From an optimization exercise on the open Yosys and OpenROAD flow, aimed at small area; shortcuts taken in it are not production practice. The RTL was checked by simulation tests, not by an equivalence proof against the original design. Not every run is shown, and edits may drop behaviour that the tests do not exercise.

<file path="design/flow/run.sh">
#!/bin/bash
# synth_recipe.tcl (not shown) runs the flow's synth.tcl, then flattens the netlist and writes it again
# the make line also repeats each setting of config.mk as NAME=value (left out here)
make -C /OpenROAD-flow-scripts/flow DESIGN_CONFIG=/design/flow/config.mk WORK_HOME=/design/flow/orfs CLKGATE_MAP_FILE= SYNTH_SCRIPT=/design/flow/synth_recipe.tcl finish
</file>
<file path="design/flow/config.mk">
export PLATFORM = sky130hd
export DESIGN_NAME = color_wheel_pwm
export DESIGN_NICKNAME = color_wheel_pwm
export VERILOG_FILES = /design/flow/design.v
export SDC_FILE = /design/flow/constraint.sdc
export NUM_CORES = 4
export LEC_CHECK = 0
export ABC_AREA = 1
export ABC_CLOCK_PERIOD_IN_PS = 6000
export CAP_MARGIN = 20
export CORE_MARGIN = 2
export CORE_UTILIZATION = 40
export CTS_BUF_LIST = sky130_fd_sc_hd__clkbuf_8 sky130_fd_sc_hd__clkbuf_16
export CTS_CLUSTER_DIAMETER = 100
export CTS_CLUSTER_SIZE = 30
export SLEW_MARGIN = 20
export SYNTH_HIERARCHICAL = 1
</file>
<file path="design/flow/constraint.sdc">
create_clock -name core_clock -period 6.0 [get_ports {clk}]
set_input_delay 1.2000 -clock core_clock [delete_from_list [all_inputs] [get_ports {clk}]]
set_output_delay 1.2000 -clock core_clock [all_outputs]
set_load 0.01 [all_outputs]
</file>
<file path="design/flow/design.v">
`timescale 1ns / 1ps
module  n4fpga_PWM_detection #(
	parameter				WIDTH = 20              
	) (
	input 					clock_3,
	input 					RGBval,                  
	input                   Reset,                   
	output reg	[WIDTH-1:0]	high_counter,            
	output reg	[WIDTH-1:0]	low_counter              
	);
	reg			[WIDTH-1:0]	run;                     
	reg			[WIDTH-1:0]	frz;                     
	reg 					lastval;                 
	wire edge_det = RGBval ^ lastval;
	wire clr      = Reset | edge_det;                
	wire keep     = ~clr;
	wire ld_f     = edge_det & ~Reset;               
	wire hd_f     = ~edge_det & ~Reset;              
	wire rise     = RGBval & ~lastval;
	wire fall     = ~RGBval & lastval;
	wire ld_h     = rise & ~Reset;                   
	wire hd_h     = ~rise & ~Reset;                  
	wire ld_l     = fall & ~Reset;                   
	wire hd_l     = ~fall & ~Reset;                  
	wire [WIDTH-1:0] run_d, frz_d, high_d, low_d;
	wire [WIDTH:0]   carry;                          
	wire [WIDTH-1:0] cnt_x;
	assign carry[0] = 1'b1;
	assign carry[1] = run[0];
	cw_nor2 u_b0 (.a(clr), .b(run[0]), .y(run_d[0]));
	genvar i;
	generate
		for (i = 1; i < WIDTH; i = i + 1) begin : g_cnt
			cw_oai21 u_x (.a(run[i]), .b(carry[i]), .c(keep), .y(cnt_x[i]));
			cw_aoi21 u_y (.a(run[i]), .b(carry[i]), .c(cnt_x[i]), .y(run_d[i]));
			if (i < WIDTH - 1) begin : g_c
				cw_and2 u_c (.a(carry[i]), .b(run[i]), .y(carry[i+1]));
			end
		end
		for (i = 0; i < WIDTH; i = i + 1) begin : g_hold
			cw_ao22 u_f (.a(ld_f), .b(run[i]), .c(hd_f), .d(frz[i]),          .y(frz_d[i]));
			cw_ao22 u_h (.a(ld_h), .b(frz[i]), .c(hd_h), .d(high_counter[i]), .y(high_d[i]));
			cw_ao22 u_l (.a(ld_l), .b(frz[i]), .c(hd_l), .d(low_counter[i]),  .y(low_d[i]));
		end
	endgenerate
	always @(posedge clock_3) begin
		lastval      <= RGBval & ~Reset;
		run          <= run_d;
		frz          <= frz_d;
		high_counter <= high_d;
		low_counter  <= low_d;
	end
endmodule
module cw_nor2 (input a, input b, output y);
	assign y = ~(a | b);
endmodule
module cw_and2 (input a, input b, output y);
	assign y = a & b;
endmodule
module cw_oai21 (input a, input b, input c, output y);
	assign y = ~((a | b) & c);
endmodule
module cw_aoi21 (input a, input b, input c, output y);
	assign y = ~((a & b) | c);
endmodule
module cw_ao22 (input a, input b, input c, input d, output y);
	assign y = (a & b) | (c & d);
endmodule
`timescale 1ns / 1ps
module color_wheel_pwm (
    input               clk,
    input               reset,           
    input               rgb_red,
    input               rgb_green,
    input               rgb_blue,
    output [19:0]       red_high,
    output [19:0]       red_low,
    output [19:0]       green_high,
    output [19:0]       green_low,
    output [19:0]       blue_high,
    output [19:0]       blue_low
);
n4fpga_PWM_detection #(.WIDTH(20)) Red
           (
               .clock_3(clk),
               .Reset(reset),
               .RGBval(rgb_red),
               .high_counter(red_high),
               .low_counter(red_low)
           );
n4fpga_PWM_detection #(.WIDTH(20)) Green
           (
               .clock_3(clk),
               .Reset(reset),
               .RGBval(rgb_green),
               .high_counter(green_high),
               .low_counter(green_low)
           );
n4fpga_PWM_detection #(.WIDTH(20)) Blue
           (
               .clock_3(clk),
               .Reset(reset),
               .RGBval(rgb_blue),
               .high_counter(blue_high),
               .low_counter(blue_low)
           );
endmodule
</file>
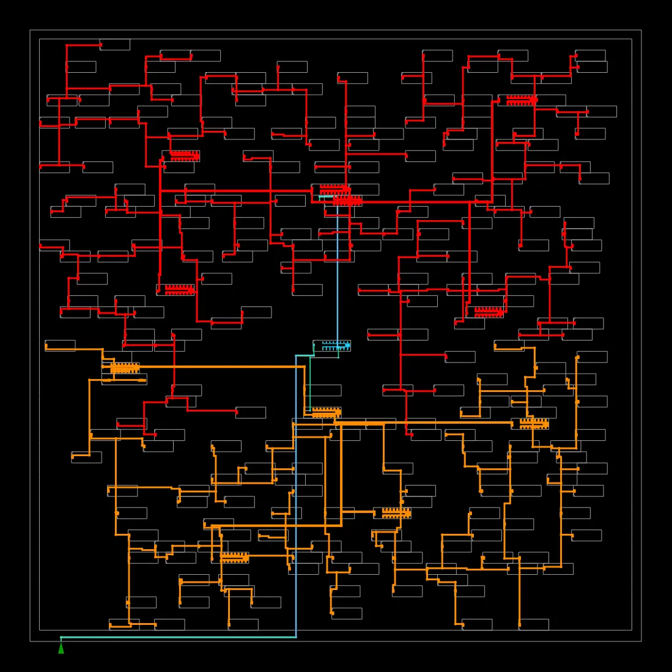
run_1/clock_tree.png
H-tree depth: 1
number of buffers inserted during clock tree synthesis: 12
sequential cell count: 243
clock root buffer master: clkbuf_16
CTS sink count: 243

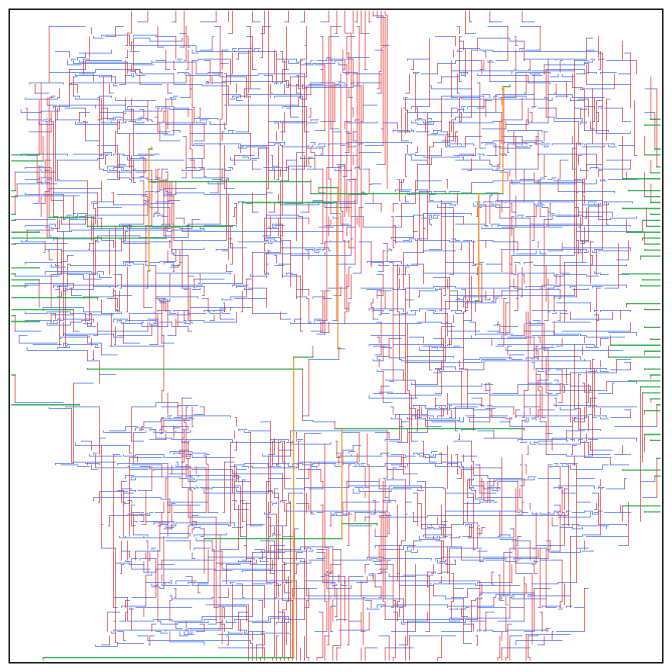
run_1/wires.png
colour	layer	wire length
orange	metal 4	207 um
red	metal 2	7,480 um
blue	metal 1	8,490 um
green	metal 3	668 um

==> notes.md, run 1 <==
The clock latency on the worst-skew pair came out at approximately 0.48 ns. The path with the worst hold slack has its endpoint at Blue.high_counter[4]. In this run the cell area measured after placement is between 10,000 and 15,000 um2.

The worst register-to-register path ends at Green.run[19]. The net count after synthesis is between 1,000 and 1,500. The cell area that synthesis handed to floorplanning was roughly 8400 um2. The starting DRC count in detailed routing came out at 293. The actual slew at the worst max-slew pin is between 1 and 1.5 ns. The maximum buffer depth of the clock tree is 3. The post-CTS resize count is 0. The final antenna diode count came out at 0. The post-place setup slack came out at around 2.5 ns. The total count of hold-check failures in the final report came out at 0. The routed wire length per instance is between 10 and 15 um. The summed area of non-filler cells in the final layout is about 10,000 um2.

Among all flip-flop cells after synthesis, the most frequent one is dfxtp_1. The worst hold path begins at Blue.high_counter[4]. The cell type with the highest aggregate area in the netlist is dfxtp_1. The congestion estimate from routability-driven global placement came to 0.716. The critical path is of the flop to flop type. After synthesis, the largest family of logic cells by area is simple AND/OR/NAND/NOR gates. Broken down by cell family, the worst path's largest delay share belongs to buffers and inverters.

The final critical path time including I/O delays and setup came out at 3.51 ns. Max-cap violations in this run came to 0. The met2 routed wirelength is around 7.5 mm. The number of placed instances with taps included came out at around 1,500. The final routed wirelength across all metal layers is 16.8 mm. The combined area of the multi-input logic cells is roughly 3300 um2.

The launching point of the worst reg2reg path is Green.run[0]. The number of ports placed on the die boundary is 125. Of all nets on the critical path, the largest fanout is 5. The post-route met1 wirelength is approximately 8.5 mm.

The utilization after layout came out at 0.497. The critical path depth is 38. The portion of the layout cell area used by non-clock buffers came out at 0.123. STA classifies the critical path startpoint as a flop. The count of buffers added by post-CTS timing repair for setup is 0. Ranked by total cell area, the synthesized netlist is headed by dfxtp_1 58%, nand2_1 26%, a21oi_2 5.9%, o21ai_1 3.4%, inv_1 3.1%.

The synthesis warning total is 7. The met1 track demand over resource in global routing came out at 0.211. The minimum setup slack among reg-to-reg paths came out at roughly 2.5 ns.

Tracing the worst setup path back leads to its startpoint at Green.run[0]. STA classifies the critical path endpoint as a flop. The pre-antenna-repair detailed-routing pass consisted of 4 iterations.

For met2 alone, demand over resource in global routing was 0.249. The sum of net half-perimeters after detailed placement is approximately 11 mm. The post-synthesis adder-cell area fraction came out at 0.00892. The proportion of cell area spent on the clock network is 0.0343. The number of standard cells after synthesis is 1,059. The synthesized design contains ~240 register bits. The initial antenna violation count came out at 0. The total routing resource utilization after global routing is 0.151. The ratio of cells with drive above 1 in the final layout came out at 0.0851. The area fraction in and, or, nand and nor cells after synthesis is 0.284. The floorplan step defined a die boundary enclosing approximately 22,000 um2. The highest metal layer carrying signal wires in the routed design is met4. For this run, design rule violations remaining after detail routing come to 0. Multi-input combinational cells in the finished layout were counted as ~740. The number of global-route vias before repair came out at about 5,900. The share of cell area taken by multi-input logic gates is 0.314. The run finished with no timing, DRC or antenna violations. The average footprint of a synthesized cell came out at 7.95 um2.

The final critical-path share of the clock period came out at 0.585. The part of the Yosys area used for sequential elements is 0.578. The post-synthesis to final-layout area growth is 23.0%.

After clock tree synthesis, the flow added hold-fix buffers numbering 0. The total buffers and inverters traversed by the critical path came out at 18.

The total of fill cells in the finished design is about 2,100. The synthesized netlist contains 11 unique library cells. The die boundary width came out at 149 um. The total number of vias came out at between 6,000 and 7,000. The number of endpoints failing setup at the final stage is 0. The non-clock buffer count in the final layout is 128. In the layout the commonest cells are 594 x nand2_1, 243 x dfxtp_1, 124 x clkdlybuf4s50_1.

The clock arrives with around 0.035 ns of skew. The cell group occupying the most layout area is sequential cells. The post-synthesis compound-gate area fraction came out at 0.0932. For the worst setup path, the data required time is between 6 and 7 ns. The via density per instance came out at 4.39. TritonCTS built the clock tree. The global-route track usage on met3 came out at 0.0235. The worst stage delay on the critical path is slightly above 0.4 ns. The initialized floorplan defines between 50 and 60 standard-cell rows. The clock buffer count in the final layout is 13.

The die boundary height came out at ~150 um. The area of the core region came out at about 21,000 um2. The wire length of the first global-routing pass is 28.3 mm. The aggregate negative setup slack came out at 0 ns. The area used by sequential logic in the layout came out at roughly 4900 um2. met2 is the most crowded layer. Setup slack on the critical path of the routed design comes to approximately 2.5 ns.

The critical path arrival is a little under 4 ns. Leaving out fill and tap cells, the most frequent cell in the layout is nand2_1. The number of pins exceeding their max-slew limit in the final report came to 0.

The number of buffer cells added on primary ports is between 100 and 150. The worst hold slack across all endpoints is ~0.44 ns. Following the worst setup path forward leads to its endpoint at Green.run[19].
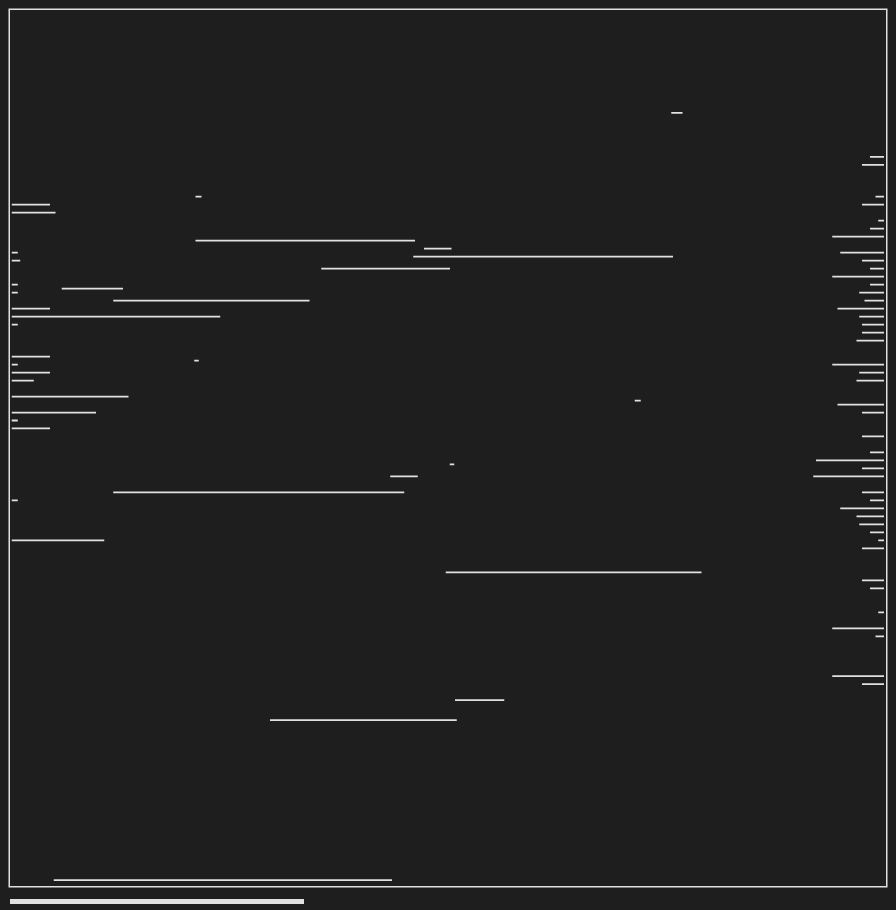
run_1/layer_met3.png
The bar under the picture is 50 um long.
longest straight run	57.3 um
share of all routed wire	4.0%
wire length on this layer	668 um
nets with wire on the layer	69

run_1/clk_routes.png
The bar under the picture is 50 um long.
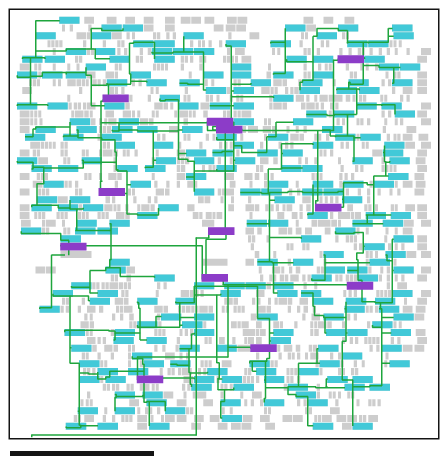

==> run 2: changes to the inputs <==
--- a/design/flow/config.mk
+++ b/design/flow/config.mk
@@ -11,3 +11,3 @@
 export CORE_MARGIN = 2
-export CORE_UTILIZATION = 40
+export CORE_UTILIZATION = 70
 export CTS_BUF_LIST = sky130_fd_sc_hd__clkbuf_8 sky130_fd_sc_hd__clkbuf_16
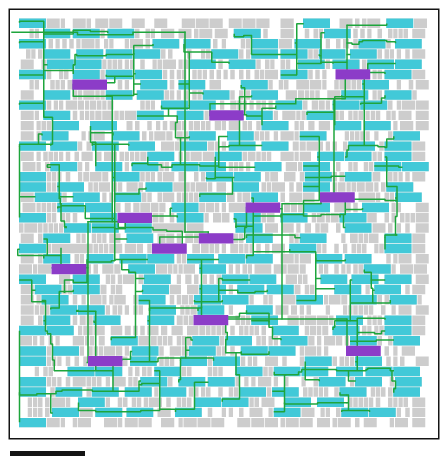
run_2/clk_routes.png
The bar under the picture is 20 um long.
[cyan] flip-flops | count: 243
[purple] clock drivers | count: 12
[green] clock wires | length: 2,150 um
routed clock nets	13
flops lie	spread over the die

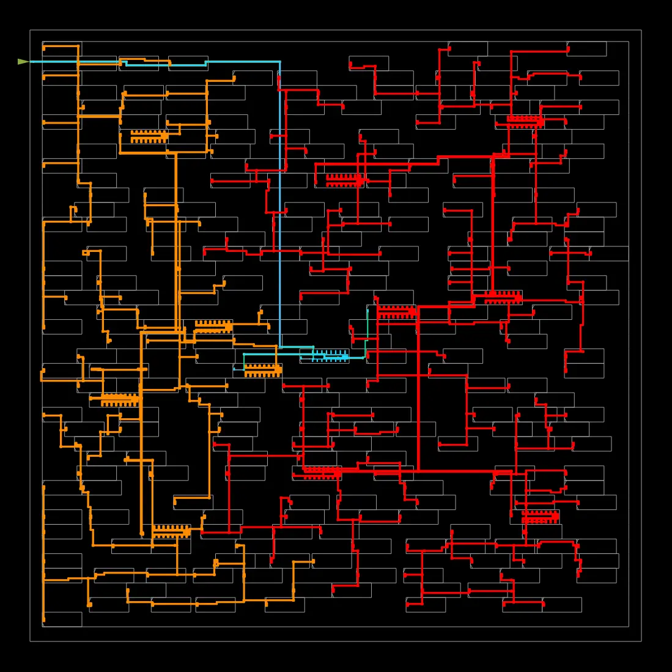
run_2/clock_tree.png

==> run 2 against run 1 <==
Net effect: worst setup slack lost 0.19 ns; synthesized cell count unchanged; critical path depth stayed put.
==> notes.md, run 2 <==
STA classifies the critical path startpoint as a flop. In the global route stage, met1 resource usage came out at 0.320. The worst hold path terminates at Red.low_counter[2]. The worst hold path begins at Red.low_counter[2]. The proportion of cell area spent on the clock network is 0.0349.

Dividing the final minimum period by the clock period gives 0.617. The number of detailed-route iterations in the first pass came out at 5.

The repair_antennas step left the layout with diodes totalling 0. The kind of cell with the highest combined delay on the critical path is buffers and inverters. The post-CTS resize count came out at 0. The end point of the critical path is Blue.run[19]. Across every metal layer, demand over resource in global routing totals 0.258. The multi-input combinational cells in the finished layout cover a total of 3250 um2. The area of the core region came out at between 10,000 and 15,000 um2.

The sequential cells in the finished layout cover a total of 4860 um2. The utilization after layout is 0.860. In this run, the number of DRC markers left after iteration 0 of detailed routing was around 440. The later pin in the worst-skew pair is clocked with a latency of between 0.4 and 0.5 ns. The synthesized flop and latch total is 243. The number of global-route vias before repair came out at roughly 6,300.

The cell type with the highest aggregate area in the netlist is dfxtp_1. The worst reg2reg path endpoint is Blue.run[19]. The wire length of the first global-routing pass came out at approximately 28 mm. The area of the die is about 13,000 um2.

The floorplan has 40 rows. 125 I/O pins were placed. Of the cells placed in the final design, the portion with a size suffix greater than 1 is 0.0851. For flop-to-flop paths, the worst setup slack is 2.30 ns. Hold timing on the final database bottoms out at a slack of roughly 0.44 ns. The die boundary width is ~110 um. Synthesis instantiated 11 different standard cells from the library. The number of endpoints failing setup at the final stage is 0. The post-synthesis to final-layout area growth came out at 21.1%. The highest metal layer carrying signal wires in the routed design is met4. The worst setup path is captured at a flop. The final weighted congestion in routability-driven placement came out at 0.755. The post-place setup slack is around 2.4 ns. The worst path setup slack after routing came out at ~2.3 ns.

The worst stage delay on the critical path is slightly above 0.4 ns. The final critical path time including I/O delays and setup is roughly 3.7 ns. The net count after synthesis is between 1,000 and 1,500. The met2 track demand over resource in global routing is 0.463. The run finished with no timing, DRC or antenna violations. The number of placed instances with taps included came out at ~1,300. At the pin with the least slew margin, the transition time is about 0.95 ns. The startpoint identified for the worst register-to-register timing path is Blue.run[0]. Of the total synthesized cell area, the portion taken by full adders, half adders and majority gates is 0.00892. In this run, post-CTS hold repair placed 0 buffers. The number of standard cells after synthesis is between 1,000 and 1,500. The post-synthesis compound-gate area fraction came to 0.0932. The sum of net half-perimeters after detailed placement came out at 11.0 mm. The share of the Yosys chip area taken by registers is 0.578. The average footprint of a synthesized cell is around 8.0 um2. The total placed instance area came out at 9840 um2. Leaving out fill and tap cells, the most frequent cell in the layout is nand2_1. TritonCTS built the clock tree. During synthesis, Yosys emitted a total of 7 warnings. The H-tree depth reported by CTS came out at 1. The critical path starts at Blue.run[0]. The area fraction in and, or, nand and nor cells after synthesis is 0.284. Post-CTS timing repair inserted 0 buffers for setup.

The critical path required time is about 6.4 ns. Input and output buffers added on the ports amount to between 100 and 150. The total of fill cells in the finished design came out at 711. In this run the worst path has a maximum fanout of 5.

The most used flip-flop cell after synthesis is dfxtp_1. The number of pins exceeding their max-slew limit in the final report came out at 0. The critical path arrival is 4.12 ns. The cell group occupying the most layout area is sequential cells. The library cells used most frequently in the layout, excluding fill and tap cells, are 594 x nand2_1, 243 x dfxtp_1, 124 x clkdlybuf4s50_1.

The total count of hold-check failures in the final report came out at 0. The maximum buffer depth of the clock tree is 3. The non-clock buffer count in the final layout is ~130. After synthesis, the largest family of logic cells by area is simple AND/OR/NAND/NOR gates. The critical path contains buffers and inverters numbering 18 combined. Summed over all nets, wire length on met2 after detailed routing comes to between 8 and 9 mm. The total clock sinks came out at about 240. The path type of the worst setup path is flop to flop. There are between 200 and 250 flip-flops and latches.
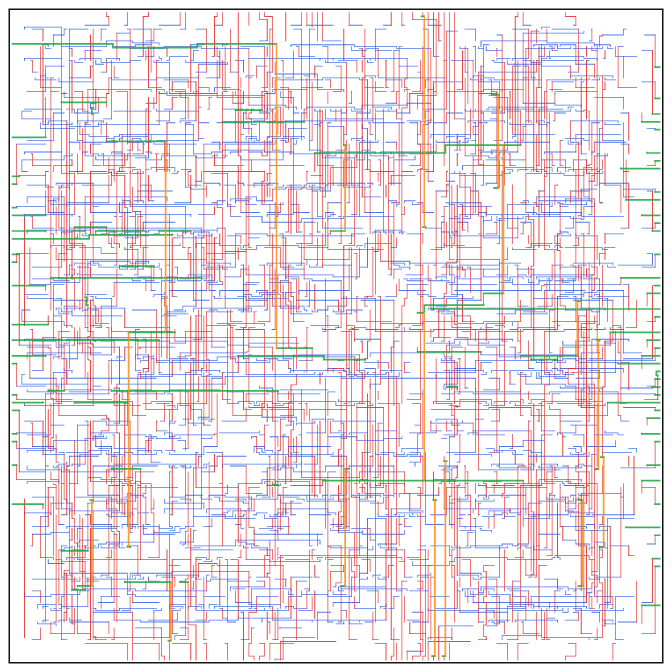
run_2/wires.png
colour	layer	wire length
red	metal 2	8,300 um
green	metal 3	620 um
orange	metal 4	416 um
blue	metal 1	7,410 um

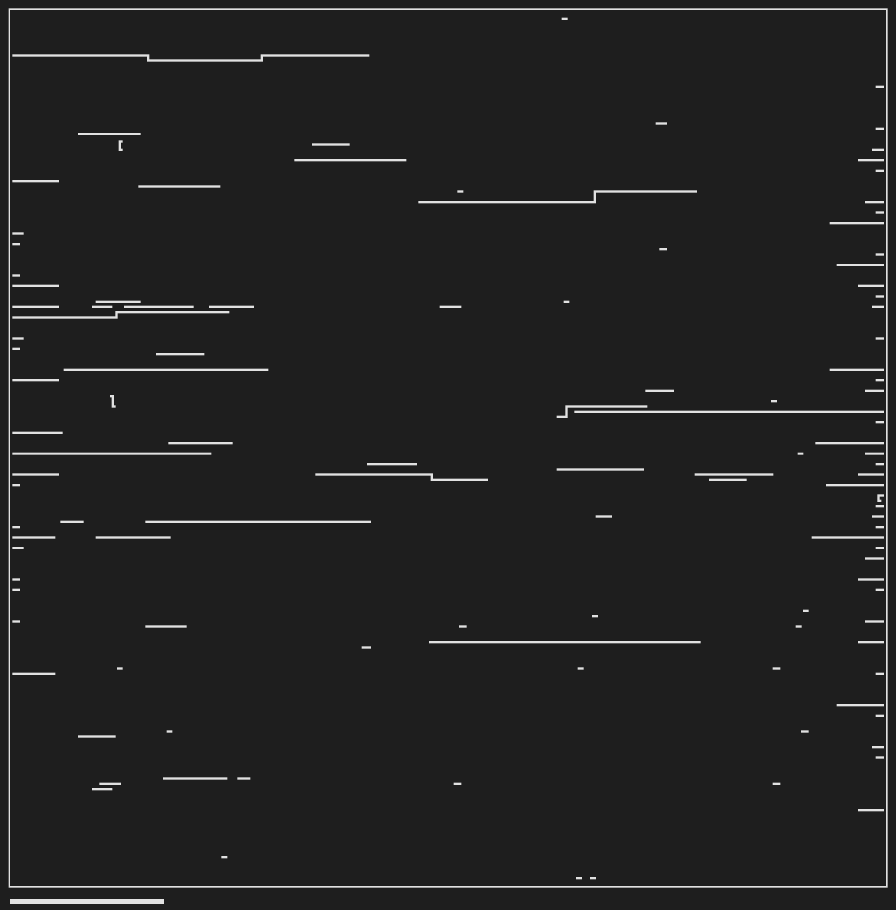
run_2/layer_met3.png
The bar under the picture is 20 um long.
longest straight run	39.9 um
main direction	horizontal
share of all routed wire	3.7%
detailed-route wire length: 16.7 mm
count of vias placed by the detailed router: 6,771

run_2/logic_types.png
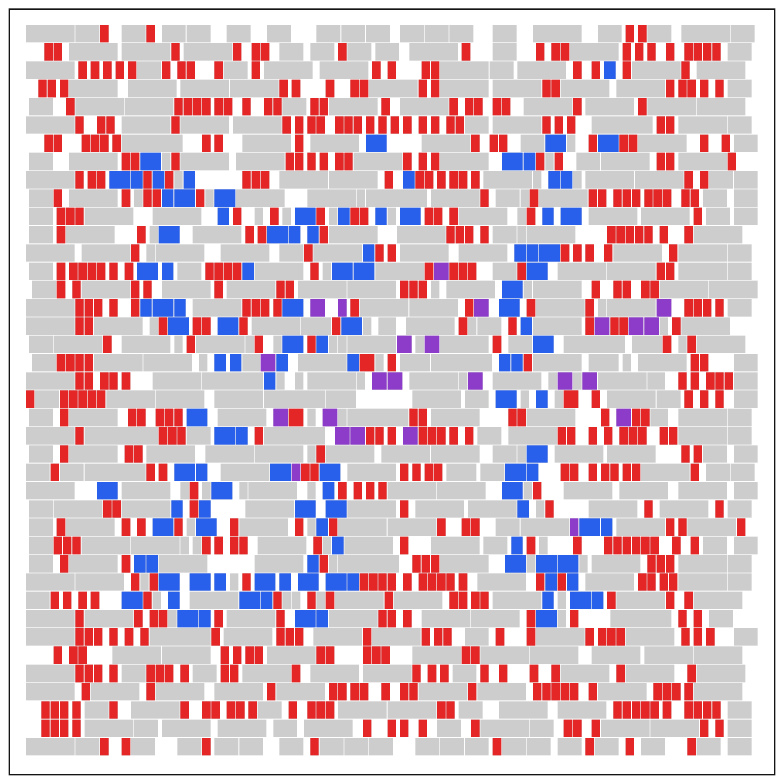

==> run 3: changes to the inputs <==
==> design/flow/flow/run.sh (new file) <==
#!/bin/bash
# Layout flow: the standard ORFS flow (standard.sh) with three changes.
#  1. Synthesis maps logic with an area-oriented ABC script (amap) instead of
#     ORFS's delay-oriented one; everything else in synthesis is unchanged
#     (same registers, same names).
#  2. Port buffers use the smallest buffer cell (buf_1).
#  3. CTS uses no dummy loads and larger sink clusters.
# Each make run's full output goes to a log file in the work folder; ORFS
# also keeps its per-step logs under orfs/logs.
set -euo pipefail
W=$PWD

rm -rf "$W/scripts_area"
cp -r "$FLOW_HOME/scripts" "$W/scripts_area"
cp "$W/flow/abc_area.script" "$W/scripts_area/abc_area.script"

bash "$W/standard.sh" SCRIPTS_DIR="$W/scripts_area" synth > "$W/flow_synth.log" 2>&1

bash "$W/standard.sh" \
  BUFFER_PORTS_ARGS="-buffer_cell sky130_fd_sc_hd__buf_1" \
  CTS_ARGS="$(cat "$W/flow/cts_args.txt")" \
  finish > "$W/flow_layout.log" 2>&1
==> design/flow/flow/abc_area.script (new file) <==
strash
dch
amap
topo
==> design/flow/flow/cts_args.txt (new file) <==
-sink_clustering_enable -repair_clock_nets -dont_use_dummy_load -buf_list {sky130_fd_sc_hd__clkbuf_8} -sink_clustering_size 18 -sink_clustering_max_diameter 80
==> design/flow/standard.sh (new file) <==
#!/bin/bash
# synth_recipe.tcl (not shown) runs the flow's synth.tcl, then flattens the netlist and writes it again
# the make line also repeats each setting of config.mk as NAME=value (left out here)
make -C /OpenROAD-flow-scripts/flow DESIGN_CONFIG=/design/flow/config.mk WORK_HOME=/design/flow/orfs CLKGATE_MAP_FILE= SYNTH_SCRIPT=/design/flow/synth_recipe.tcl "${@:-finish}"
--- a/design/flow/config.mk
+++ b/design/flow/config.mk
@@ -11,3 +11,3 @@
 export CORE_MARGIN = 2
-export CORE_UTILIZATION = 70
+export CORE_UTILIZATION = 40
 export CTS_BUF_LIST = sky130_fd_sc_hd__clkbuf_8 sky130_fd_sc_hd__clkbuf_16
removed: design/flow/run.sh
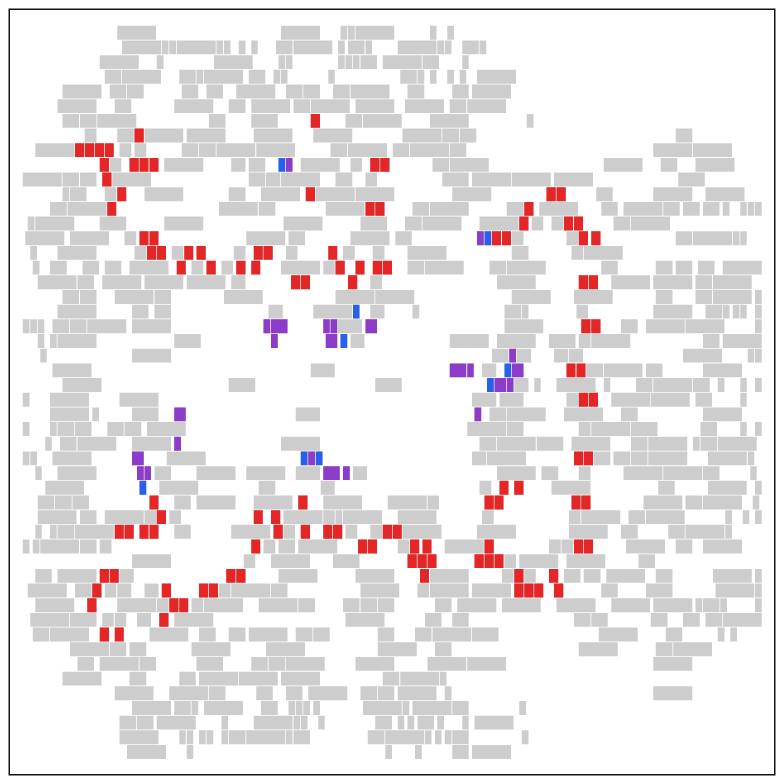
run_3/logic_types.png
colour	family	cells
blue	inv cells	9
purple	nor cells	24
red	aoi and oai cells	114
post-route non-filler standard cell count: 1,023
multi-input combinational area share: 0.308
leading cell type in the layout, fill and taps excluded: dfxtp_1

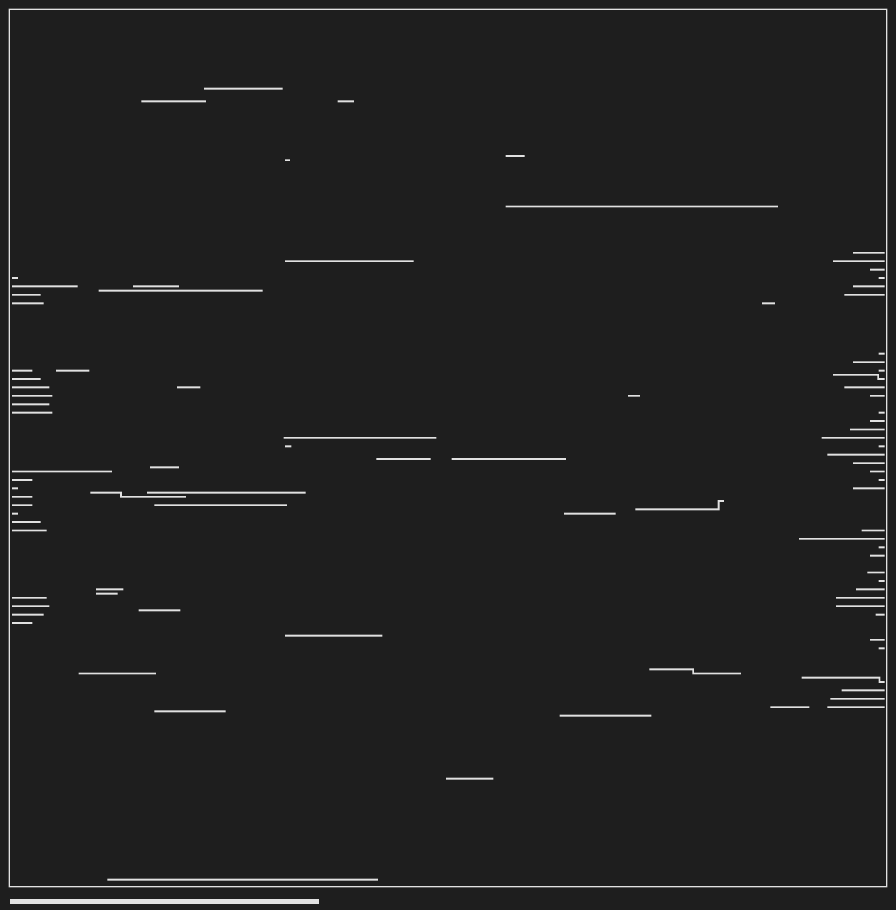
run_3/layer_met3.png
The bar under the picture is 50 um long.
wire length on this layer	699 um
nets with wire on the layer	76
share of all routed wire	4.3%
longest straight run	43.7 um
M3 GR Usage: 0.0256
count of vias placed by the detailed router: 5,452
detailed-route wire length: 16.3 mm

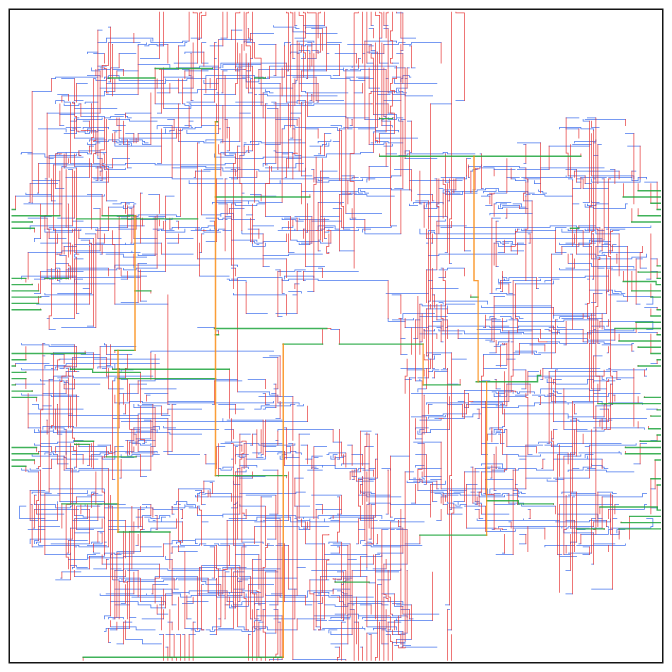
run_3/wires.png
colour	layer	wire length
orange	metal 4	306 um
red	metal 2	7,690 um
blue	metal 1	7,590 um
green	metal 3	699 um
overall track demand over capacity in global routing: 0.159
final routed wire length divided by cell count: 15.9 um

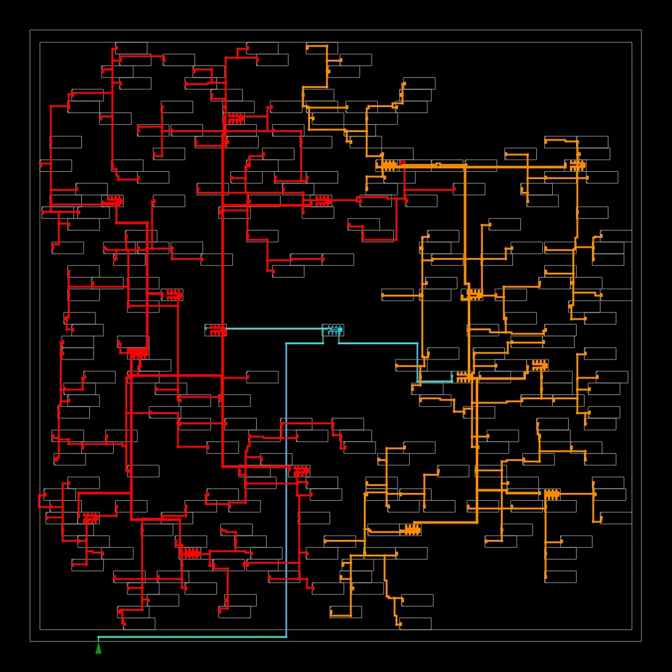
run_3/clock_tree.png
number of buffers inserted during clock tree synthesis: 17
clock root buffer master: clkbuf_8

==> run 3 against run 2 <==
Net effect: via count fell by 19%; die area rose by 55%; maximum frequency fell by 8.8%; clock skew rose by 0.022 ns; highest routed layer unchanged; core utilization fell by 39 points; area after synthesis fell by 10%; still clean on timing, DRC and antenna; cell count fell by 24%; register-to-register slack got worse by 0.36 ns; design area fell by 15%; worst setup slack got worse by 0.36 ns.
==> notes.md, run 3 <==
The kind of cell with the highest combined delay on the critical path is simple AND/OR/NAND/NOR gates. The via density per instance came out at 5.33. The starting DRC count in detailed routing came out at 314. The post-route met1 wirelength is 7.59 mm. The area fraction in and, or, nand and nor cells after synthesis came out at 0.0595. The worst stage delay on the critical path came out at roughly 0.36 ns. The part of the Yosys area used for sequential elements came out at 0.643. The actual slew at the worst max-slew pin is around 0.93 ns.

The post-synthesis to final-layout area growth is 15.0%.

The portion of the layout cell area used by non-clock buffers is 0.0690. The minimum setup slack among reg-to-reg paths came out at a little under 2 ns. The number of placed instances with taps included is a little over 1,000. The predominant post-synthesis flop cell is dfxtp_1. The tool flagged a number of max-cap violations equal to 0.

The worst setup path is captured at a flop. The average footprint of a synthesized cell is roughly 12 um2. The number of standard cells after synthesis is 630. The startpoint identified for the worst register-to-register timing path is Red.run[0]. After routing, the total negative slack on setup checks comes to 0 ns. met2 is the most crowded layer. In this run, synthesis produced a sequential element count of ~240. The ratio of cells with drive above 1 in the final layout is 0.0482. The first global-routing pass estimated 26.6 mm of wire.

Port buffering added approximately 120 buffers. The number of global-route vias before repair was around 5,200.

The maximum buffer depth of the clock tree came out at 3. The top cell types in the final layout, fill and taps aside, are 243 x dfxtp_1, 180 x a22o_1, 124 x buf_1. The area used by sequential logic in the layout is 4860 um2.

The number of pins exceeding their max-slew limit in the final report came out at 0. In this run the critical register-to-register path is captured at Red.run[19]. Ranked by total area, the top cell class in this layout is sequential cells.

The run finished with no timing, DRC or antenna violations. The total buffers and inverters traversed by the critical path is 0. The count of buffers added by post-CTS timing repair for setup is 0. In the routed design, unresolved DRC markers number 0. The synthesized netlist contains 9 unique library cells.
==> run 4: changes to the inputs <==
--- a/design/flow/config.mk
+++ b/design/flow/config.mk
@@ -9,3 +9,3 @@
 export ABC_CLOCK_PERIOD_IN_PS = 6000
-export CAP_MARGIN = 20
+export CAP_MARGIN = 5
 export CORE_MARGIN = 2
@@ -15,3 +15,3 @@
 export CTS_CLUSTER_SIZE = 30
-export SLEW_MARGIN = 20
+export SLEW_MARGIN = 5
 export SYNTH_HIERARCHICAL = 1
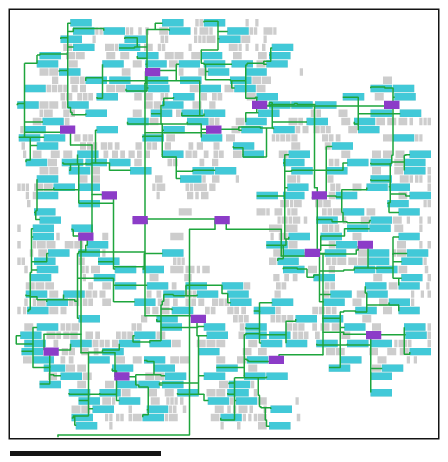
run_4/clk_routes.png
The bar under the picture is 50 um long.
[green] clock wires | length: 2,500 um
[purple] clock drivers | count: 17
[cyan] flip-flops | count: 243
routed clock nets	18
clock tree skew after final layout: 0.0540 ns
Clk Latency, worst-skew pair: 0.53 ns

==> run 4 against run 3 <==
Net effect: register-to-register slack about the same; core utilization unchanged; non-clock buffer count did not move; worst setup slack is the same; global-route usage unchanged; critical path type unchanged.
==> notes.md, run 4 <==
The starting DRC count in detailed routing came out at 314. For this run, the slowest stage of the critical path takes 0.36 ns. The actual slew at the worst max-slew pin is between 0.9 and 1 ns. TritonCTS built the clock tree. The path type of the worst setup path is flop to flop. After layout, the buffer instance count without clock buffers stands at 142.

The kind of end point of the critical path is a flop. In the final design, more cell area goes to sequential cells than to any other class. The run finished with no timing, DRC or antenna violations.

The maximum buffer depth of the clock tree is 3. The via density per instance is approximately 5.3. The clock buffers instantiated in the layout total 17. The root buffer selected by CTS is clkbuf_8. The synthesized flop and latch total came out at between 200 and 250. Timing analysis after detailed placement gives a worst setup slack of between 1.5 and 2 ns.

The H-tree depth reported by CTS is 1. The share of cell area taken by multi-input logic gates came out at 0.308. The area fraction in and, or, nand and nor cells after synthesis came out at 0.0595. In the synthesized netlist the dominant register cell turns out to be dfxtp_1. Of all the cell area in the finished design, the clock network holds 0.0269. Including well taps, the total number of placed cells is between 1,000 and 1,500. The die is 142 um tall.

The number of pins exceeding their max-slew limit in the final report came out at 0. For this run, combinational gates with multiple inputs come to 378.

The mapped cell area is roughly 7600 um2. In this run, post-CTS repair resized a total of 0 instances. For this run, the total global-route usage over all layers was measured as 0.159. The sum of net half-perimeters after detailed placement came out at 11.0 mm. Data on the critical path arrives at its endpoint at 4.49 ns.

The largest fanout on the critical path came out at 5. The number of standard cells after synthesis is 630. The utilization after layout came out at 0.467.

The number of detailed-route iterations in the first pass came out at 4. The met1 track demand over resource in global routing is 0.212. The post-synthesis adder-cell area fraction came out at 0.00992.

The critical path contains buffers and inverters numbering 0 combined. Max-cap violations in this run came to 0. The area of the core region came out at 18,600 um2. Registers take 4860 um2.

The worst setup path is launched from a flop. After clock tree synthesis, the flow added hold-fix buffers numbering 0. The post-synthesis compound-gate area fraction is 0.284. The count of buffers added by post-CTS timing repair for setup is 0. The total count of hold-check failures in the final report came to 0.

The number of core rows is 50. The critical path ends at Red.run[19]. The aggregate negative setup slack is 0 ns. The final critical path time including I/O delays and setup is 4.06 ns. The synthesis warning total is 7.

After synthesis, the netlist uses 9 different library cells. The net count after synthesis is 641. In the post-synthesis netlist, the biggest area contributors are dfxtp_1 64%, a22o_1 21%, and2_0 4.5%, a21oi_1 3.8%, o21ai_0 3.8%. Signal routing reaches up to met4. The cell family contributing the most delay on the critical path is simple AND/OR/NAND/NOR gates. The minimum setup slack among reg-to-reg paths came out at around 1.9 ns. The ratio of cells with drive above 1 in the final layout came out at 0.0482. The count of non-filler cells in the finished layout came out at between 1,000 and 1,500. The number of global-route vias before repair is approximately 5,200. Setup slack on the critical path of the routed design comes to around 1.9 ns.
==> run 5: changes to the inputs <==
==> design/flow/flow/cts_args.txt (replaced) <==
-sink_clustering_enable -repair_clock_nets -dont_use_dummy_load -buf_list {sky130_fd_sc_hd__clkbuf_8 sky130_fd_sc_hd__clkbuf_16} -sink_clustering_size 30 -sink_clustering_max_diameter 100
--- a/design/flow/config.mk
+++ b/design/flow/config.mk
@@ -9,3 +9,3 @@
 export ABC_CLOCK_PERIOD_IN_PS = 6000
-export CAP_MARGIN = 5
+export CAP_MARGIN = 20
 export CORE_MARGIN = 2
@@ -15,3 +15,3 @@
 export CTS_CLUSTER_SIZE = 30
-export SLEW_MARGIN = 5
+export SLEW_MARGIN = 20
 export SYNTH_HIERARCHICAL = 1
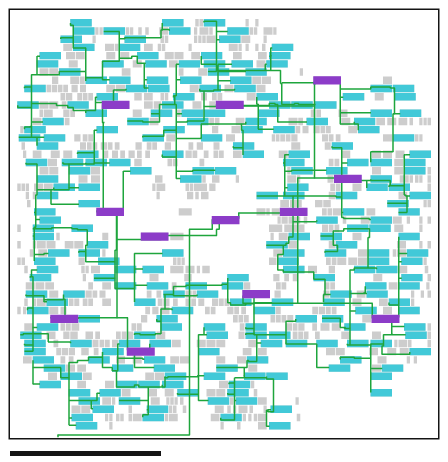
run_5/clk_routes.png
The bar under the picture is 50 um long.
[purple] clock drivers | count: 12
[green] clock wires | length: 2,390 um
[cyan] flip-flops | count: 243
flops lie	spread over the die
routed clock nets	13

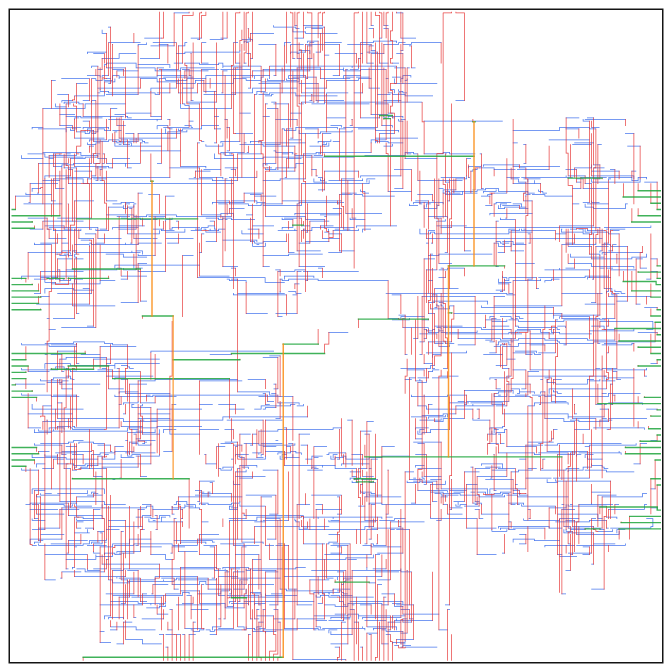
run_5/wires.png
colour	layer	wire length
orange	metal 4	205 um
green	metal 3	633 um
red	metal 2	7,700 um
blue	metal 1	7,580 um
final routed wire length divided by cell count: 15.8 um
count of vias placed by the detailed router: 5,480
detailed-route wire length: 16.1 mm
overall track demand over capacity in global routing: 0.157

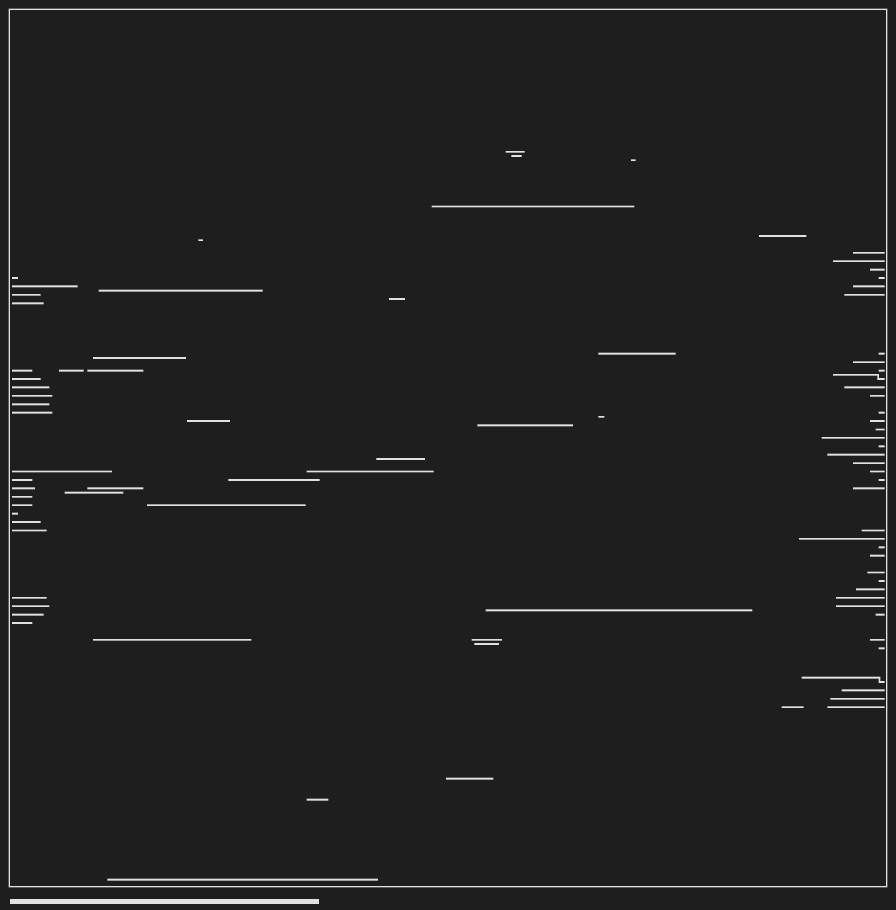
run_5/layer_met3.png
The bar under the picture is 50 um long.
longest straight run	43.5 um
wire length on this layer	633 um
nets with wire on the layer	79
share of all routed wire	3.9%

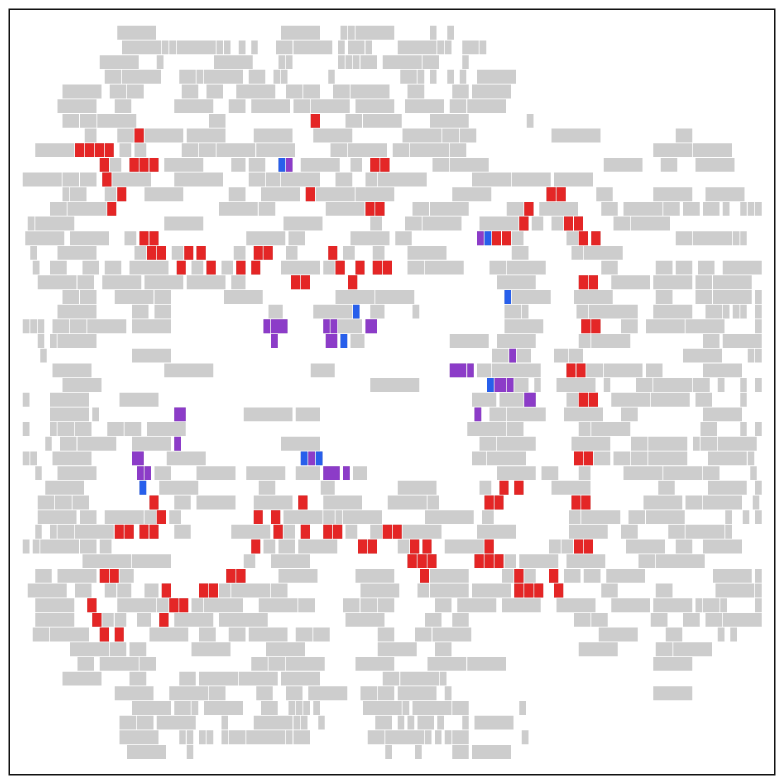
run_5/logic_types.png
colour	family	cells
purple	nor cells	24
blue	inv cells	9
red	aoi and oai cells	114
post-route non-filler standard cell count: 1,018
multi-input combinational area share: 0.306

==> run 5 against run 4 <==
Net effect: worst hold slack better by 0.026 ns; sequential share of layout area down 0.42 points; critical path type unchanged; die area stayed put; clock-buffer cell count down 5; critical endpoint unchanged; design area up 0.76%; area after synthesis is the same; clock skew is 0.0058 ns higher.
==> notes.md, run 5 <==
The run finished with no timing, DRC or antenna violations. The largest net degree at the start of global routing came out at a little over 40. The worst hold endpoint is Blue.low_counter[7]. On the worst path, the slowest cell contributes a delay of about 0.36 ns.

The utilization after layout came out at 0.471. The die boundary height is approximately 140 um. In the finished design the tool counted flip-flops and latches totalling around 240. The worst path setup slack after routing came out at 1.93 ns. Hold is met by about 0.47 ns. The met1 track demand over resource in global routing came out at 0.214.

The top layer reached by signal wires is met4. Data on the critical path arrives at its endpoint at around 4.4 ns.

The final critical path time including I/O delays and setup came out at a little over 4 ns. The mapped cell area came out at about 7600 um2. The final weighted congestion in routability-driven placement is approximately 0.72. The number of buffer cells added on primary ports is about 120.

In this run the most critical hold path is launched from Blue.frz[7]. The first global-routing pass estimated 26.4 mm of wire. In this run the clock root is driven by a clkbuf_16. The post-place setup slack came out at 1.97 ns.

After synthesis, the largest family of logic cells by area is compound AO/OA/AOI/OAI gates. By area, the class that comes first in the final layout consists of sequential cells. The path type of the worst setup path is flop to flop. The number of endpoints failing setup at the final stage came out at 0. The clock latency on the worst-skew pair came out at 0.47 ns. The global-route track usage on met3 came out at 0.0213. The critical path depth is 20.

The total count of hold-check failures in the final report came out at 0. The via density per instance is roughly 5.4. For this block, wires on met1 add up to about 7.6 mm. The post-CTS resize count is 0. In this run the most used layer during global routing was met2. In this run the critical register-to-register path is captured at Red.run[19]. The post-synthesis to final-layout area growth came out at 15.9%.

The launching point of the worst reg2reg path is Red.run[0]. The number of standard cells after synthesis came out at 630. The total of fill cells in the finished design is around 1,700. The area fraction in and, or, nand and nor cells after synthesis is 0.0595.

The number of buffers added to fix hold violations after cts came out at 0. The area used by sequential logic in the layout is between 4000 and 5000 um2. In the final layout, the multi-input gates occupy 2680 um2. The number of placed instances with taps included came out at about 1,000.

The sum of net half-perimeters after detailed placement is between 10 and 15 mm. Synthesis inferred 243 register bits. Following the worst setup path forward leads to its endpoint at Red.run[19].

The routed design uses 7.70 mm of met2 wire. The actual slew at the worst max-slew pin is approximately 0.96 ns. The maximum clock skew at final layout came out at approximately 0.060 ns. The initial antenna violation count was 0. STA classifies the critical path startpoint as a flop. The worst register-to-register path has a setup slack of between 1.5 and 2 ns. The detailed router finished its first iteration with 318 violations. The non-clock buffer count in the final layout is around 140. In this run the count of I/O pins placed on the die edge is roughly 130. The critical path starts at Red.run[0]. The summed area of non-filler cells in the final layout is about 9000 um2. The number of combinational gates with multiple inputs is 378. The library cell used most frequently in the layout, excluding fill and tap cells, is dfxtp_1. The die boundary width came out at around 140 um.

The number of global-route vias before repair is between 5,000 and 6,000. Each instance of the synthesized netlist takes up on average about 12 um2. The fraction of final cell area spent on clock buffers and inverters in this run is 0.0342. The number of core rows came out at 50.

The final antenna diode count came out at 0. The predominant post-synthesis flop cell is dfxtp_1. TritonCTS built the clock tree. The net count after synthesis is between 600 and 700. The H-tree depth reported by CTS came out at 1. In the layout the commonest cells are 243 x dfxtp_1, 180 x a22o_1, 124 x buf_1. The area of the die came out at 20,000 um2. The aggregate negative setup slack is 0 ns. The ratio of cells with drive above 1 in the final layout came out at 0.0421. Dividing the final minimum period by the clock period gives 0.679. The met2 track demand over resource in global routing is 0.269.

The post-synthesis compound-gate area fraction came out at 0.284. The region available for standard cell placement spans between 15,000 and 20,000 um2.

The number of pins exceeding their max-slew limit in the final report came to 0. The number of detailed-route iterations in the first pass came out at 4. The post-synthesis adder-cell area fraction is 0.00992. The total DRC errors in the routed layout is 0. STA classifies the critical path endpoint as a flop. The critical path required time is roughly 6.4 ns. The total buffers and inverters traversed by the critical path is 0.
run_5/clock_tree.png
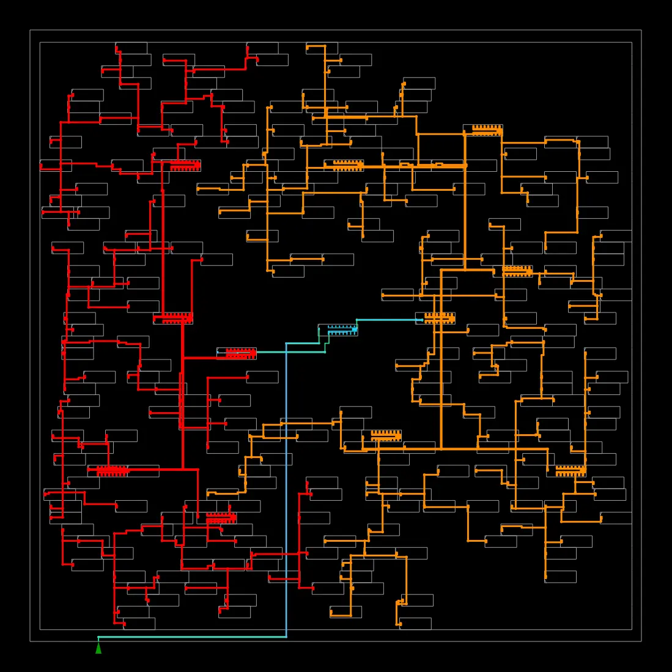

==> run 6: changes to the inputs <==
--- a/design/flow/design.v
+++ b/design/flow/design.v
@@ -13,19 +13,18 @@
 	reg 					lastval;                 
-	wire edge_det = RGBval ^ lastval;
-	wire clr      = Reset | edge_det;                
-	wire keep     = ~clr;
-	wire ld_f     = edge_det & ~Reset;               
-	wire hd_f     = ~edge_det & ~Reset;              
-	wire rise     = RGBval & ~lastval;
-	wire fall     = ~RGBval & lastval;
-	wire ld_h     = rise & ~Reset;                   
-	wire hd_h     = ~rise & ~Reset;                  
-	wire ld_l     = fall & ~Reset;                   
-	wire hd_l     = ~fall & ~Reset;                  
+	wire rise, fall;                                 
+	wire ld_h, hd_h, ld_l, hd_l, ld_f, keep, lastval_d;
+	cw_nor2b u_rise (.a(lastval), .bn(RGBval),  .y(rise));    
+	cw_nor2b u_fall (.a(RGBval),  .bn(lastval), .y(fall));    
+	cw_nor2b u_ldh  (.a(Reset), .bn(rise), .y(ld_h));         
+	cw_nor2  u_hdh  (.a(Reset), .b(rise),  .y(hd_h));         
+	cw_nor2b u_ldl  (.a(Reset), .bn(fall), .y(ld_l));         
+	cw_nor2  u_hdl  (.a(Reset), .b(fall),  .y(hd_l));         
+	cw_or2   u_ldf  (.a(ld_h), .b(ld_l), .y(ld_f));           
+	cw_nor3  u_keep (.a(Reset), .b(rise), .c(fall), .y(keep));  
+	cw_nor2b u_last (.a(Reset), .bn(RGBval), .y(lastval_d));
 	wire [WIDTH-1:0] run_d, frz_d, high_d, low_d;
-	wire [WIDTH:0]   carry;                          
+	wire [WIDTH-1:0] carry;                          
 	wire [WIDTH-1:0] cnt_x;
-	assign carry[0] = 1'b1;
 	assign carry[1] = run[0];
-	cw_nor2 u_b0 (.a(clr), .b(run[0]), .y(run_d[0]));
+	cw_nor2b u_b0 (.a(run[0]), .bn(keep), .y(run_d[0]));
 	genvar i;
@@ -40,3 +39,3 @@
 		for (i = 0; i < WIDTH; i = i + 1) begin : g_hold
-			cw_ao22 u_f (.a(ld_f), .b(run[i]), .c(hd_f), .d(frz[i]),          .y(frz_d[i]));
+			cw_ao22 u_f (.a(ld_f), .b(run[i]), .c(keep), .d(frz[i]),          .y(frz_d[i]));
 			cw_ao22 u_h (.a(ld_h), .b(frz[i]), .c(hd_h), .d(high_counter[i]), .y(high_d[i]));
@@ -46,3 +45,3 @@
 	always @(posedge clock_3) begin
-		lastval      <= RGBval & ~Reset;
+		lastval      <= lastval_d;
 		run          <= run_d;
@@ -55,2 +54,11 @@
 	assign y = ~(a | b);
+endmodule
+module cw_nor2b (input a, input bn, output y);
+	assign y = ~a & bn;
+endmodule
+module cw_nor3 (input a, input b, input c, output y);
+	assign y = ~(a | b | c);
+endmodule
+module cw_or2 (input a, input b, output y);
+	assign y = a | b;
 endmodule
==> design/flow/flow/cts_args.txt (replaced) <==
-sink_clustering_enable -repair_clock_nets -dont_use_dummy_load -buf_list {sky130_fd_sc_hd__clkbuf_8} -sink_clustering_size 18 -sink_clustering_max_diameter 80
--- a/design/flow/config.mk
+++ b/design/flow/config.mk
@@ -15,2 +15,3 @@
 export CTS_CLUSTER_SIZE = 30
+export GPL_TIMING_DRIVEN = 0
 export SLEW_MARGIN = 20
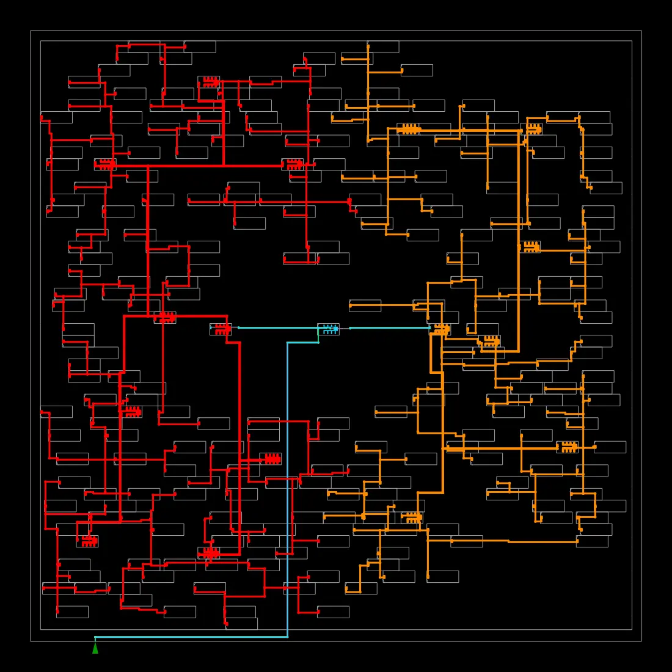
run_6/clock_tree.png

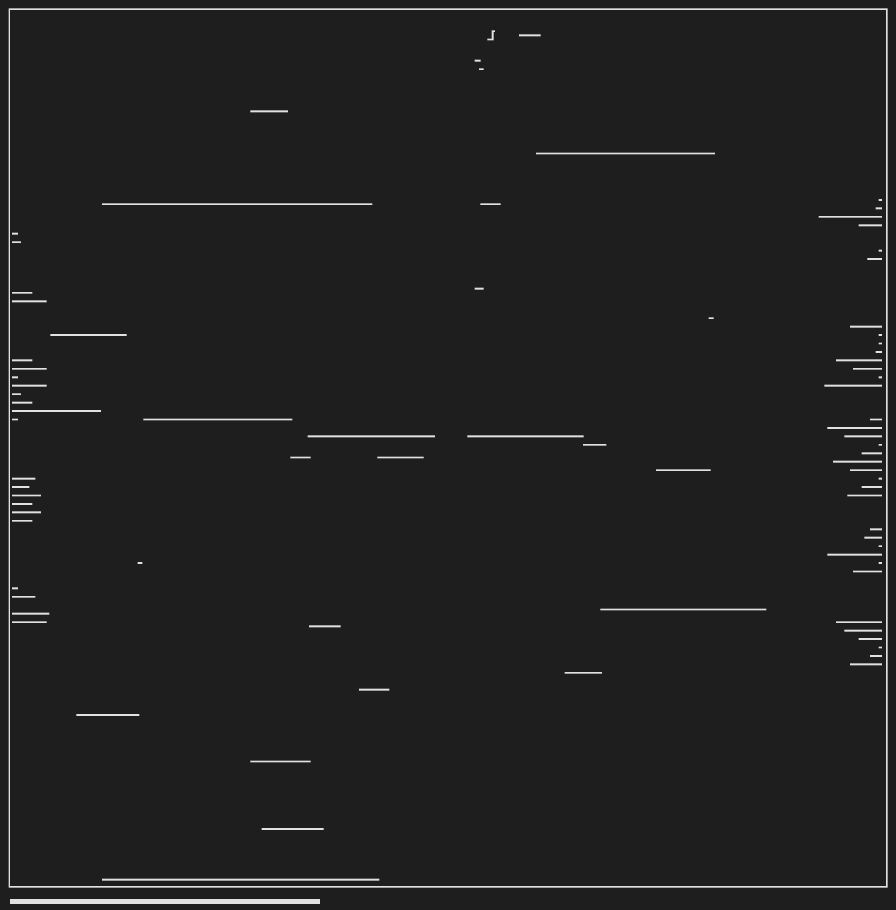
run_6/layer_met3.png
The bar under the picture is 50 um long.
main direction	horizontal
nets with wire on the layer	69
longest straight run	44.4 um
share of all routed wire	3.2%
wire length on this layer	503 um

==> run 6 against run 5 <==
Net effect: still clean; design area is 0.57% lower; routed wire length is 0.97% lower; core utilization is 0.11 points lower; die area is 0.67% lower; synthesized cell count is 1.4% lower; critical endpoint is now Blue.run[19]; largest cell class unchanged.
==> notes.md, run 6 <==
The area used by sequential logic in the layout came out at 4860 um2. The synthesis warning total came out at 7. The aggregate negative setup slack came out at 0 ns. The final critical-path share of the clock period came out at 0.693. For this run, global-route usage on met3 was measured as 0.0231. In this run the most used layer during global routing was met2.

The final antenna diode count came out at 0. The number of combinational gates with multiple inputs is ~380. Leaving out fill and tap cells, the most frequent cells in the layout are 243 x dfxtp_1, 180 x a22o_1, 123 x buf_1. STA classifies the critical path endpoint as a flop. The minimum setup slack among reg-to-reg paths is around 1.8 ns.

Counting the buffers created by CTS gives 17. The part of the Yosys area used for sequential elements came out at 0.647. Leaving out the clock tree, the finished layout contains a buffer count of between 100 and 150.

The critical path arrival is about 4.6 ns. The final routed wirelength across all metal layers came out at 16.0 mm. The reported max-cap violation count came out at 0. The flow ran to the end and the layout has no timing, DRC or antenna violations. After synthesis, the netlist uses 9 different library cells.

Among all flip-flop cells after synthesis, the most frequent one is dfxtp_1. After clock tree synthesis, the setup repair step added 0 buffers. STA classifies the critical path startpoint as a flop. The count of non-filler cells in the finished layout is around 1,000. The number of buffer cells added on primary ports is roughly 120. The cell family contributing the most delay on the critical path is simple AND/OR/NAND/NOR gates. The utilization after layout is 0.469.

Leaving out fill and tap cells, the most frequent cell in the layout is dfxtp_1. The die boundary height is 141 um. In the post-route analysis, the smallest setup slack over all paths is approximately 1.8 ns. The number of pins exceeding their max-slew limit in the final report is 0. The post-synthesis compound-gate area fraction is 0.286. The critical path is of the flop to flop type.

The largest fanout on the critical path is 5. Counting every net in the synthesized netlist gives 626. The sum of net half-perimeters after detailed placement came out at 11.0 mm. The root buffer selected by CTS is clkbuf_8. TritonCTS built the clock tree. Together, buffers and inverters on the worst path number 0.

The area of the die is 19,900 um2. The met2 routed wirelength is about 7.3 mm. The total DRC errors in the routed layout came out at 0. The largest total area in the synthesized netlist belongs to dfxtp_1.

The total routing resource utilization after global routing came out at 0.156.
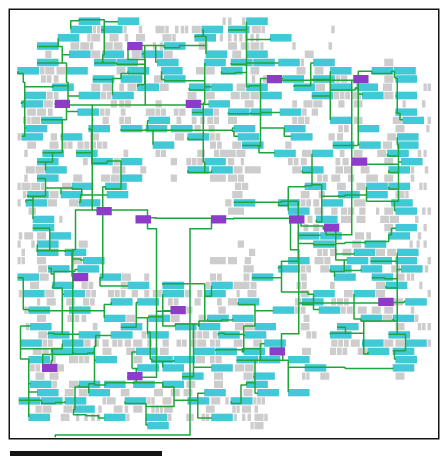
run_6/clk_routes.png
The bar under the picture is 50 um long.
[cyan] flip-flops | count: 243
[purple] clock drivers | count: 17
[green] clock wires | length: 2,550 um
routed clock nets	18
Clk Latency, worst-skew pair: 0.51 ns
clock tree skew after final layout: 0.0322 ns

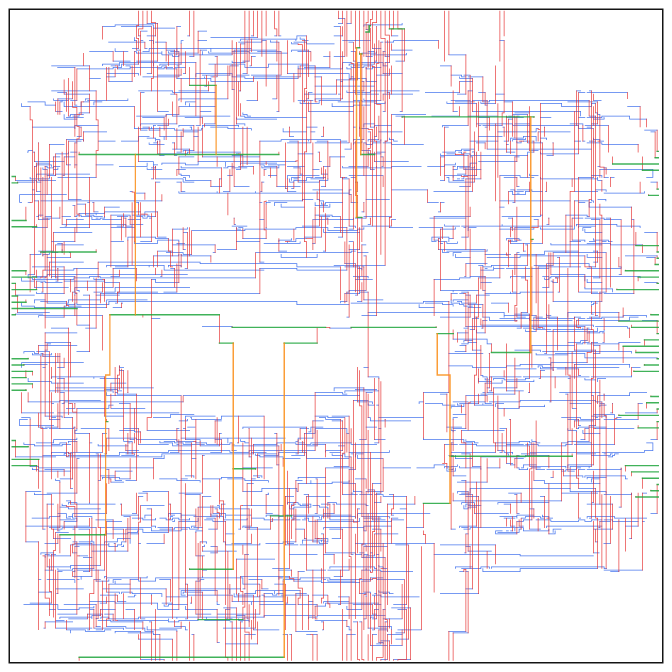
run_6/wires.png
colour	layer	wire length
red	metal 2	7,340 um
orange	metal 4	364 um
blue	metal 1	7,760 um
green	metal 3	503 um

run_6/logic_types.png
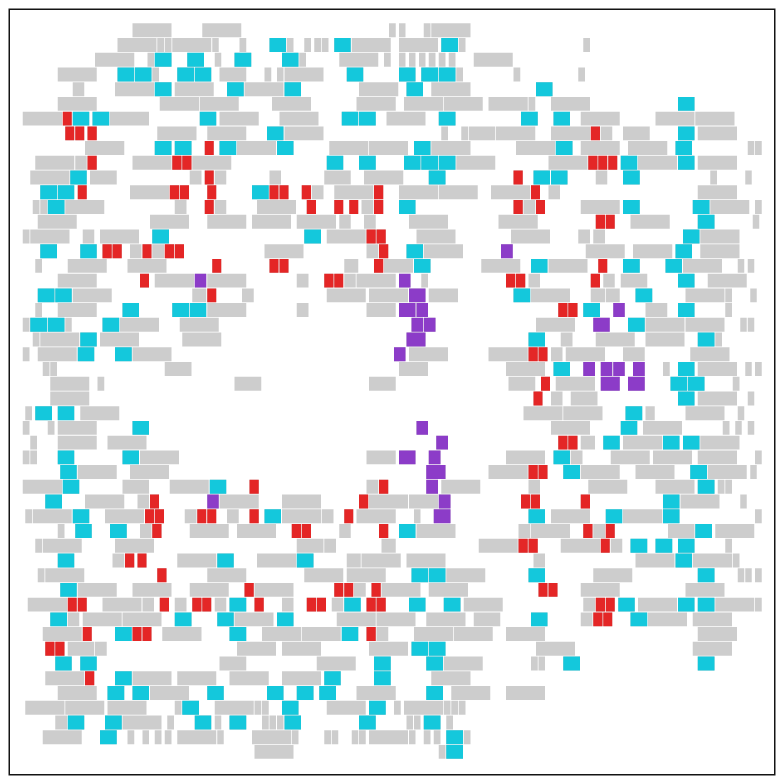

==> run 7: changes to the inputs <==
--- a/design/flow/config.mk
+++ b/design/flow/config.mk
@@ -9,3 +9,3 @@
 export ABC_CLOCK_PERIOD_IN_PS = 6000
-export CAP_MARGIN = 20
+export CAP_MARGIN = 5
 export CORE_MARGIN = 2
@@ -16,3 +16,3 @@
 export GPL_TIMING_DRIVEN = 0
-export SLEW_MARGIN = 20
+export SLEW_MARGIN = 5
 export SYNTH_HIERARCHICAL = 1
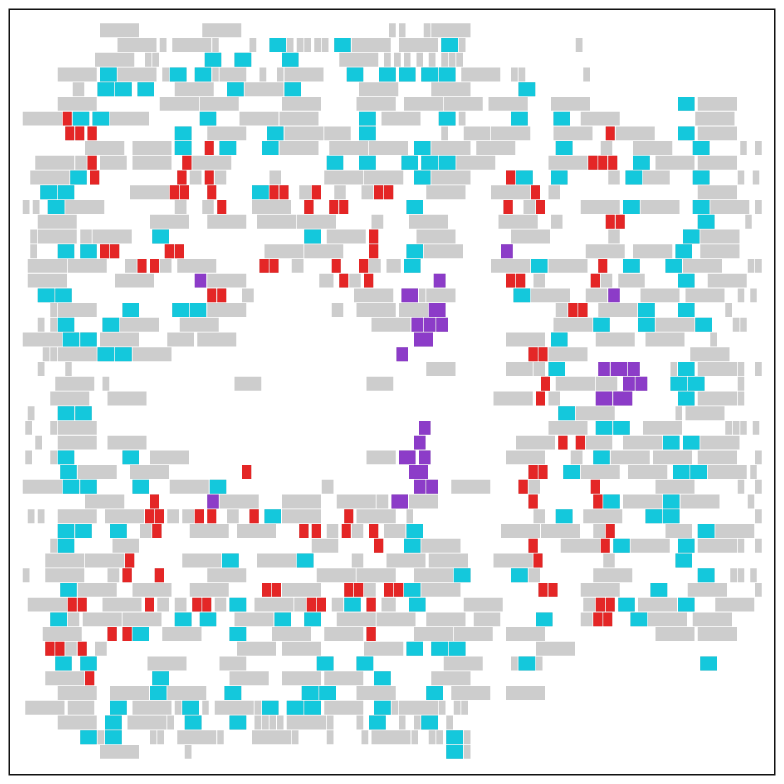
run_7/logic_types.png
colour	family	cells
purple	nor cells	27
cyan	non-inverting ao/oa cells	180
red	aoi and oai cells	114
post-route non-filler standard cell count: 1,007
multi-input combinational area share: 0.311

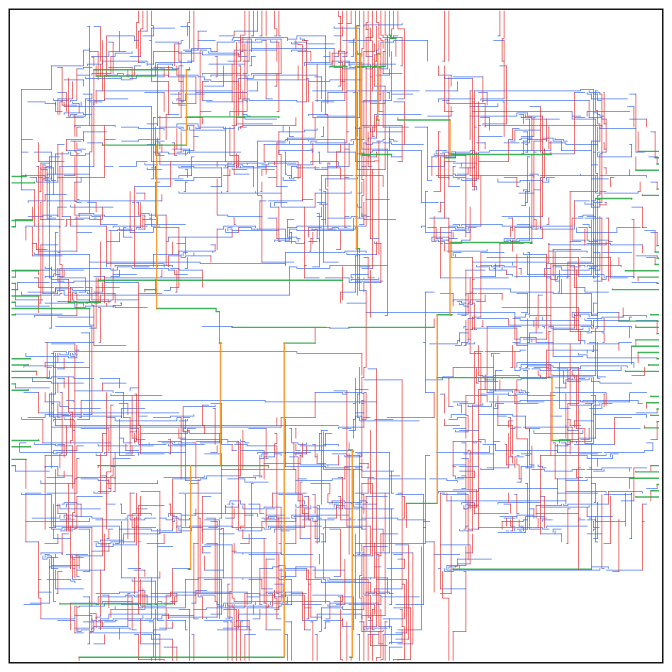
run_7/wires.png
colour	layer	wire length
orange	metal 4	375 um
red	metal 2	7,180 um
blue	metal 1	7,590 um
green	metal 3	638 um

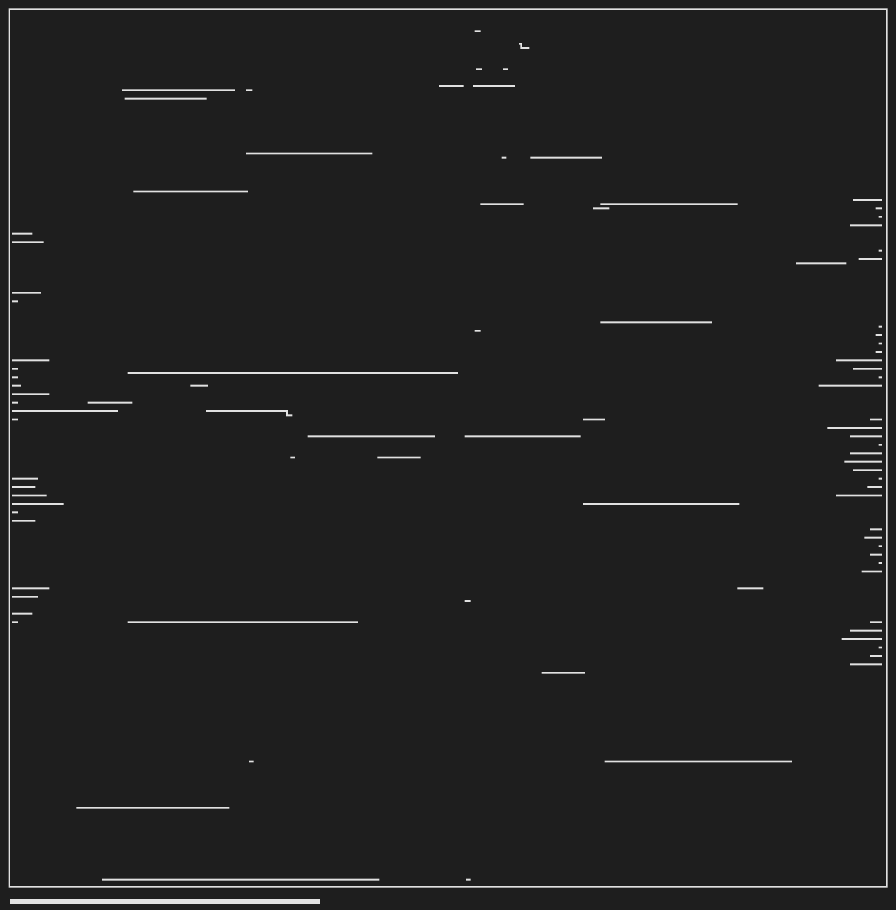
run_7/layer_met3.png
The bar under the picture is 50 um long.
wire length on this layer	638 um
nets with wire on the layer	75
main direction	horizontal
detailed-route wire length: 15.8 mm
M3 GR Usage: 0.0255

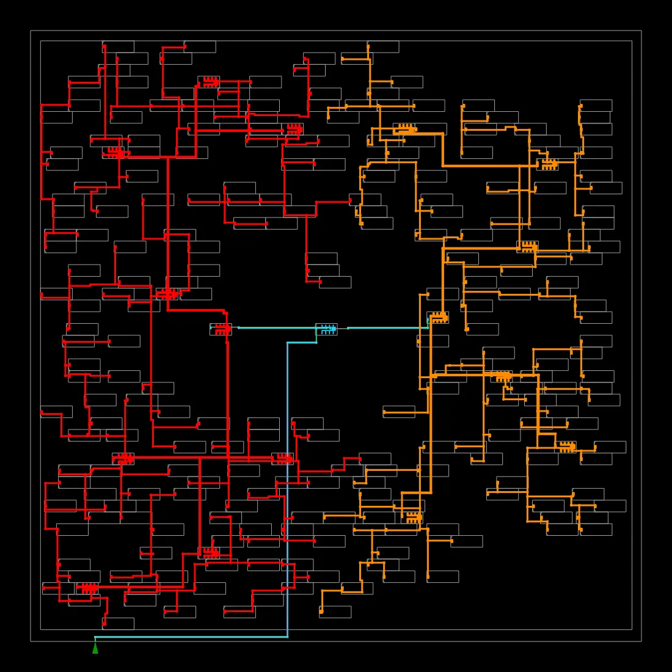
run_7/clock_tree.png

==> run 7 against run 6 <==
Net effect: still clean on timing, DRC and antenna; critical path depth stayed put; synthesized cell count is the same; die area did not move; core utilization down 0.19 points; worst setup slack improved by 0.025 ns; non-clock buffer count is 4 lower; routed wire length down 1.1%; largest cell class unchanged.
==> notes.md, run 7 <==
The first TritonRoute pass finished after 4 iterations. The synthesis warning total came out at 7. In this run the worst setup path terminates at Blue.run[19]. For this run, design rule violations remaining after detail routing come to 0. The post-synthesis adder-cell area fraction is 0. In this run the critical register-to-register path is captured at Blue.run[19]. For this run, the total global-route usage over all layers was measured as 0.155. The number of placed instances with taps included came out at slightly below 1,000.

The cell type with the highest aggregate area in the netlist is dfxtp_1. The maximum clock skew at final layout is approximately 0.037 ns. Summing all placed instances gives a cell area of ~8500 um2. Leaving out fill and tap cells, the most frequent cell in the layout is dfxtp_1. The worst stage delay on the critical path came out at ~0.36 ns. The post-place setup slack is 1.91 ns. In this run the clock root is driven by a clkbuf_8. For this run, global-route usage on met2 was measured as 0.255. Together, buffers and inverters on the worst path number 0.

The area of the die came out at approximately 20,000 um2. The critical path starts at Blue.run[0]. The post-route met1 wirelength is between 7 and 8 mm.

The clock net in this run drives a total of roughly 240 sinks. The worst path setup slack after routing is 1.87 ns. The floorplan step set the die height to roughly 140 um.

The final critical-path share of the clock period is 0.688. The largest fanout on the critical path is 5. Non-clock buffers in the final layout number between 100 and 150.

The distinct cell type count of the synthesized netlist came out at 9. The minimum setup slack among reg-to-reg paths came out at 1.87 ns. In this run, the number of DRC markers left after iteration 0 of detailed routing was ~180. The met1 track demand over resource in global routing came out at 0.210.

The top layer reached by signal wires is met4. The largest net degree at the start of global routing came out at 22. The worst setup path is launched from a flop. The cell group occupying the most layout area is sequential cells. The number of hold buffers added after CTS was 0. The final critical path time including I/O delays and setup is about 4.1 ns. The layer flagged by global routing as most heavily used is met2.

125 I/O pins were placed. The total count of hold-check failures in the final report came to 0. For this run, the register share of the synthesized area comes to 0.647.

The mapped cell area came out at about 7500 um2. The area fraction in and, or, nand and nor cells after synthesis is 0.0674. Yosys attributes the largest share of cell area to dfxtp_1 65%, a22o_1 21%, and2_0 4.5%, a21oi_1 3.8%, o21ai_0 3.8%. The number of buffer cells added on primary ports came out at 124.

The via density per instance came out at about 5.3. The net count after synthesis is roughly 630. The clock latency on the worst-skew pair came out at 0.51 ns. The initial antenna violation count came out at 0. The routed wire length per instance is approximately 16 um. Setup violations remaining at the end of the flow were counted as 0. The summed area of non-filler cells in the final layout came out at a little under 9000 um2.

The count of buffers added by post-CTS timing repair for setup came out at 0. Detailed placement finished with a half-perimeter wire length of approximately 11 mm. The kind of cell with the highest combined delay on the critical path is simple AND/OR/NAND/NOR gates. After synthesis, the largest family of logic cells by area is compound AO/OA/AOI/OAI gates. The repair_antennas step left the layout with diodes totalling 0. The number of standard cells after synthesis is about 620. The met2 routed wirelength is 7.18 mm.

The portion of the layout cell area used by non-clock buffers came out at 0.0687. For this run, the share of the core covered by cells in the final layout is 0.468. The run finished with no timing, DRC or antenna violations. The average footprint of a synthesized cell is between 10 and 15 um2.

The clock buffer count in the final layout is 17. The synthesized flop and latch total came out at between 200 and 250. The worst hold slack across all endpoints came out at approximately 0.46 ns. The clock tree from TritonCTS is yes. The sequential cell count of the final layout is 243. The number of combinational gates with multiple inputs came out at between 300 and 400. The area of the core region came out at between 15,000 and 20,000 um2.

The total number of vias came out at about 5,400. The setup path with the least slack is of type flop to flop. The critical path required time came out at approximately 6.4 ns.
run_7/clk_routes.png
The bar under the picture is 50 um long.
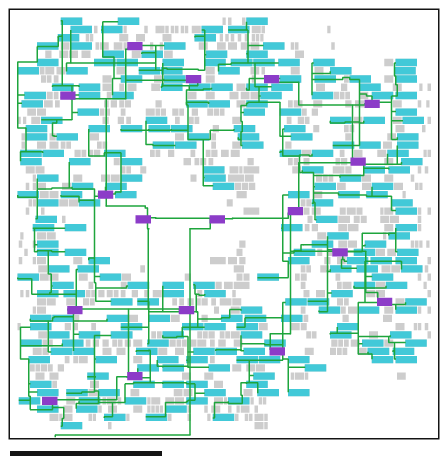

==> run 8: changes to the inputs <==
--- a/design/flow/config.mk
+++ b/design/flow/config.mk
@@ -11,3 +11,3 @@
 export CORE_MARGIN = 2
-export CORE_UTILIZATION = 40
+export CORE_UTILIZATION = 70
 export CTS_BUF_LIST = sky130_fd_sc_hd__clkbuf_8 sky130_fd_sc_hd__clkbuf_16
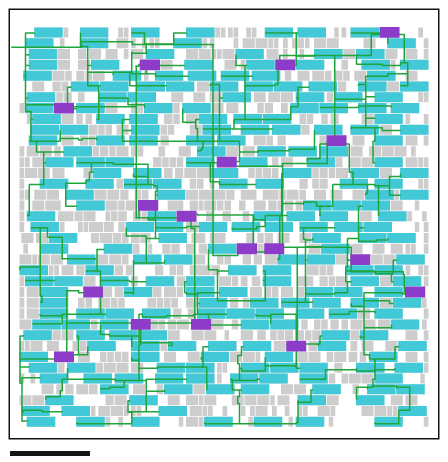
run_8/clk_routes.png
The bar under the picture is 20 um long.
[cyan] flip-flops | count: 243
[green] clock wires | length: 2,180 um
[purple] clock drivers | count: 17
flops lie	spread over the die
Clk Latency, worst-skew pair: 0.48 ns
clock tree skew after final layout: 0.0354 ns

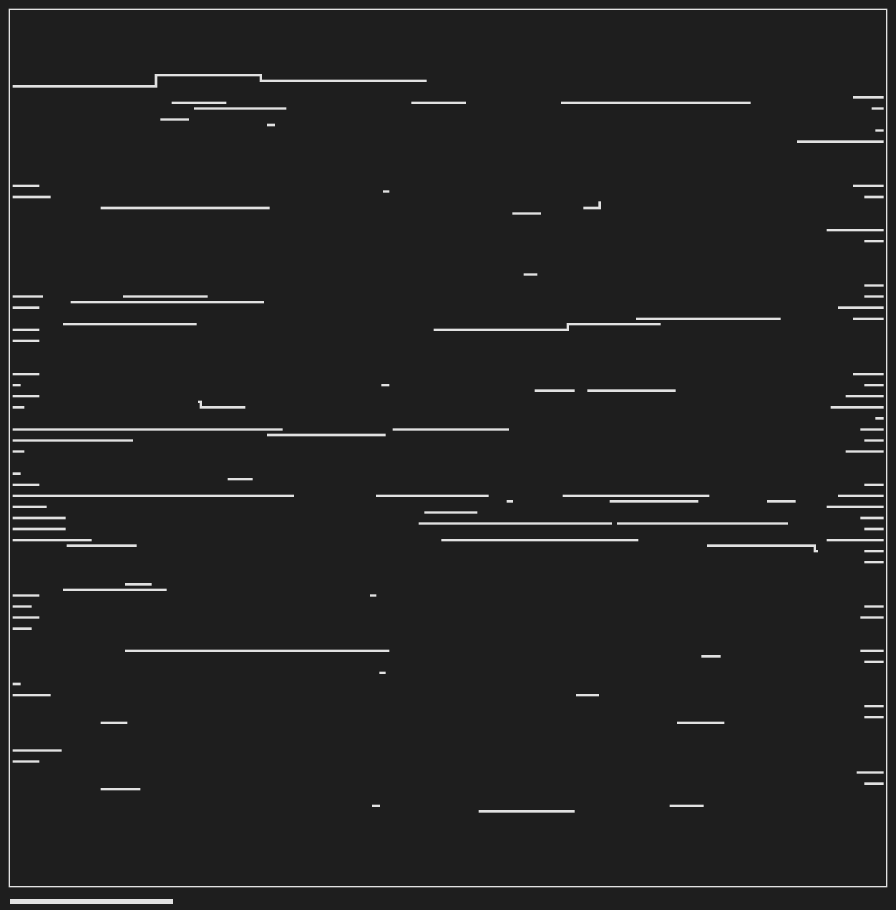
run_8/layer_met3.png
The bar under the picture is 20 um long.
share of all routed wire	5.2%
wire length on this layer	783 um
main direction	horizontal
longest straight run	34.3 um

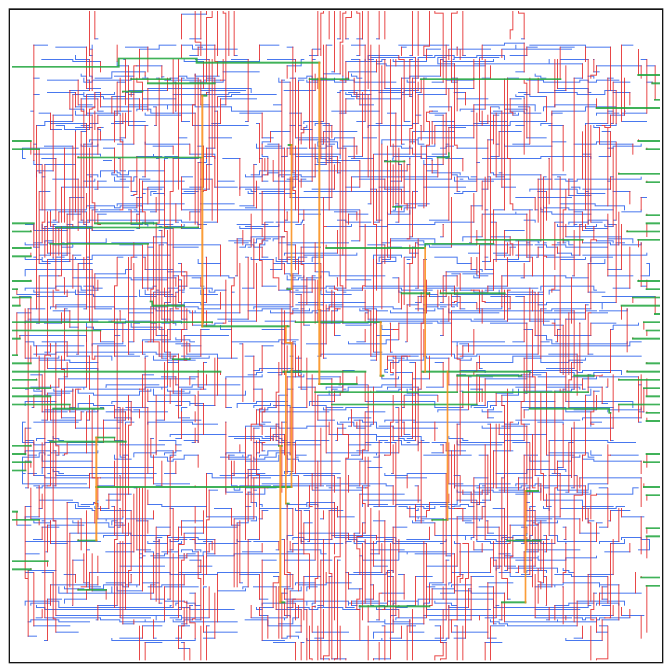
run_8/wires.png
colour	layer	wire length
green	metal 3	783 um
orange	metal 4	279 um
red	metal 2	7,360 um
blue	metal 1	6,760 um

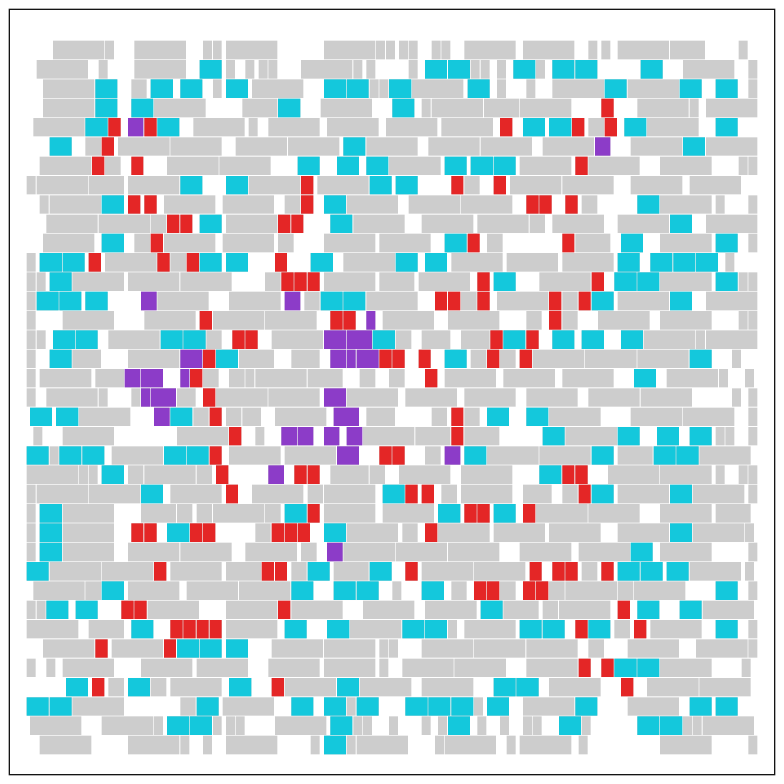
run_8/logic_types.png
colour	family	cells
purple	nor cells	27
cyan	non-inverting ao/oa cells	180
red	aoi and oai cells	114
multi-input combinational area share: 0.315
post-route non-filler standard cell count: 908

==> run 8 against run 7 <==
Net effect: still clean on timing, DRC and antenna; design area decreased by 1.8%; register-to-register slack got worse by 0.09 ns; flip-flop and latch count unchanged; global-route usage increased by 9.8 points; worst setup slack got worse by 0.087 ns; core utilization increased by 36 points; first-iteration DRC count increased by 120%; die area decreased by 42%; critical path depth unchanged.
==> notes.md, run 8 <==
The global routing stage identified its most utilized layer as met2. The portion of the layout cell area used by non-clock buffers is 0.0673.

By area, the combinational part of the netlist is dominated by compound AO/OA/AOI/OAI gates. Summed over all failing endpoints, the final setup total negative slack is 0 ns. The worst path setup slack after routing is around 1.8 ns. The smallest clock period supported by the final layout is computed as roughly 4.2 ns. The post-synthesis compound-gate area fraction is 0.286. In the post-synthesis netlist, the biggest area contributors are dfxtp_1 65%, a22o_1 21%, and2_0 4.5%, a21oi_1 3.8%, o21ai_0 3.8%. After synthesis the netlist holds a flip-flop and latch count of 243. Measured on the final layout, the clock distribution area share stands at 0.0274. In this run the most critical hold path is launched from Red.run[19]. The combined area of the multi-input logic cells came out at 2690 um2. The worst setup path is of the flop to flop kind. The startpoint identified for the worst register-to-register timing path is Red.run[0]. The kind of cell with the highest combined delay along the critical path is simple AND/OR/NAND/NOR gates. The number of buffers added to fix hold violations after cts is 0. Wire segments on met2 add up to about 7.4 mm in the final route. The design has about 240 sequential cells.

The number of detailed-route iterations in the first pass came out at 4. Summed over all layers, the routed wires come to around 15 mm. The die boundary height came out at approximately 110 um.

The worst hold endpoint is Red.run[19]. The final antenna diode count is 0. Summing all flip-flop and latch instances after layout gives just under 5000 um2. Across all register-to-register paths, the minimum setup slack is around 1.8 ns. The kind of end point of the critical path is a flop. The average footprint of a synthesized cell is 12.1 um2. Once detailed placement completed, the half-perimeter wirelength came to about 10 mm.

The post-place setup slack came out at around 1.9 ns. The floorplan step defined a die boundary enclosing 11,600 um2. The number of CTS-inserted buffers came out at 17. Leaving out fill and tap cells, the most frequent cell in the layout is dfxtp_1. The clock buffer count in the final layout came out at 17. The H-tree depth reported by CTS is 1. The number of pins exceeding their max-slew limit in the final report is 0. In this run the top signal layer used is met4. After detailed routing, the wire length on met1 is a little under 7 mm. The worst hold slack across all endpoints came out at about 0.46 ns. Of the total synthesized cell area, the portion taken by full adders, half adders and majority gates is 0. The wire length of the first global-routing pass is about 24 mm. The total routing resource utilization after global routing came out at 0.253.

The predominant post-synthesis flop cell is dfxtp_1. The part of the Yosys area used for sequential elements is 0.647. The total number of vias came out at 5,499. The count of buffers added by post-CTS timing repair for setup is 0. In the global route stage, met3 resource usage came out at 0.0424. The Yosys step of the flow raised 7 warnings. The number of endpoints failing setup at the final stage is 0. The worst reg2reg path endpoint is Red.run[19]. The routed wire length per instance came out at roughly 17 um. The top cell types in the final layout, fill and taps aside, are 243 x dfxtp_1, 180 x a22o_1, 124 x buf_1. The clock tree from TritonCTS is yes. The count of nets left with antenna violations once routing finished came out at 0.

The clock edge transition at the registers on the reported setup and hold paths is 0.10 ns. The mapped cell area came out at between 7000 and 8000 um2. The area fraction in and, or, nand and nor cells after synthesis is 0.0674. The total count of hold-check failures in the final report is 0. After detailed routing, the number of vias per cell comes to roughly 6.1.

Once layout is complete, the utilization of the core stands at 0.823. STA classifies the critical path startpoint as a flop.

The post-CTS resize count came out at 0. dfxtp_1 takes more of the synthesized area than any other cell. The tree is rooted in a clkbuf_8. Port buffering added about 120 buffers. The die is around 110 um wide.

The total DRC errors in the routed layout came out at 0. The actual slew at the worst max-slew pin is between 1 and 1.5 ns. In this run the worst setup path terminates at Red.run[19]. The number of global-route vias before repair is 5,109. Data arrives at the worst endpoint at around 4.6 ns. The total placed instance area is 8300 um2. The flow ran to the end and the layout has no timing, DRC or antenna violations.

Together, buffers and inverters on the worst path number 0. The post-synthesis to final-layout area growth is 13.5%. The total clock sinks is between 200 and 250.

After routing the design area is between 8000 and 9000 um2. The critical path required time came out at 6.39 ns. The critical path depth came out at 20. Synthesis handed over a netlist of a little over 600 instances. Along the worst path, the maximum fanout reaches 5. The ratio of cells with drive above 1 in the final layout came out at 0.0492. The number of core rows is 37. The net count after synthesis is 626.

The number of placed instances with taps included is 891. The initial antenna violation count came out at 0. ~130 I/O pins were placed. The starting DRC count in detailed routing is 399. The layout contains a multi-input combinational cell count of around 380.

The reported max-cap violation count came out at 0. The area of the core region is ~10,000 um2. The met2 track demand over resource in global routing is 0.427.
run_8/clock_tree.png
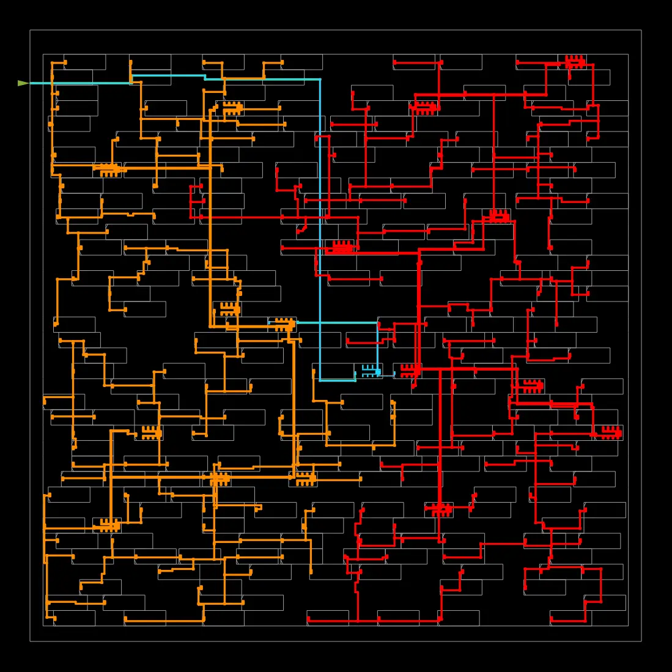

==> run 9: changes to the inputs <==
--- a/design/flow/design.v
+++ b/design/flow/design.v
@@ -13,13 +13,22 @@
 	reg 					lastval;                 
+	localparam NG = 2;
+	localparam GS = (WIDTH + NG - 1) / NG;           
 	wire rise, fall;                                 
-	wire ld_h, hd_h, ld_l, hd_l, ld_f, keep, lastval_d;
+	wire lastval_d;
+	wire [NG-1:0] ld_h, hd_h, ld_l, hd_l, ld_f, keep_c, keep_f;
 	cw_nor2b u_rise (.a(lastval), .bn(RGBval),  .y(rise));    
 	cw_nor2b u_fall (.a(RGBval),  .bn(lastval), .y(fall));    
-	cw_nor2b u_ldh  (.a(Reset), .bn(rise), .y(ld_h));         
-	cw_nor2  u_hdh  (.a(Reset), .b(rise),  .y(hd_h));         
-	cw_nor2b u_ldl  (.a(Reset), .bn(fall), .y(ld_l));         
-	cw_nor2  u_hdl  (.a(Reset), .b(fall),  .y(hd_l));         
-	cw_or2   u_ldf  (.a(ld_h), .b(ld_l), .y(ld_f));           
-	cw_nor3  u_keep (.a(Reset), .b(rise), .c(fall), .y(keep));  
 	cw_nor2b u_last (.a(Reset), .bn(RGBval), .y(lastval_d));
+	genvar g;
+	generate
+		for (g = 0; g < NG; g = g + 1) begin : g_ctl
+			cw_nor2b u_ldh  (.a(Reset), .bn(rise), .y(ld_h[g]));    
+			cw_nor2  u_hdh  (.a(Reset), .b(rise),  .y(hd_h[g]));    
+			cw_nor2b u_ldl  (.a(Reset), .bn(fall), .y(ld_l[g]));    
+			cw_nor2  u_hdl  (.a(Reset), .b(fall),  .y(hd_l[g]));    
+			cw_or2   u_ldf  (.a(ld_h[g]), .b(ld_l[g]), .y(ld_f[g]));  
+			cw_nor3  u_kc   (.a(Reset), .b(rise), .c(fall), .y(keep_c[g]));  
+			cw_nor3  u_kf   (.a(Reset), .b(rise), .c(fall), .y(keep_f[g]));  
+		end
+	endgenerate
 	wire [WIDTH-1:0] run_d, frz_d, high_d, low_d;
@@ -28,3 +37,3 @@
 	assign carry[1] = run[0];
-	cw_nor2b u_b0 (.a(run[0]), .bn(keep), .y(run_d[0]));
+	cw_nor2b u_b0 (.a(run[0]), .bn(keep_c[0]), .y(run_d[0]));
 	genvar i;
@@ -32,3 +41,3 @@
 		for (i = 1; i < WIDTH; i = i + 1) begin : g_cnt
-			cw_oai21 u_x (.a(run[i]), .b(carry[i]), .c(keep), .y(cnt_x[i]));
+			cw_oai21 u_x (.a(run[i]), .b(carry[i]), .c(keep_c[i/GS]), .y(cnt_x[i]));
 			cw_aoi21 u_y (.a(run[i]), .b(carry[i]), .c(cnt_x[i]), .y(run_d[i]));
@@ -39,5 +48,5 @@
 		for (i = 0; i < WIDTH; i = i + 1) begin : g_hold
-			cw_ao22 u_f (.a(ld_f), .b(run[i]), .c(keep), .d(frz[i]),          .y(frz_d[i]));
-			cw_ao22 u_h (.a(ld_h), .b(frz[i]), .c(hd_h), .d(high_counter[i]), .y(high_d[i]));
-			cw_ao22 u_l (.a(ld_l), .b(frz[i]), .c(hd_l), .d(low_counter[i]),  .y(low_d[i]));
+			cw_ao22 u_f (.a(ld_f[i/GS]), .b(run[i]), .c(keep_f[i/GS]), .d(frz[i]),          .y(frz_d[i]));
+			cw_ao22 u_h (.a(ld_h[i/GS]), .b(frz[i]), .c(hd_h[i/GS]), .d(high_counter[i]), .y(high_d[i]));
+			cw_ao22 u_l (.a(ld_l[i/GS]), .b(frz[i]), .c(hd_l[i/GS]), .d(low_counter[i]),  .y(low_d[i]));
 		end
==> design/flow/flow/cts_args.txt (replaced) <==
-sink_clustering_enable -repair_clock_nets -dont_use_dummy_load -buf_list {sky130_fd_sc_hd__clkbuf_8} -sink_clustering_size 20 -sink_clustering_max_diameter 60
--- a/design/flow/config.mk
+++ b/design/flow/config.mk
@@ -11,3 +11,3 @@
 export CORE_MARGIN = 2
-export CORE_UTILIZATION = 70
+export CORE_UTILIZATION = 40
 export CTS_BUF_LIST = sky130_fd_sc_hd__clkbuf_8 sky130_fd_sc_hd__clkbuf_16
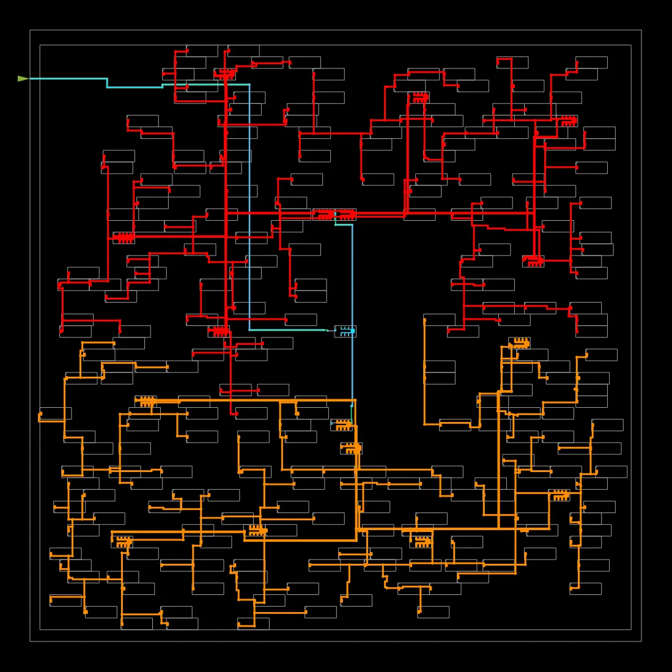
run_9/clock_tree.png

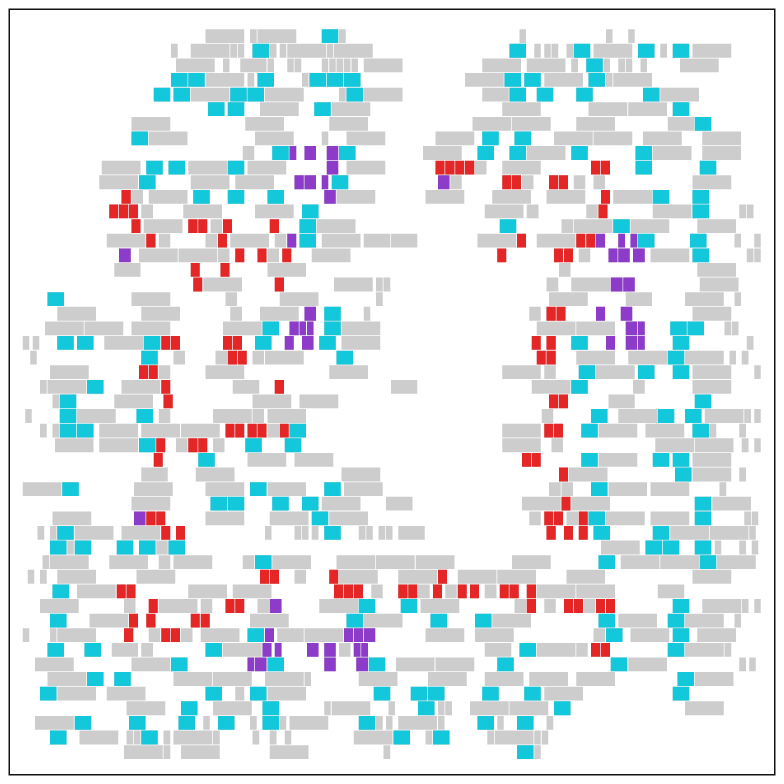
run_9/logic_types.png
colour	family	cells
purple	nor cells	48
cyan	non-inverting ao/oa cells	180
red	aoi and oai cells	114
multi-input combinational area share: 0.322
post-route non-filler standard cell count: 1,020

==> run 9 against run 8 <==
Net effect: still clean on timing, DRC and antenna; clock skew grew 0.010 ns; core utilization decreased by 36 points; global-route usage down 9.9 points; critical endpoint is now Green.run[19].
==> notes.md, run 9 <==
The flow ran to the end and the layout has no timing, DRC or antenna violations. Signal routing reaches up to met4. The starting DRC count in detailed routing is between 300 and 400. At the end of the flow the core is filled with cells to 0.462. The worst hold slack across all endpoints is 0.466 ns.

At the later pin of the worst-skew pair, clock insertion delay measures around 0.52 ns. The layout has 17 clock buffers. After detailed routing, the met2 layer carries 7.51 mm of wire. The number of buffer cells added on primary ports came out at 124. The worst stage delay on the critical path came out at about 0.36 ns. For this run, the leading register cell type out of synthesis is dfxtp_1. The portion of the layout cell area used by non-clock buffers is 0.0540. The maximum buffer depth of the clock tree came out at 3. The total routing resource utilization after global routing came out at 0.154.

The biggest slice of the area belongs to sequential cells. After global routing, the most crowded layer is met2. The number of global-route vias before repair is between 5,000 and 6,000. The number of ports placed on the die boundary came out at ~130. The critical path depth is 20. Leaving out fill and tap cells, the most frequent cells in the layout are 243 x dfxtp_1, 180 x a22o_1, 123 x buf_1. The area fraction in and, or, nand and nor cells after synthesis came out at 0.0825. The met1 track demand over resource in global routing came out at 0.205.

The root buffer selected by CTS is clkbuf_8. Leaving out fill and tap cells, the most frequent cell in the layout is dfxtp_1. The routed wire length per instance is ~16 um.

The synthesized flop and latch total is about 240. Synthesis produced 645 cells. The largest net degree at the start of global routing came out at 40. The die boundary width is roughly 140 um.

The worst path setup slack after routing is approximately 1.9 ns. The final critical path time including I/O delays and setup is ~4.1 ns. Of the cells placed in the final design, the portion with a size suffix greater than 1 is 0.0229. In this run the worst setup path terminates at Green.run[19]. The count of buffers added by post-CTS timing repair for setup is 0. The H-tree depth reported by CTS is 1.

The detail route stage leaves a number of antenna-violating nets equal to 0. The number of endpoints failing setup at the final stage came out at 0. In this run the worst setup path begins at Green.run[0]. The hold path startpoint is Red.run[17].

STA puts the critical path data required time at between 6 and 7 ns. The post-route met1 wirelength came out at ~7.6 mm. The post-place setup slack came out at between 1.5 and 2 ns. After synthesis, the cell types taking the most area are dfxtp_1 64%, a22o_1 21%, and2_0 4.4%, a21oi_1 3.7%, o21ai_0 3.7%. The distinct cell type count of the synthesized netlist is 9. After floorplanning, the core was divided into 50 placement rows.

The area used by sequential logic in the layout came out at 4860 um2. The total of fill cells in the finished design is ~1,700. The final antenna diode count is 0. ~400 cells are multi-input combinational gates.

The post-synthesis compound-gate area fraction was 0.281. In the routed layout, each cell is associated on average with a via count of 5.33. Non-clock buffers in the final layout number around 120. The number of buffers added to fix hold violations after cts is 0.
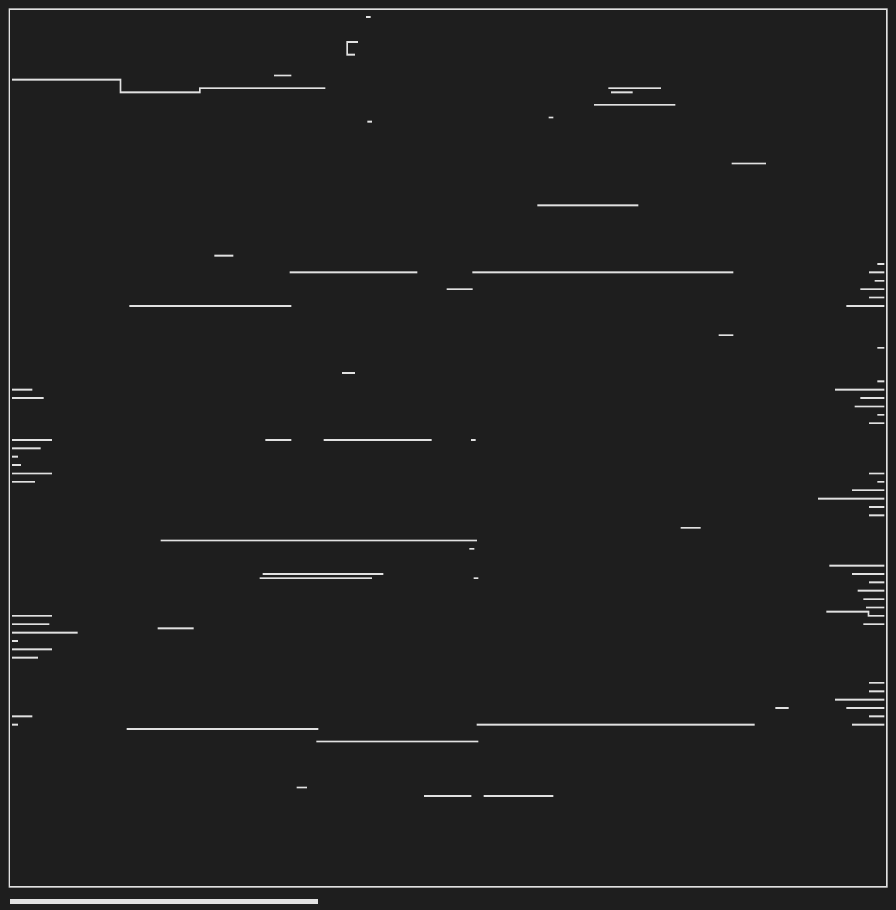
run_9/layer_met3.png
The bar under the picture is 50 um long.
longest straight run	51.1 um
wire length on this layer	638 um
main direction	horizontal
nets with wire on the layer	68
detailed-route wire length: 16.0 mm
M3 GR Usage: 0.0266
count of vias placed by the detailed router: 5,438

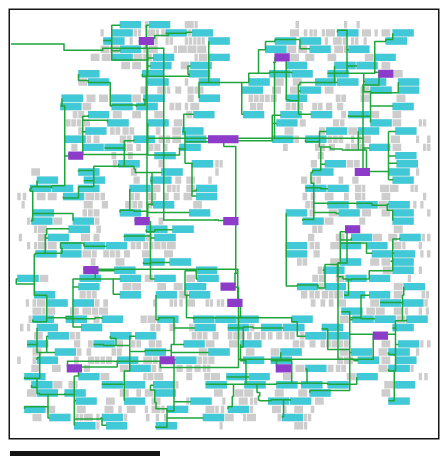
run_9/clk_routes.png
The bar under the picture is 50 um long.
[cyan] flip-flops | count: 243
[purple] clock drivers | count: 17
[green] clock wires | length: 2,610 um
flops lie	spread over the die
routed clock nets	18

run_9/wires.png
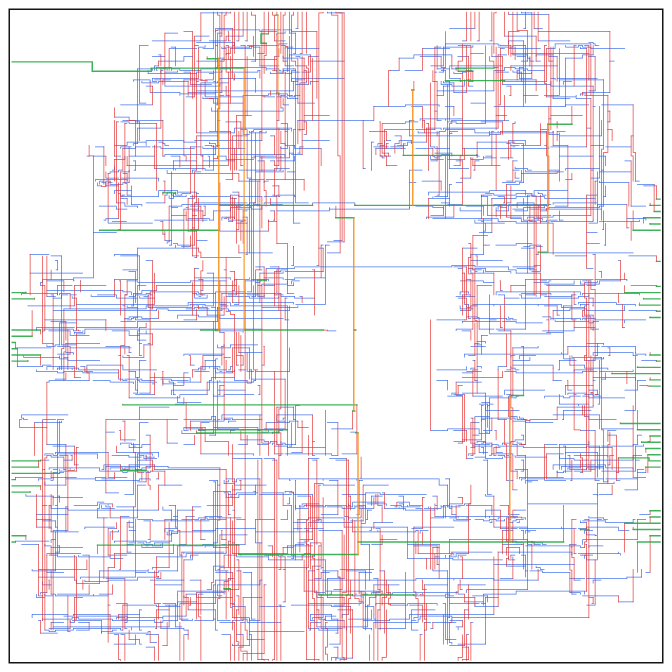

==> run 10: changes to the inputs <==
==> design/flow/flow/cts_args.txt (replaced) <==
-sink_clustering_enable -repair_clock_nets -dont_use_dummy_load -buf_list {sky130_fd_sc_hd__clkbuf_16} -sink_clustering_size 35 -sink_clustering_max_diameter 80
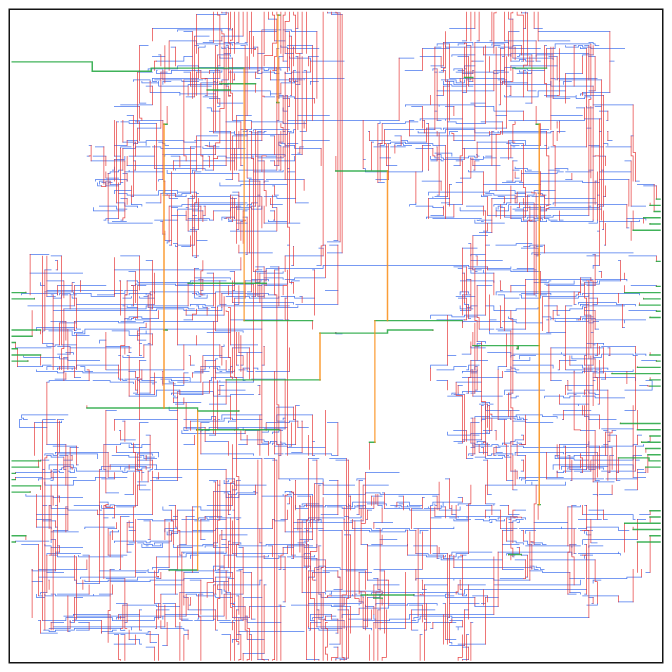
run_10/wires.png
colour	layer	wire length
red	metal 2	7,560 um
orange	metal 4	323 um
green	metal 3	457 um
blue	metal 1	7,510 um
final routed wire length divided by cell count: 15.6 um
count of vias placed by the detailed router: 5,401

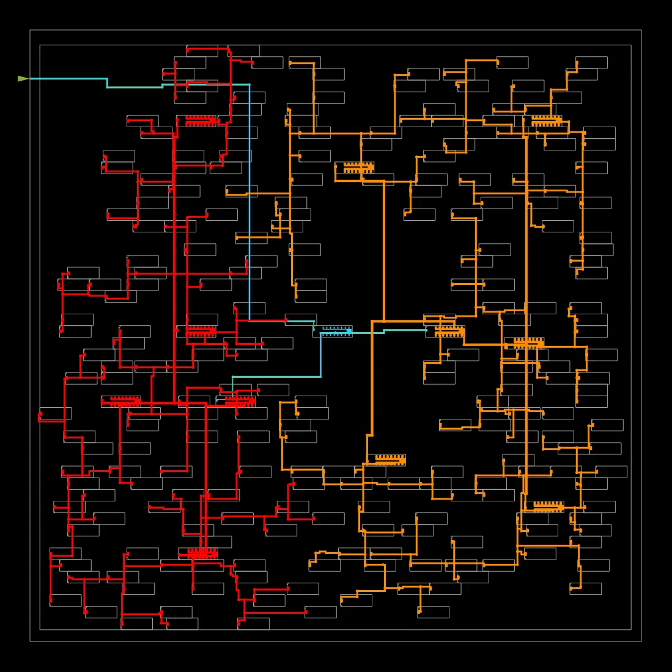
run_10/clock_tree.png
number of buffers inserted during clock tree synthesis: 12
clock root buffer master: clkbuf_16

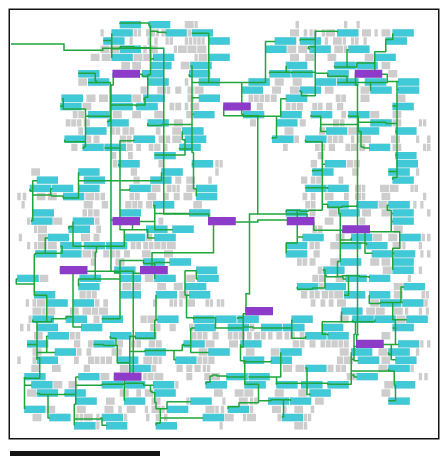
run_10/clk_routes.png
The bar under the picture is 50 um long.
[green] clock wires | length: 2,390 um
[purple] clock drivers | count: 12
[cyan] flip-flops | count: 243
flops lie	spread over the die
clock tree skew after final layout: 0.0380 ns
Clk Latency, worst-skew pair: 0.47 ns

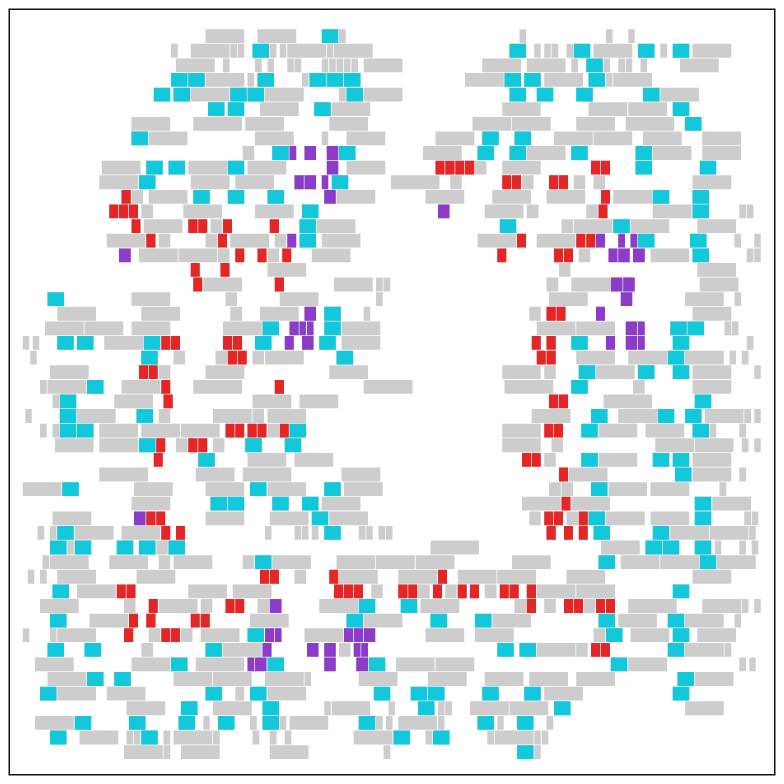
run_10/logic_types.png
colour	family	cells
red	aoi and oai cells	114
cyan	non-inverting ao/oa cells	180
purple	nor cells	48
post-route non-filler standard cell count: 1,015
multi-input combinational area share: 0.319

==> run 10 against run 9 <==
Net effect: sequential share of layout area shrank 0.43 points; first-iteration DRC count shrank 3.8%; worst setup slack lost 0.0035 ns; critical path depth is the same; flip-flop and latch count is the same; maximum frequency is essentially flat; register-to-register slack is essentially flat; design area grew 0.77%; via count shrank 0.68%.
==> notes.md, run 10 <==
The run finished with no timing, DRC or antenna violations. For this run, the leading register cell type out of synthesis is dfxtp_1. The critical path required time came out at about 6.4 ns. The total buffers and inverters traversed by the critical path is 0. The final routed wirelength across all metal layers is 15.8 mm. The utilization after layout is 0.465. The number of detailed-route iterations in the first pass came out at 4.

Of all the cell area in the finished design, the clock network holds 0.0345. The post-place setup slack came out at 1.90 ns. Max-cap violations in this run came to 0. By startpoint and endpoint, the worst setup path is classified as flop to flop. By area, the combinational part of the netlist is dominated by compound AO/OA/AOI/OAI gates.

The top cell types in the final layout, fill and taps aside, are 243 x dfxtp_1, 180 x a22o_1, 123 x buf_1. Once routing completed, OpenROAD measured the worst setup slack at around 1.9 ns. The detailed router put a total of ~7.5 mm of wire on met1. The total placed instance area is between 8000 and 9000 um2.

The kind of end point of the critical path is a flop. In the final layout, the share of cells above drive strength 1 is 0.0166. dfxtp_1 takes more of the synthesized area than any other cell. The met1 track demand over resource in global routing is 0.204. The wire length of the first global-routing pass is approximately 26 mm. The distinct cell type count of the synthesized netlist is 9. The number of gates resized after CTS was 0. The number of placed instances with taps included is approximately 1,000. There are ~240 flip-flops and latches. During synthesis, Yosys emitted a total of 7 warnings. For this block, the initial DRC count from the detailed router was between 300 and 400. Setup slack on the worst reg-to-reg path comes out at between 1.5 and 2 ns.

The worst hold slack across all endpoints came out at between 0.4 and 0.5 ns. The critical path crosses 20 cells after its start point. Summing every instance area after synthesis gives about 7600 um2. The initial antenna violation count came out at 0.

The H-tree depth reported by CTS came out at 1. The final weighted congestion in routability-driven placement is 0.743. The summed area of non-filler cells in the final layout is a little under 9000 um2. The post-synthesis compound-gate area fraction is 0.281.

Leaving out fill and tap cells, the most frequent cell in the layout is dfxtp_1. The clock buffer count in the final layout came out at 12.

re-timing with driven ports:
The results above use ideal ports. As a check the final layouts listed here were re-extracted and re-timed, cells and wires unchanged. Step 1: set_driving_cell puts a clkbuf_16 on clk and a buf_2 on each other input, an assumption about the parent block. Step 2 moves the port delays by t, midway between the first and last clock arrival at a register: inputs arrive t later, outputs are due t later. That takes back most of the time a late clock gives input paths. Slacks: ideal / step 1 / step 2; pairs: ideal / step 1.
run | t, ns | setup WS [ns] | hold slack, ns | worst slew at a driven data input, ns | pins driven straight from the clock port
run 1 | 0.505 | 2.491 / 2.491 / 2.491 | 0.441 / 0.441 / 0.441 | 0.06 | 1
run 2 | 0.497 | 2.296 / 2.296 / 2.296 | 0.439 / 0.439 / 0.439 | 0.06 | 1
run 3 | 0.539 | 1.940 / 1.940 / 1.940 | 0.447 / 0.447 / 0.447 | 0.06 | 1
run 4 | 0.539 | 1.940 / 1.940 / 1.940 | 0.447 / 0.447 / 0.447 | 0.06 | 1
run 5 | 0.483 | 1.926 / 1.926 / 1.926 | 0.473 / 0.473 / 0.473 | 0.06 | 1
run 6 | 0.529 | 1.844 / 1.844 / 1.844 | 0.456 / 0.456 / 0.456 | 0.06 | 1
run 7 | 0.526 | 1.870 / 1.870 / 1.870 | 0.456 / 0.456 / 0.456 | 0.07 | 1
run 8 | 0.508 | 1.783 / 1.783 / 1.783 | 0.455 / 0.455 / 0.455 | 0.05 | 1
run 9 | 0.533 | 1.920 / 1.920 / 1.920 | 0.466 / 0.466 / 0.466 | 0.04 | 1
run 10 | 0.498 | 1.917 / 1.917 / 1.917 | 0.475 / 0.475 / 0.475 | 0.05 | 1
After both steps every run listed still meets setup and hold.
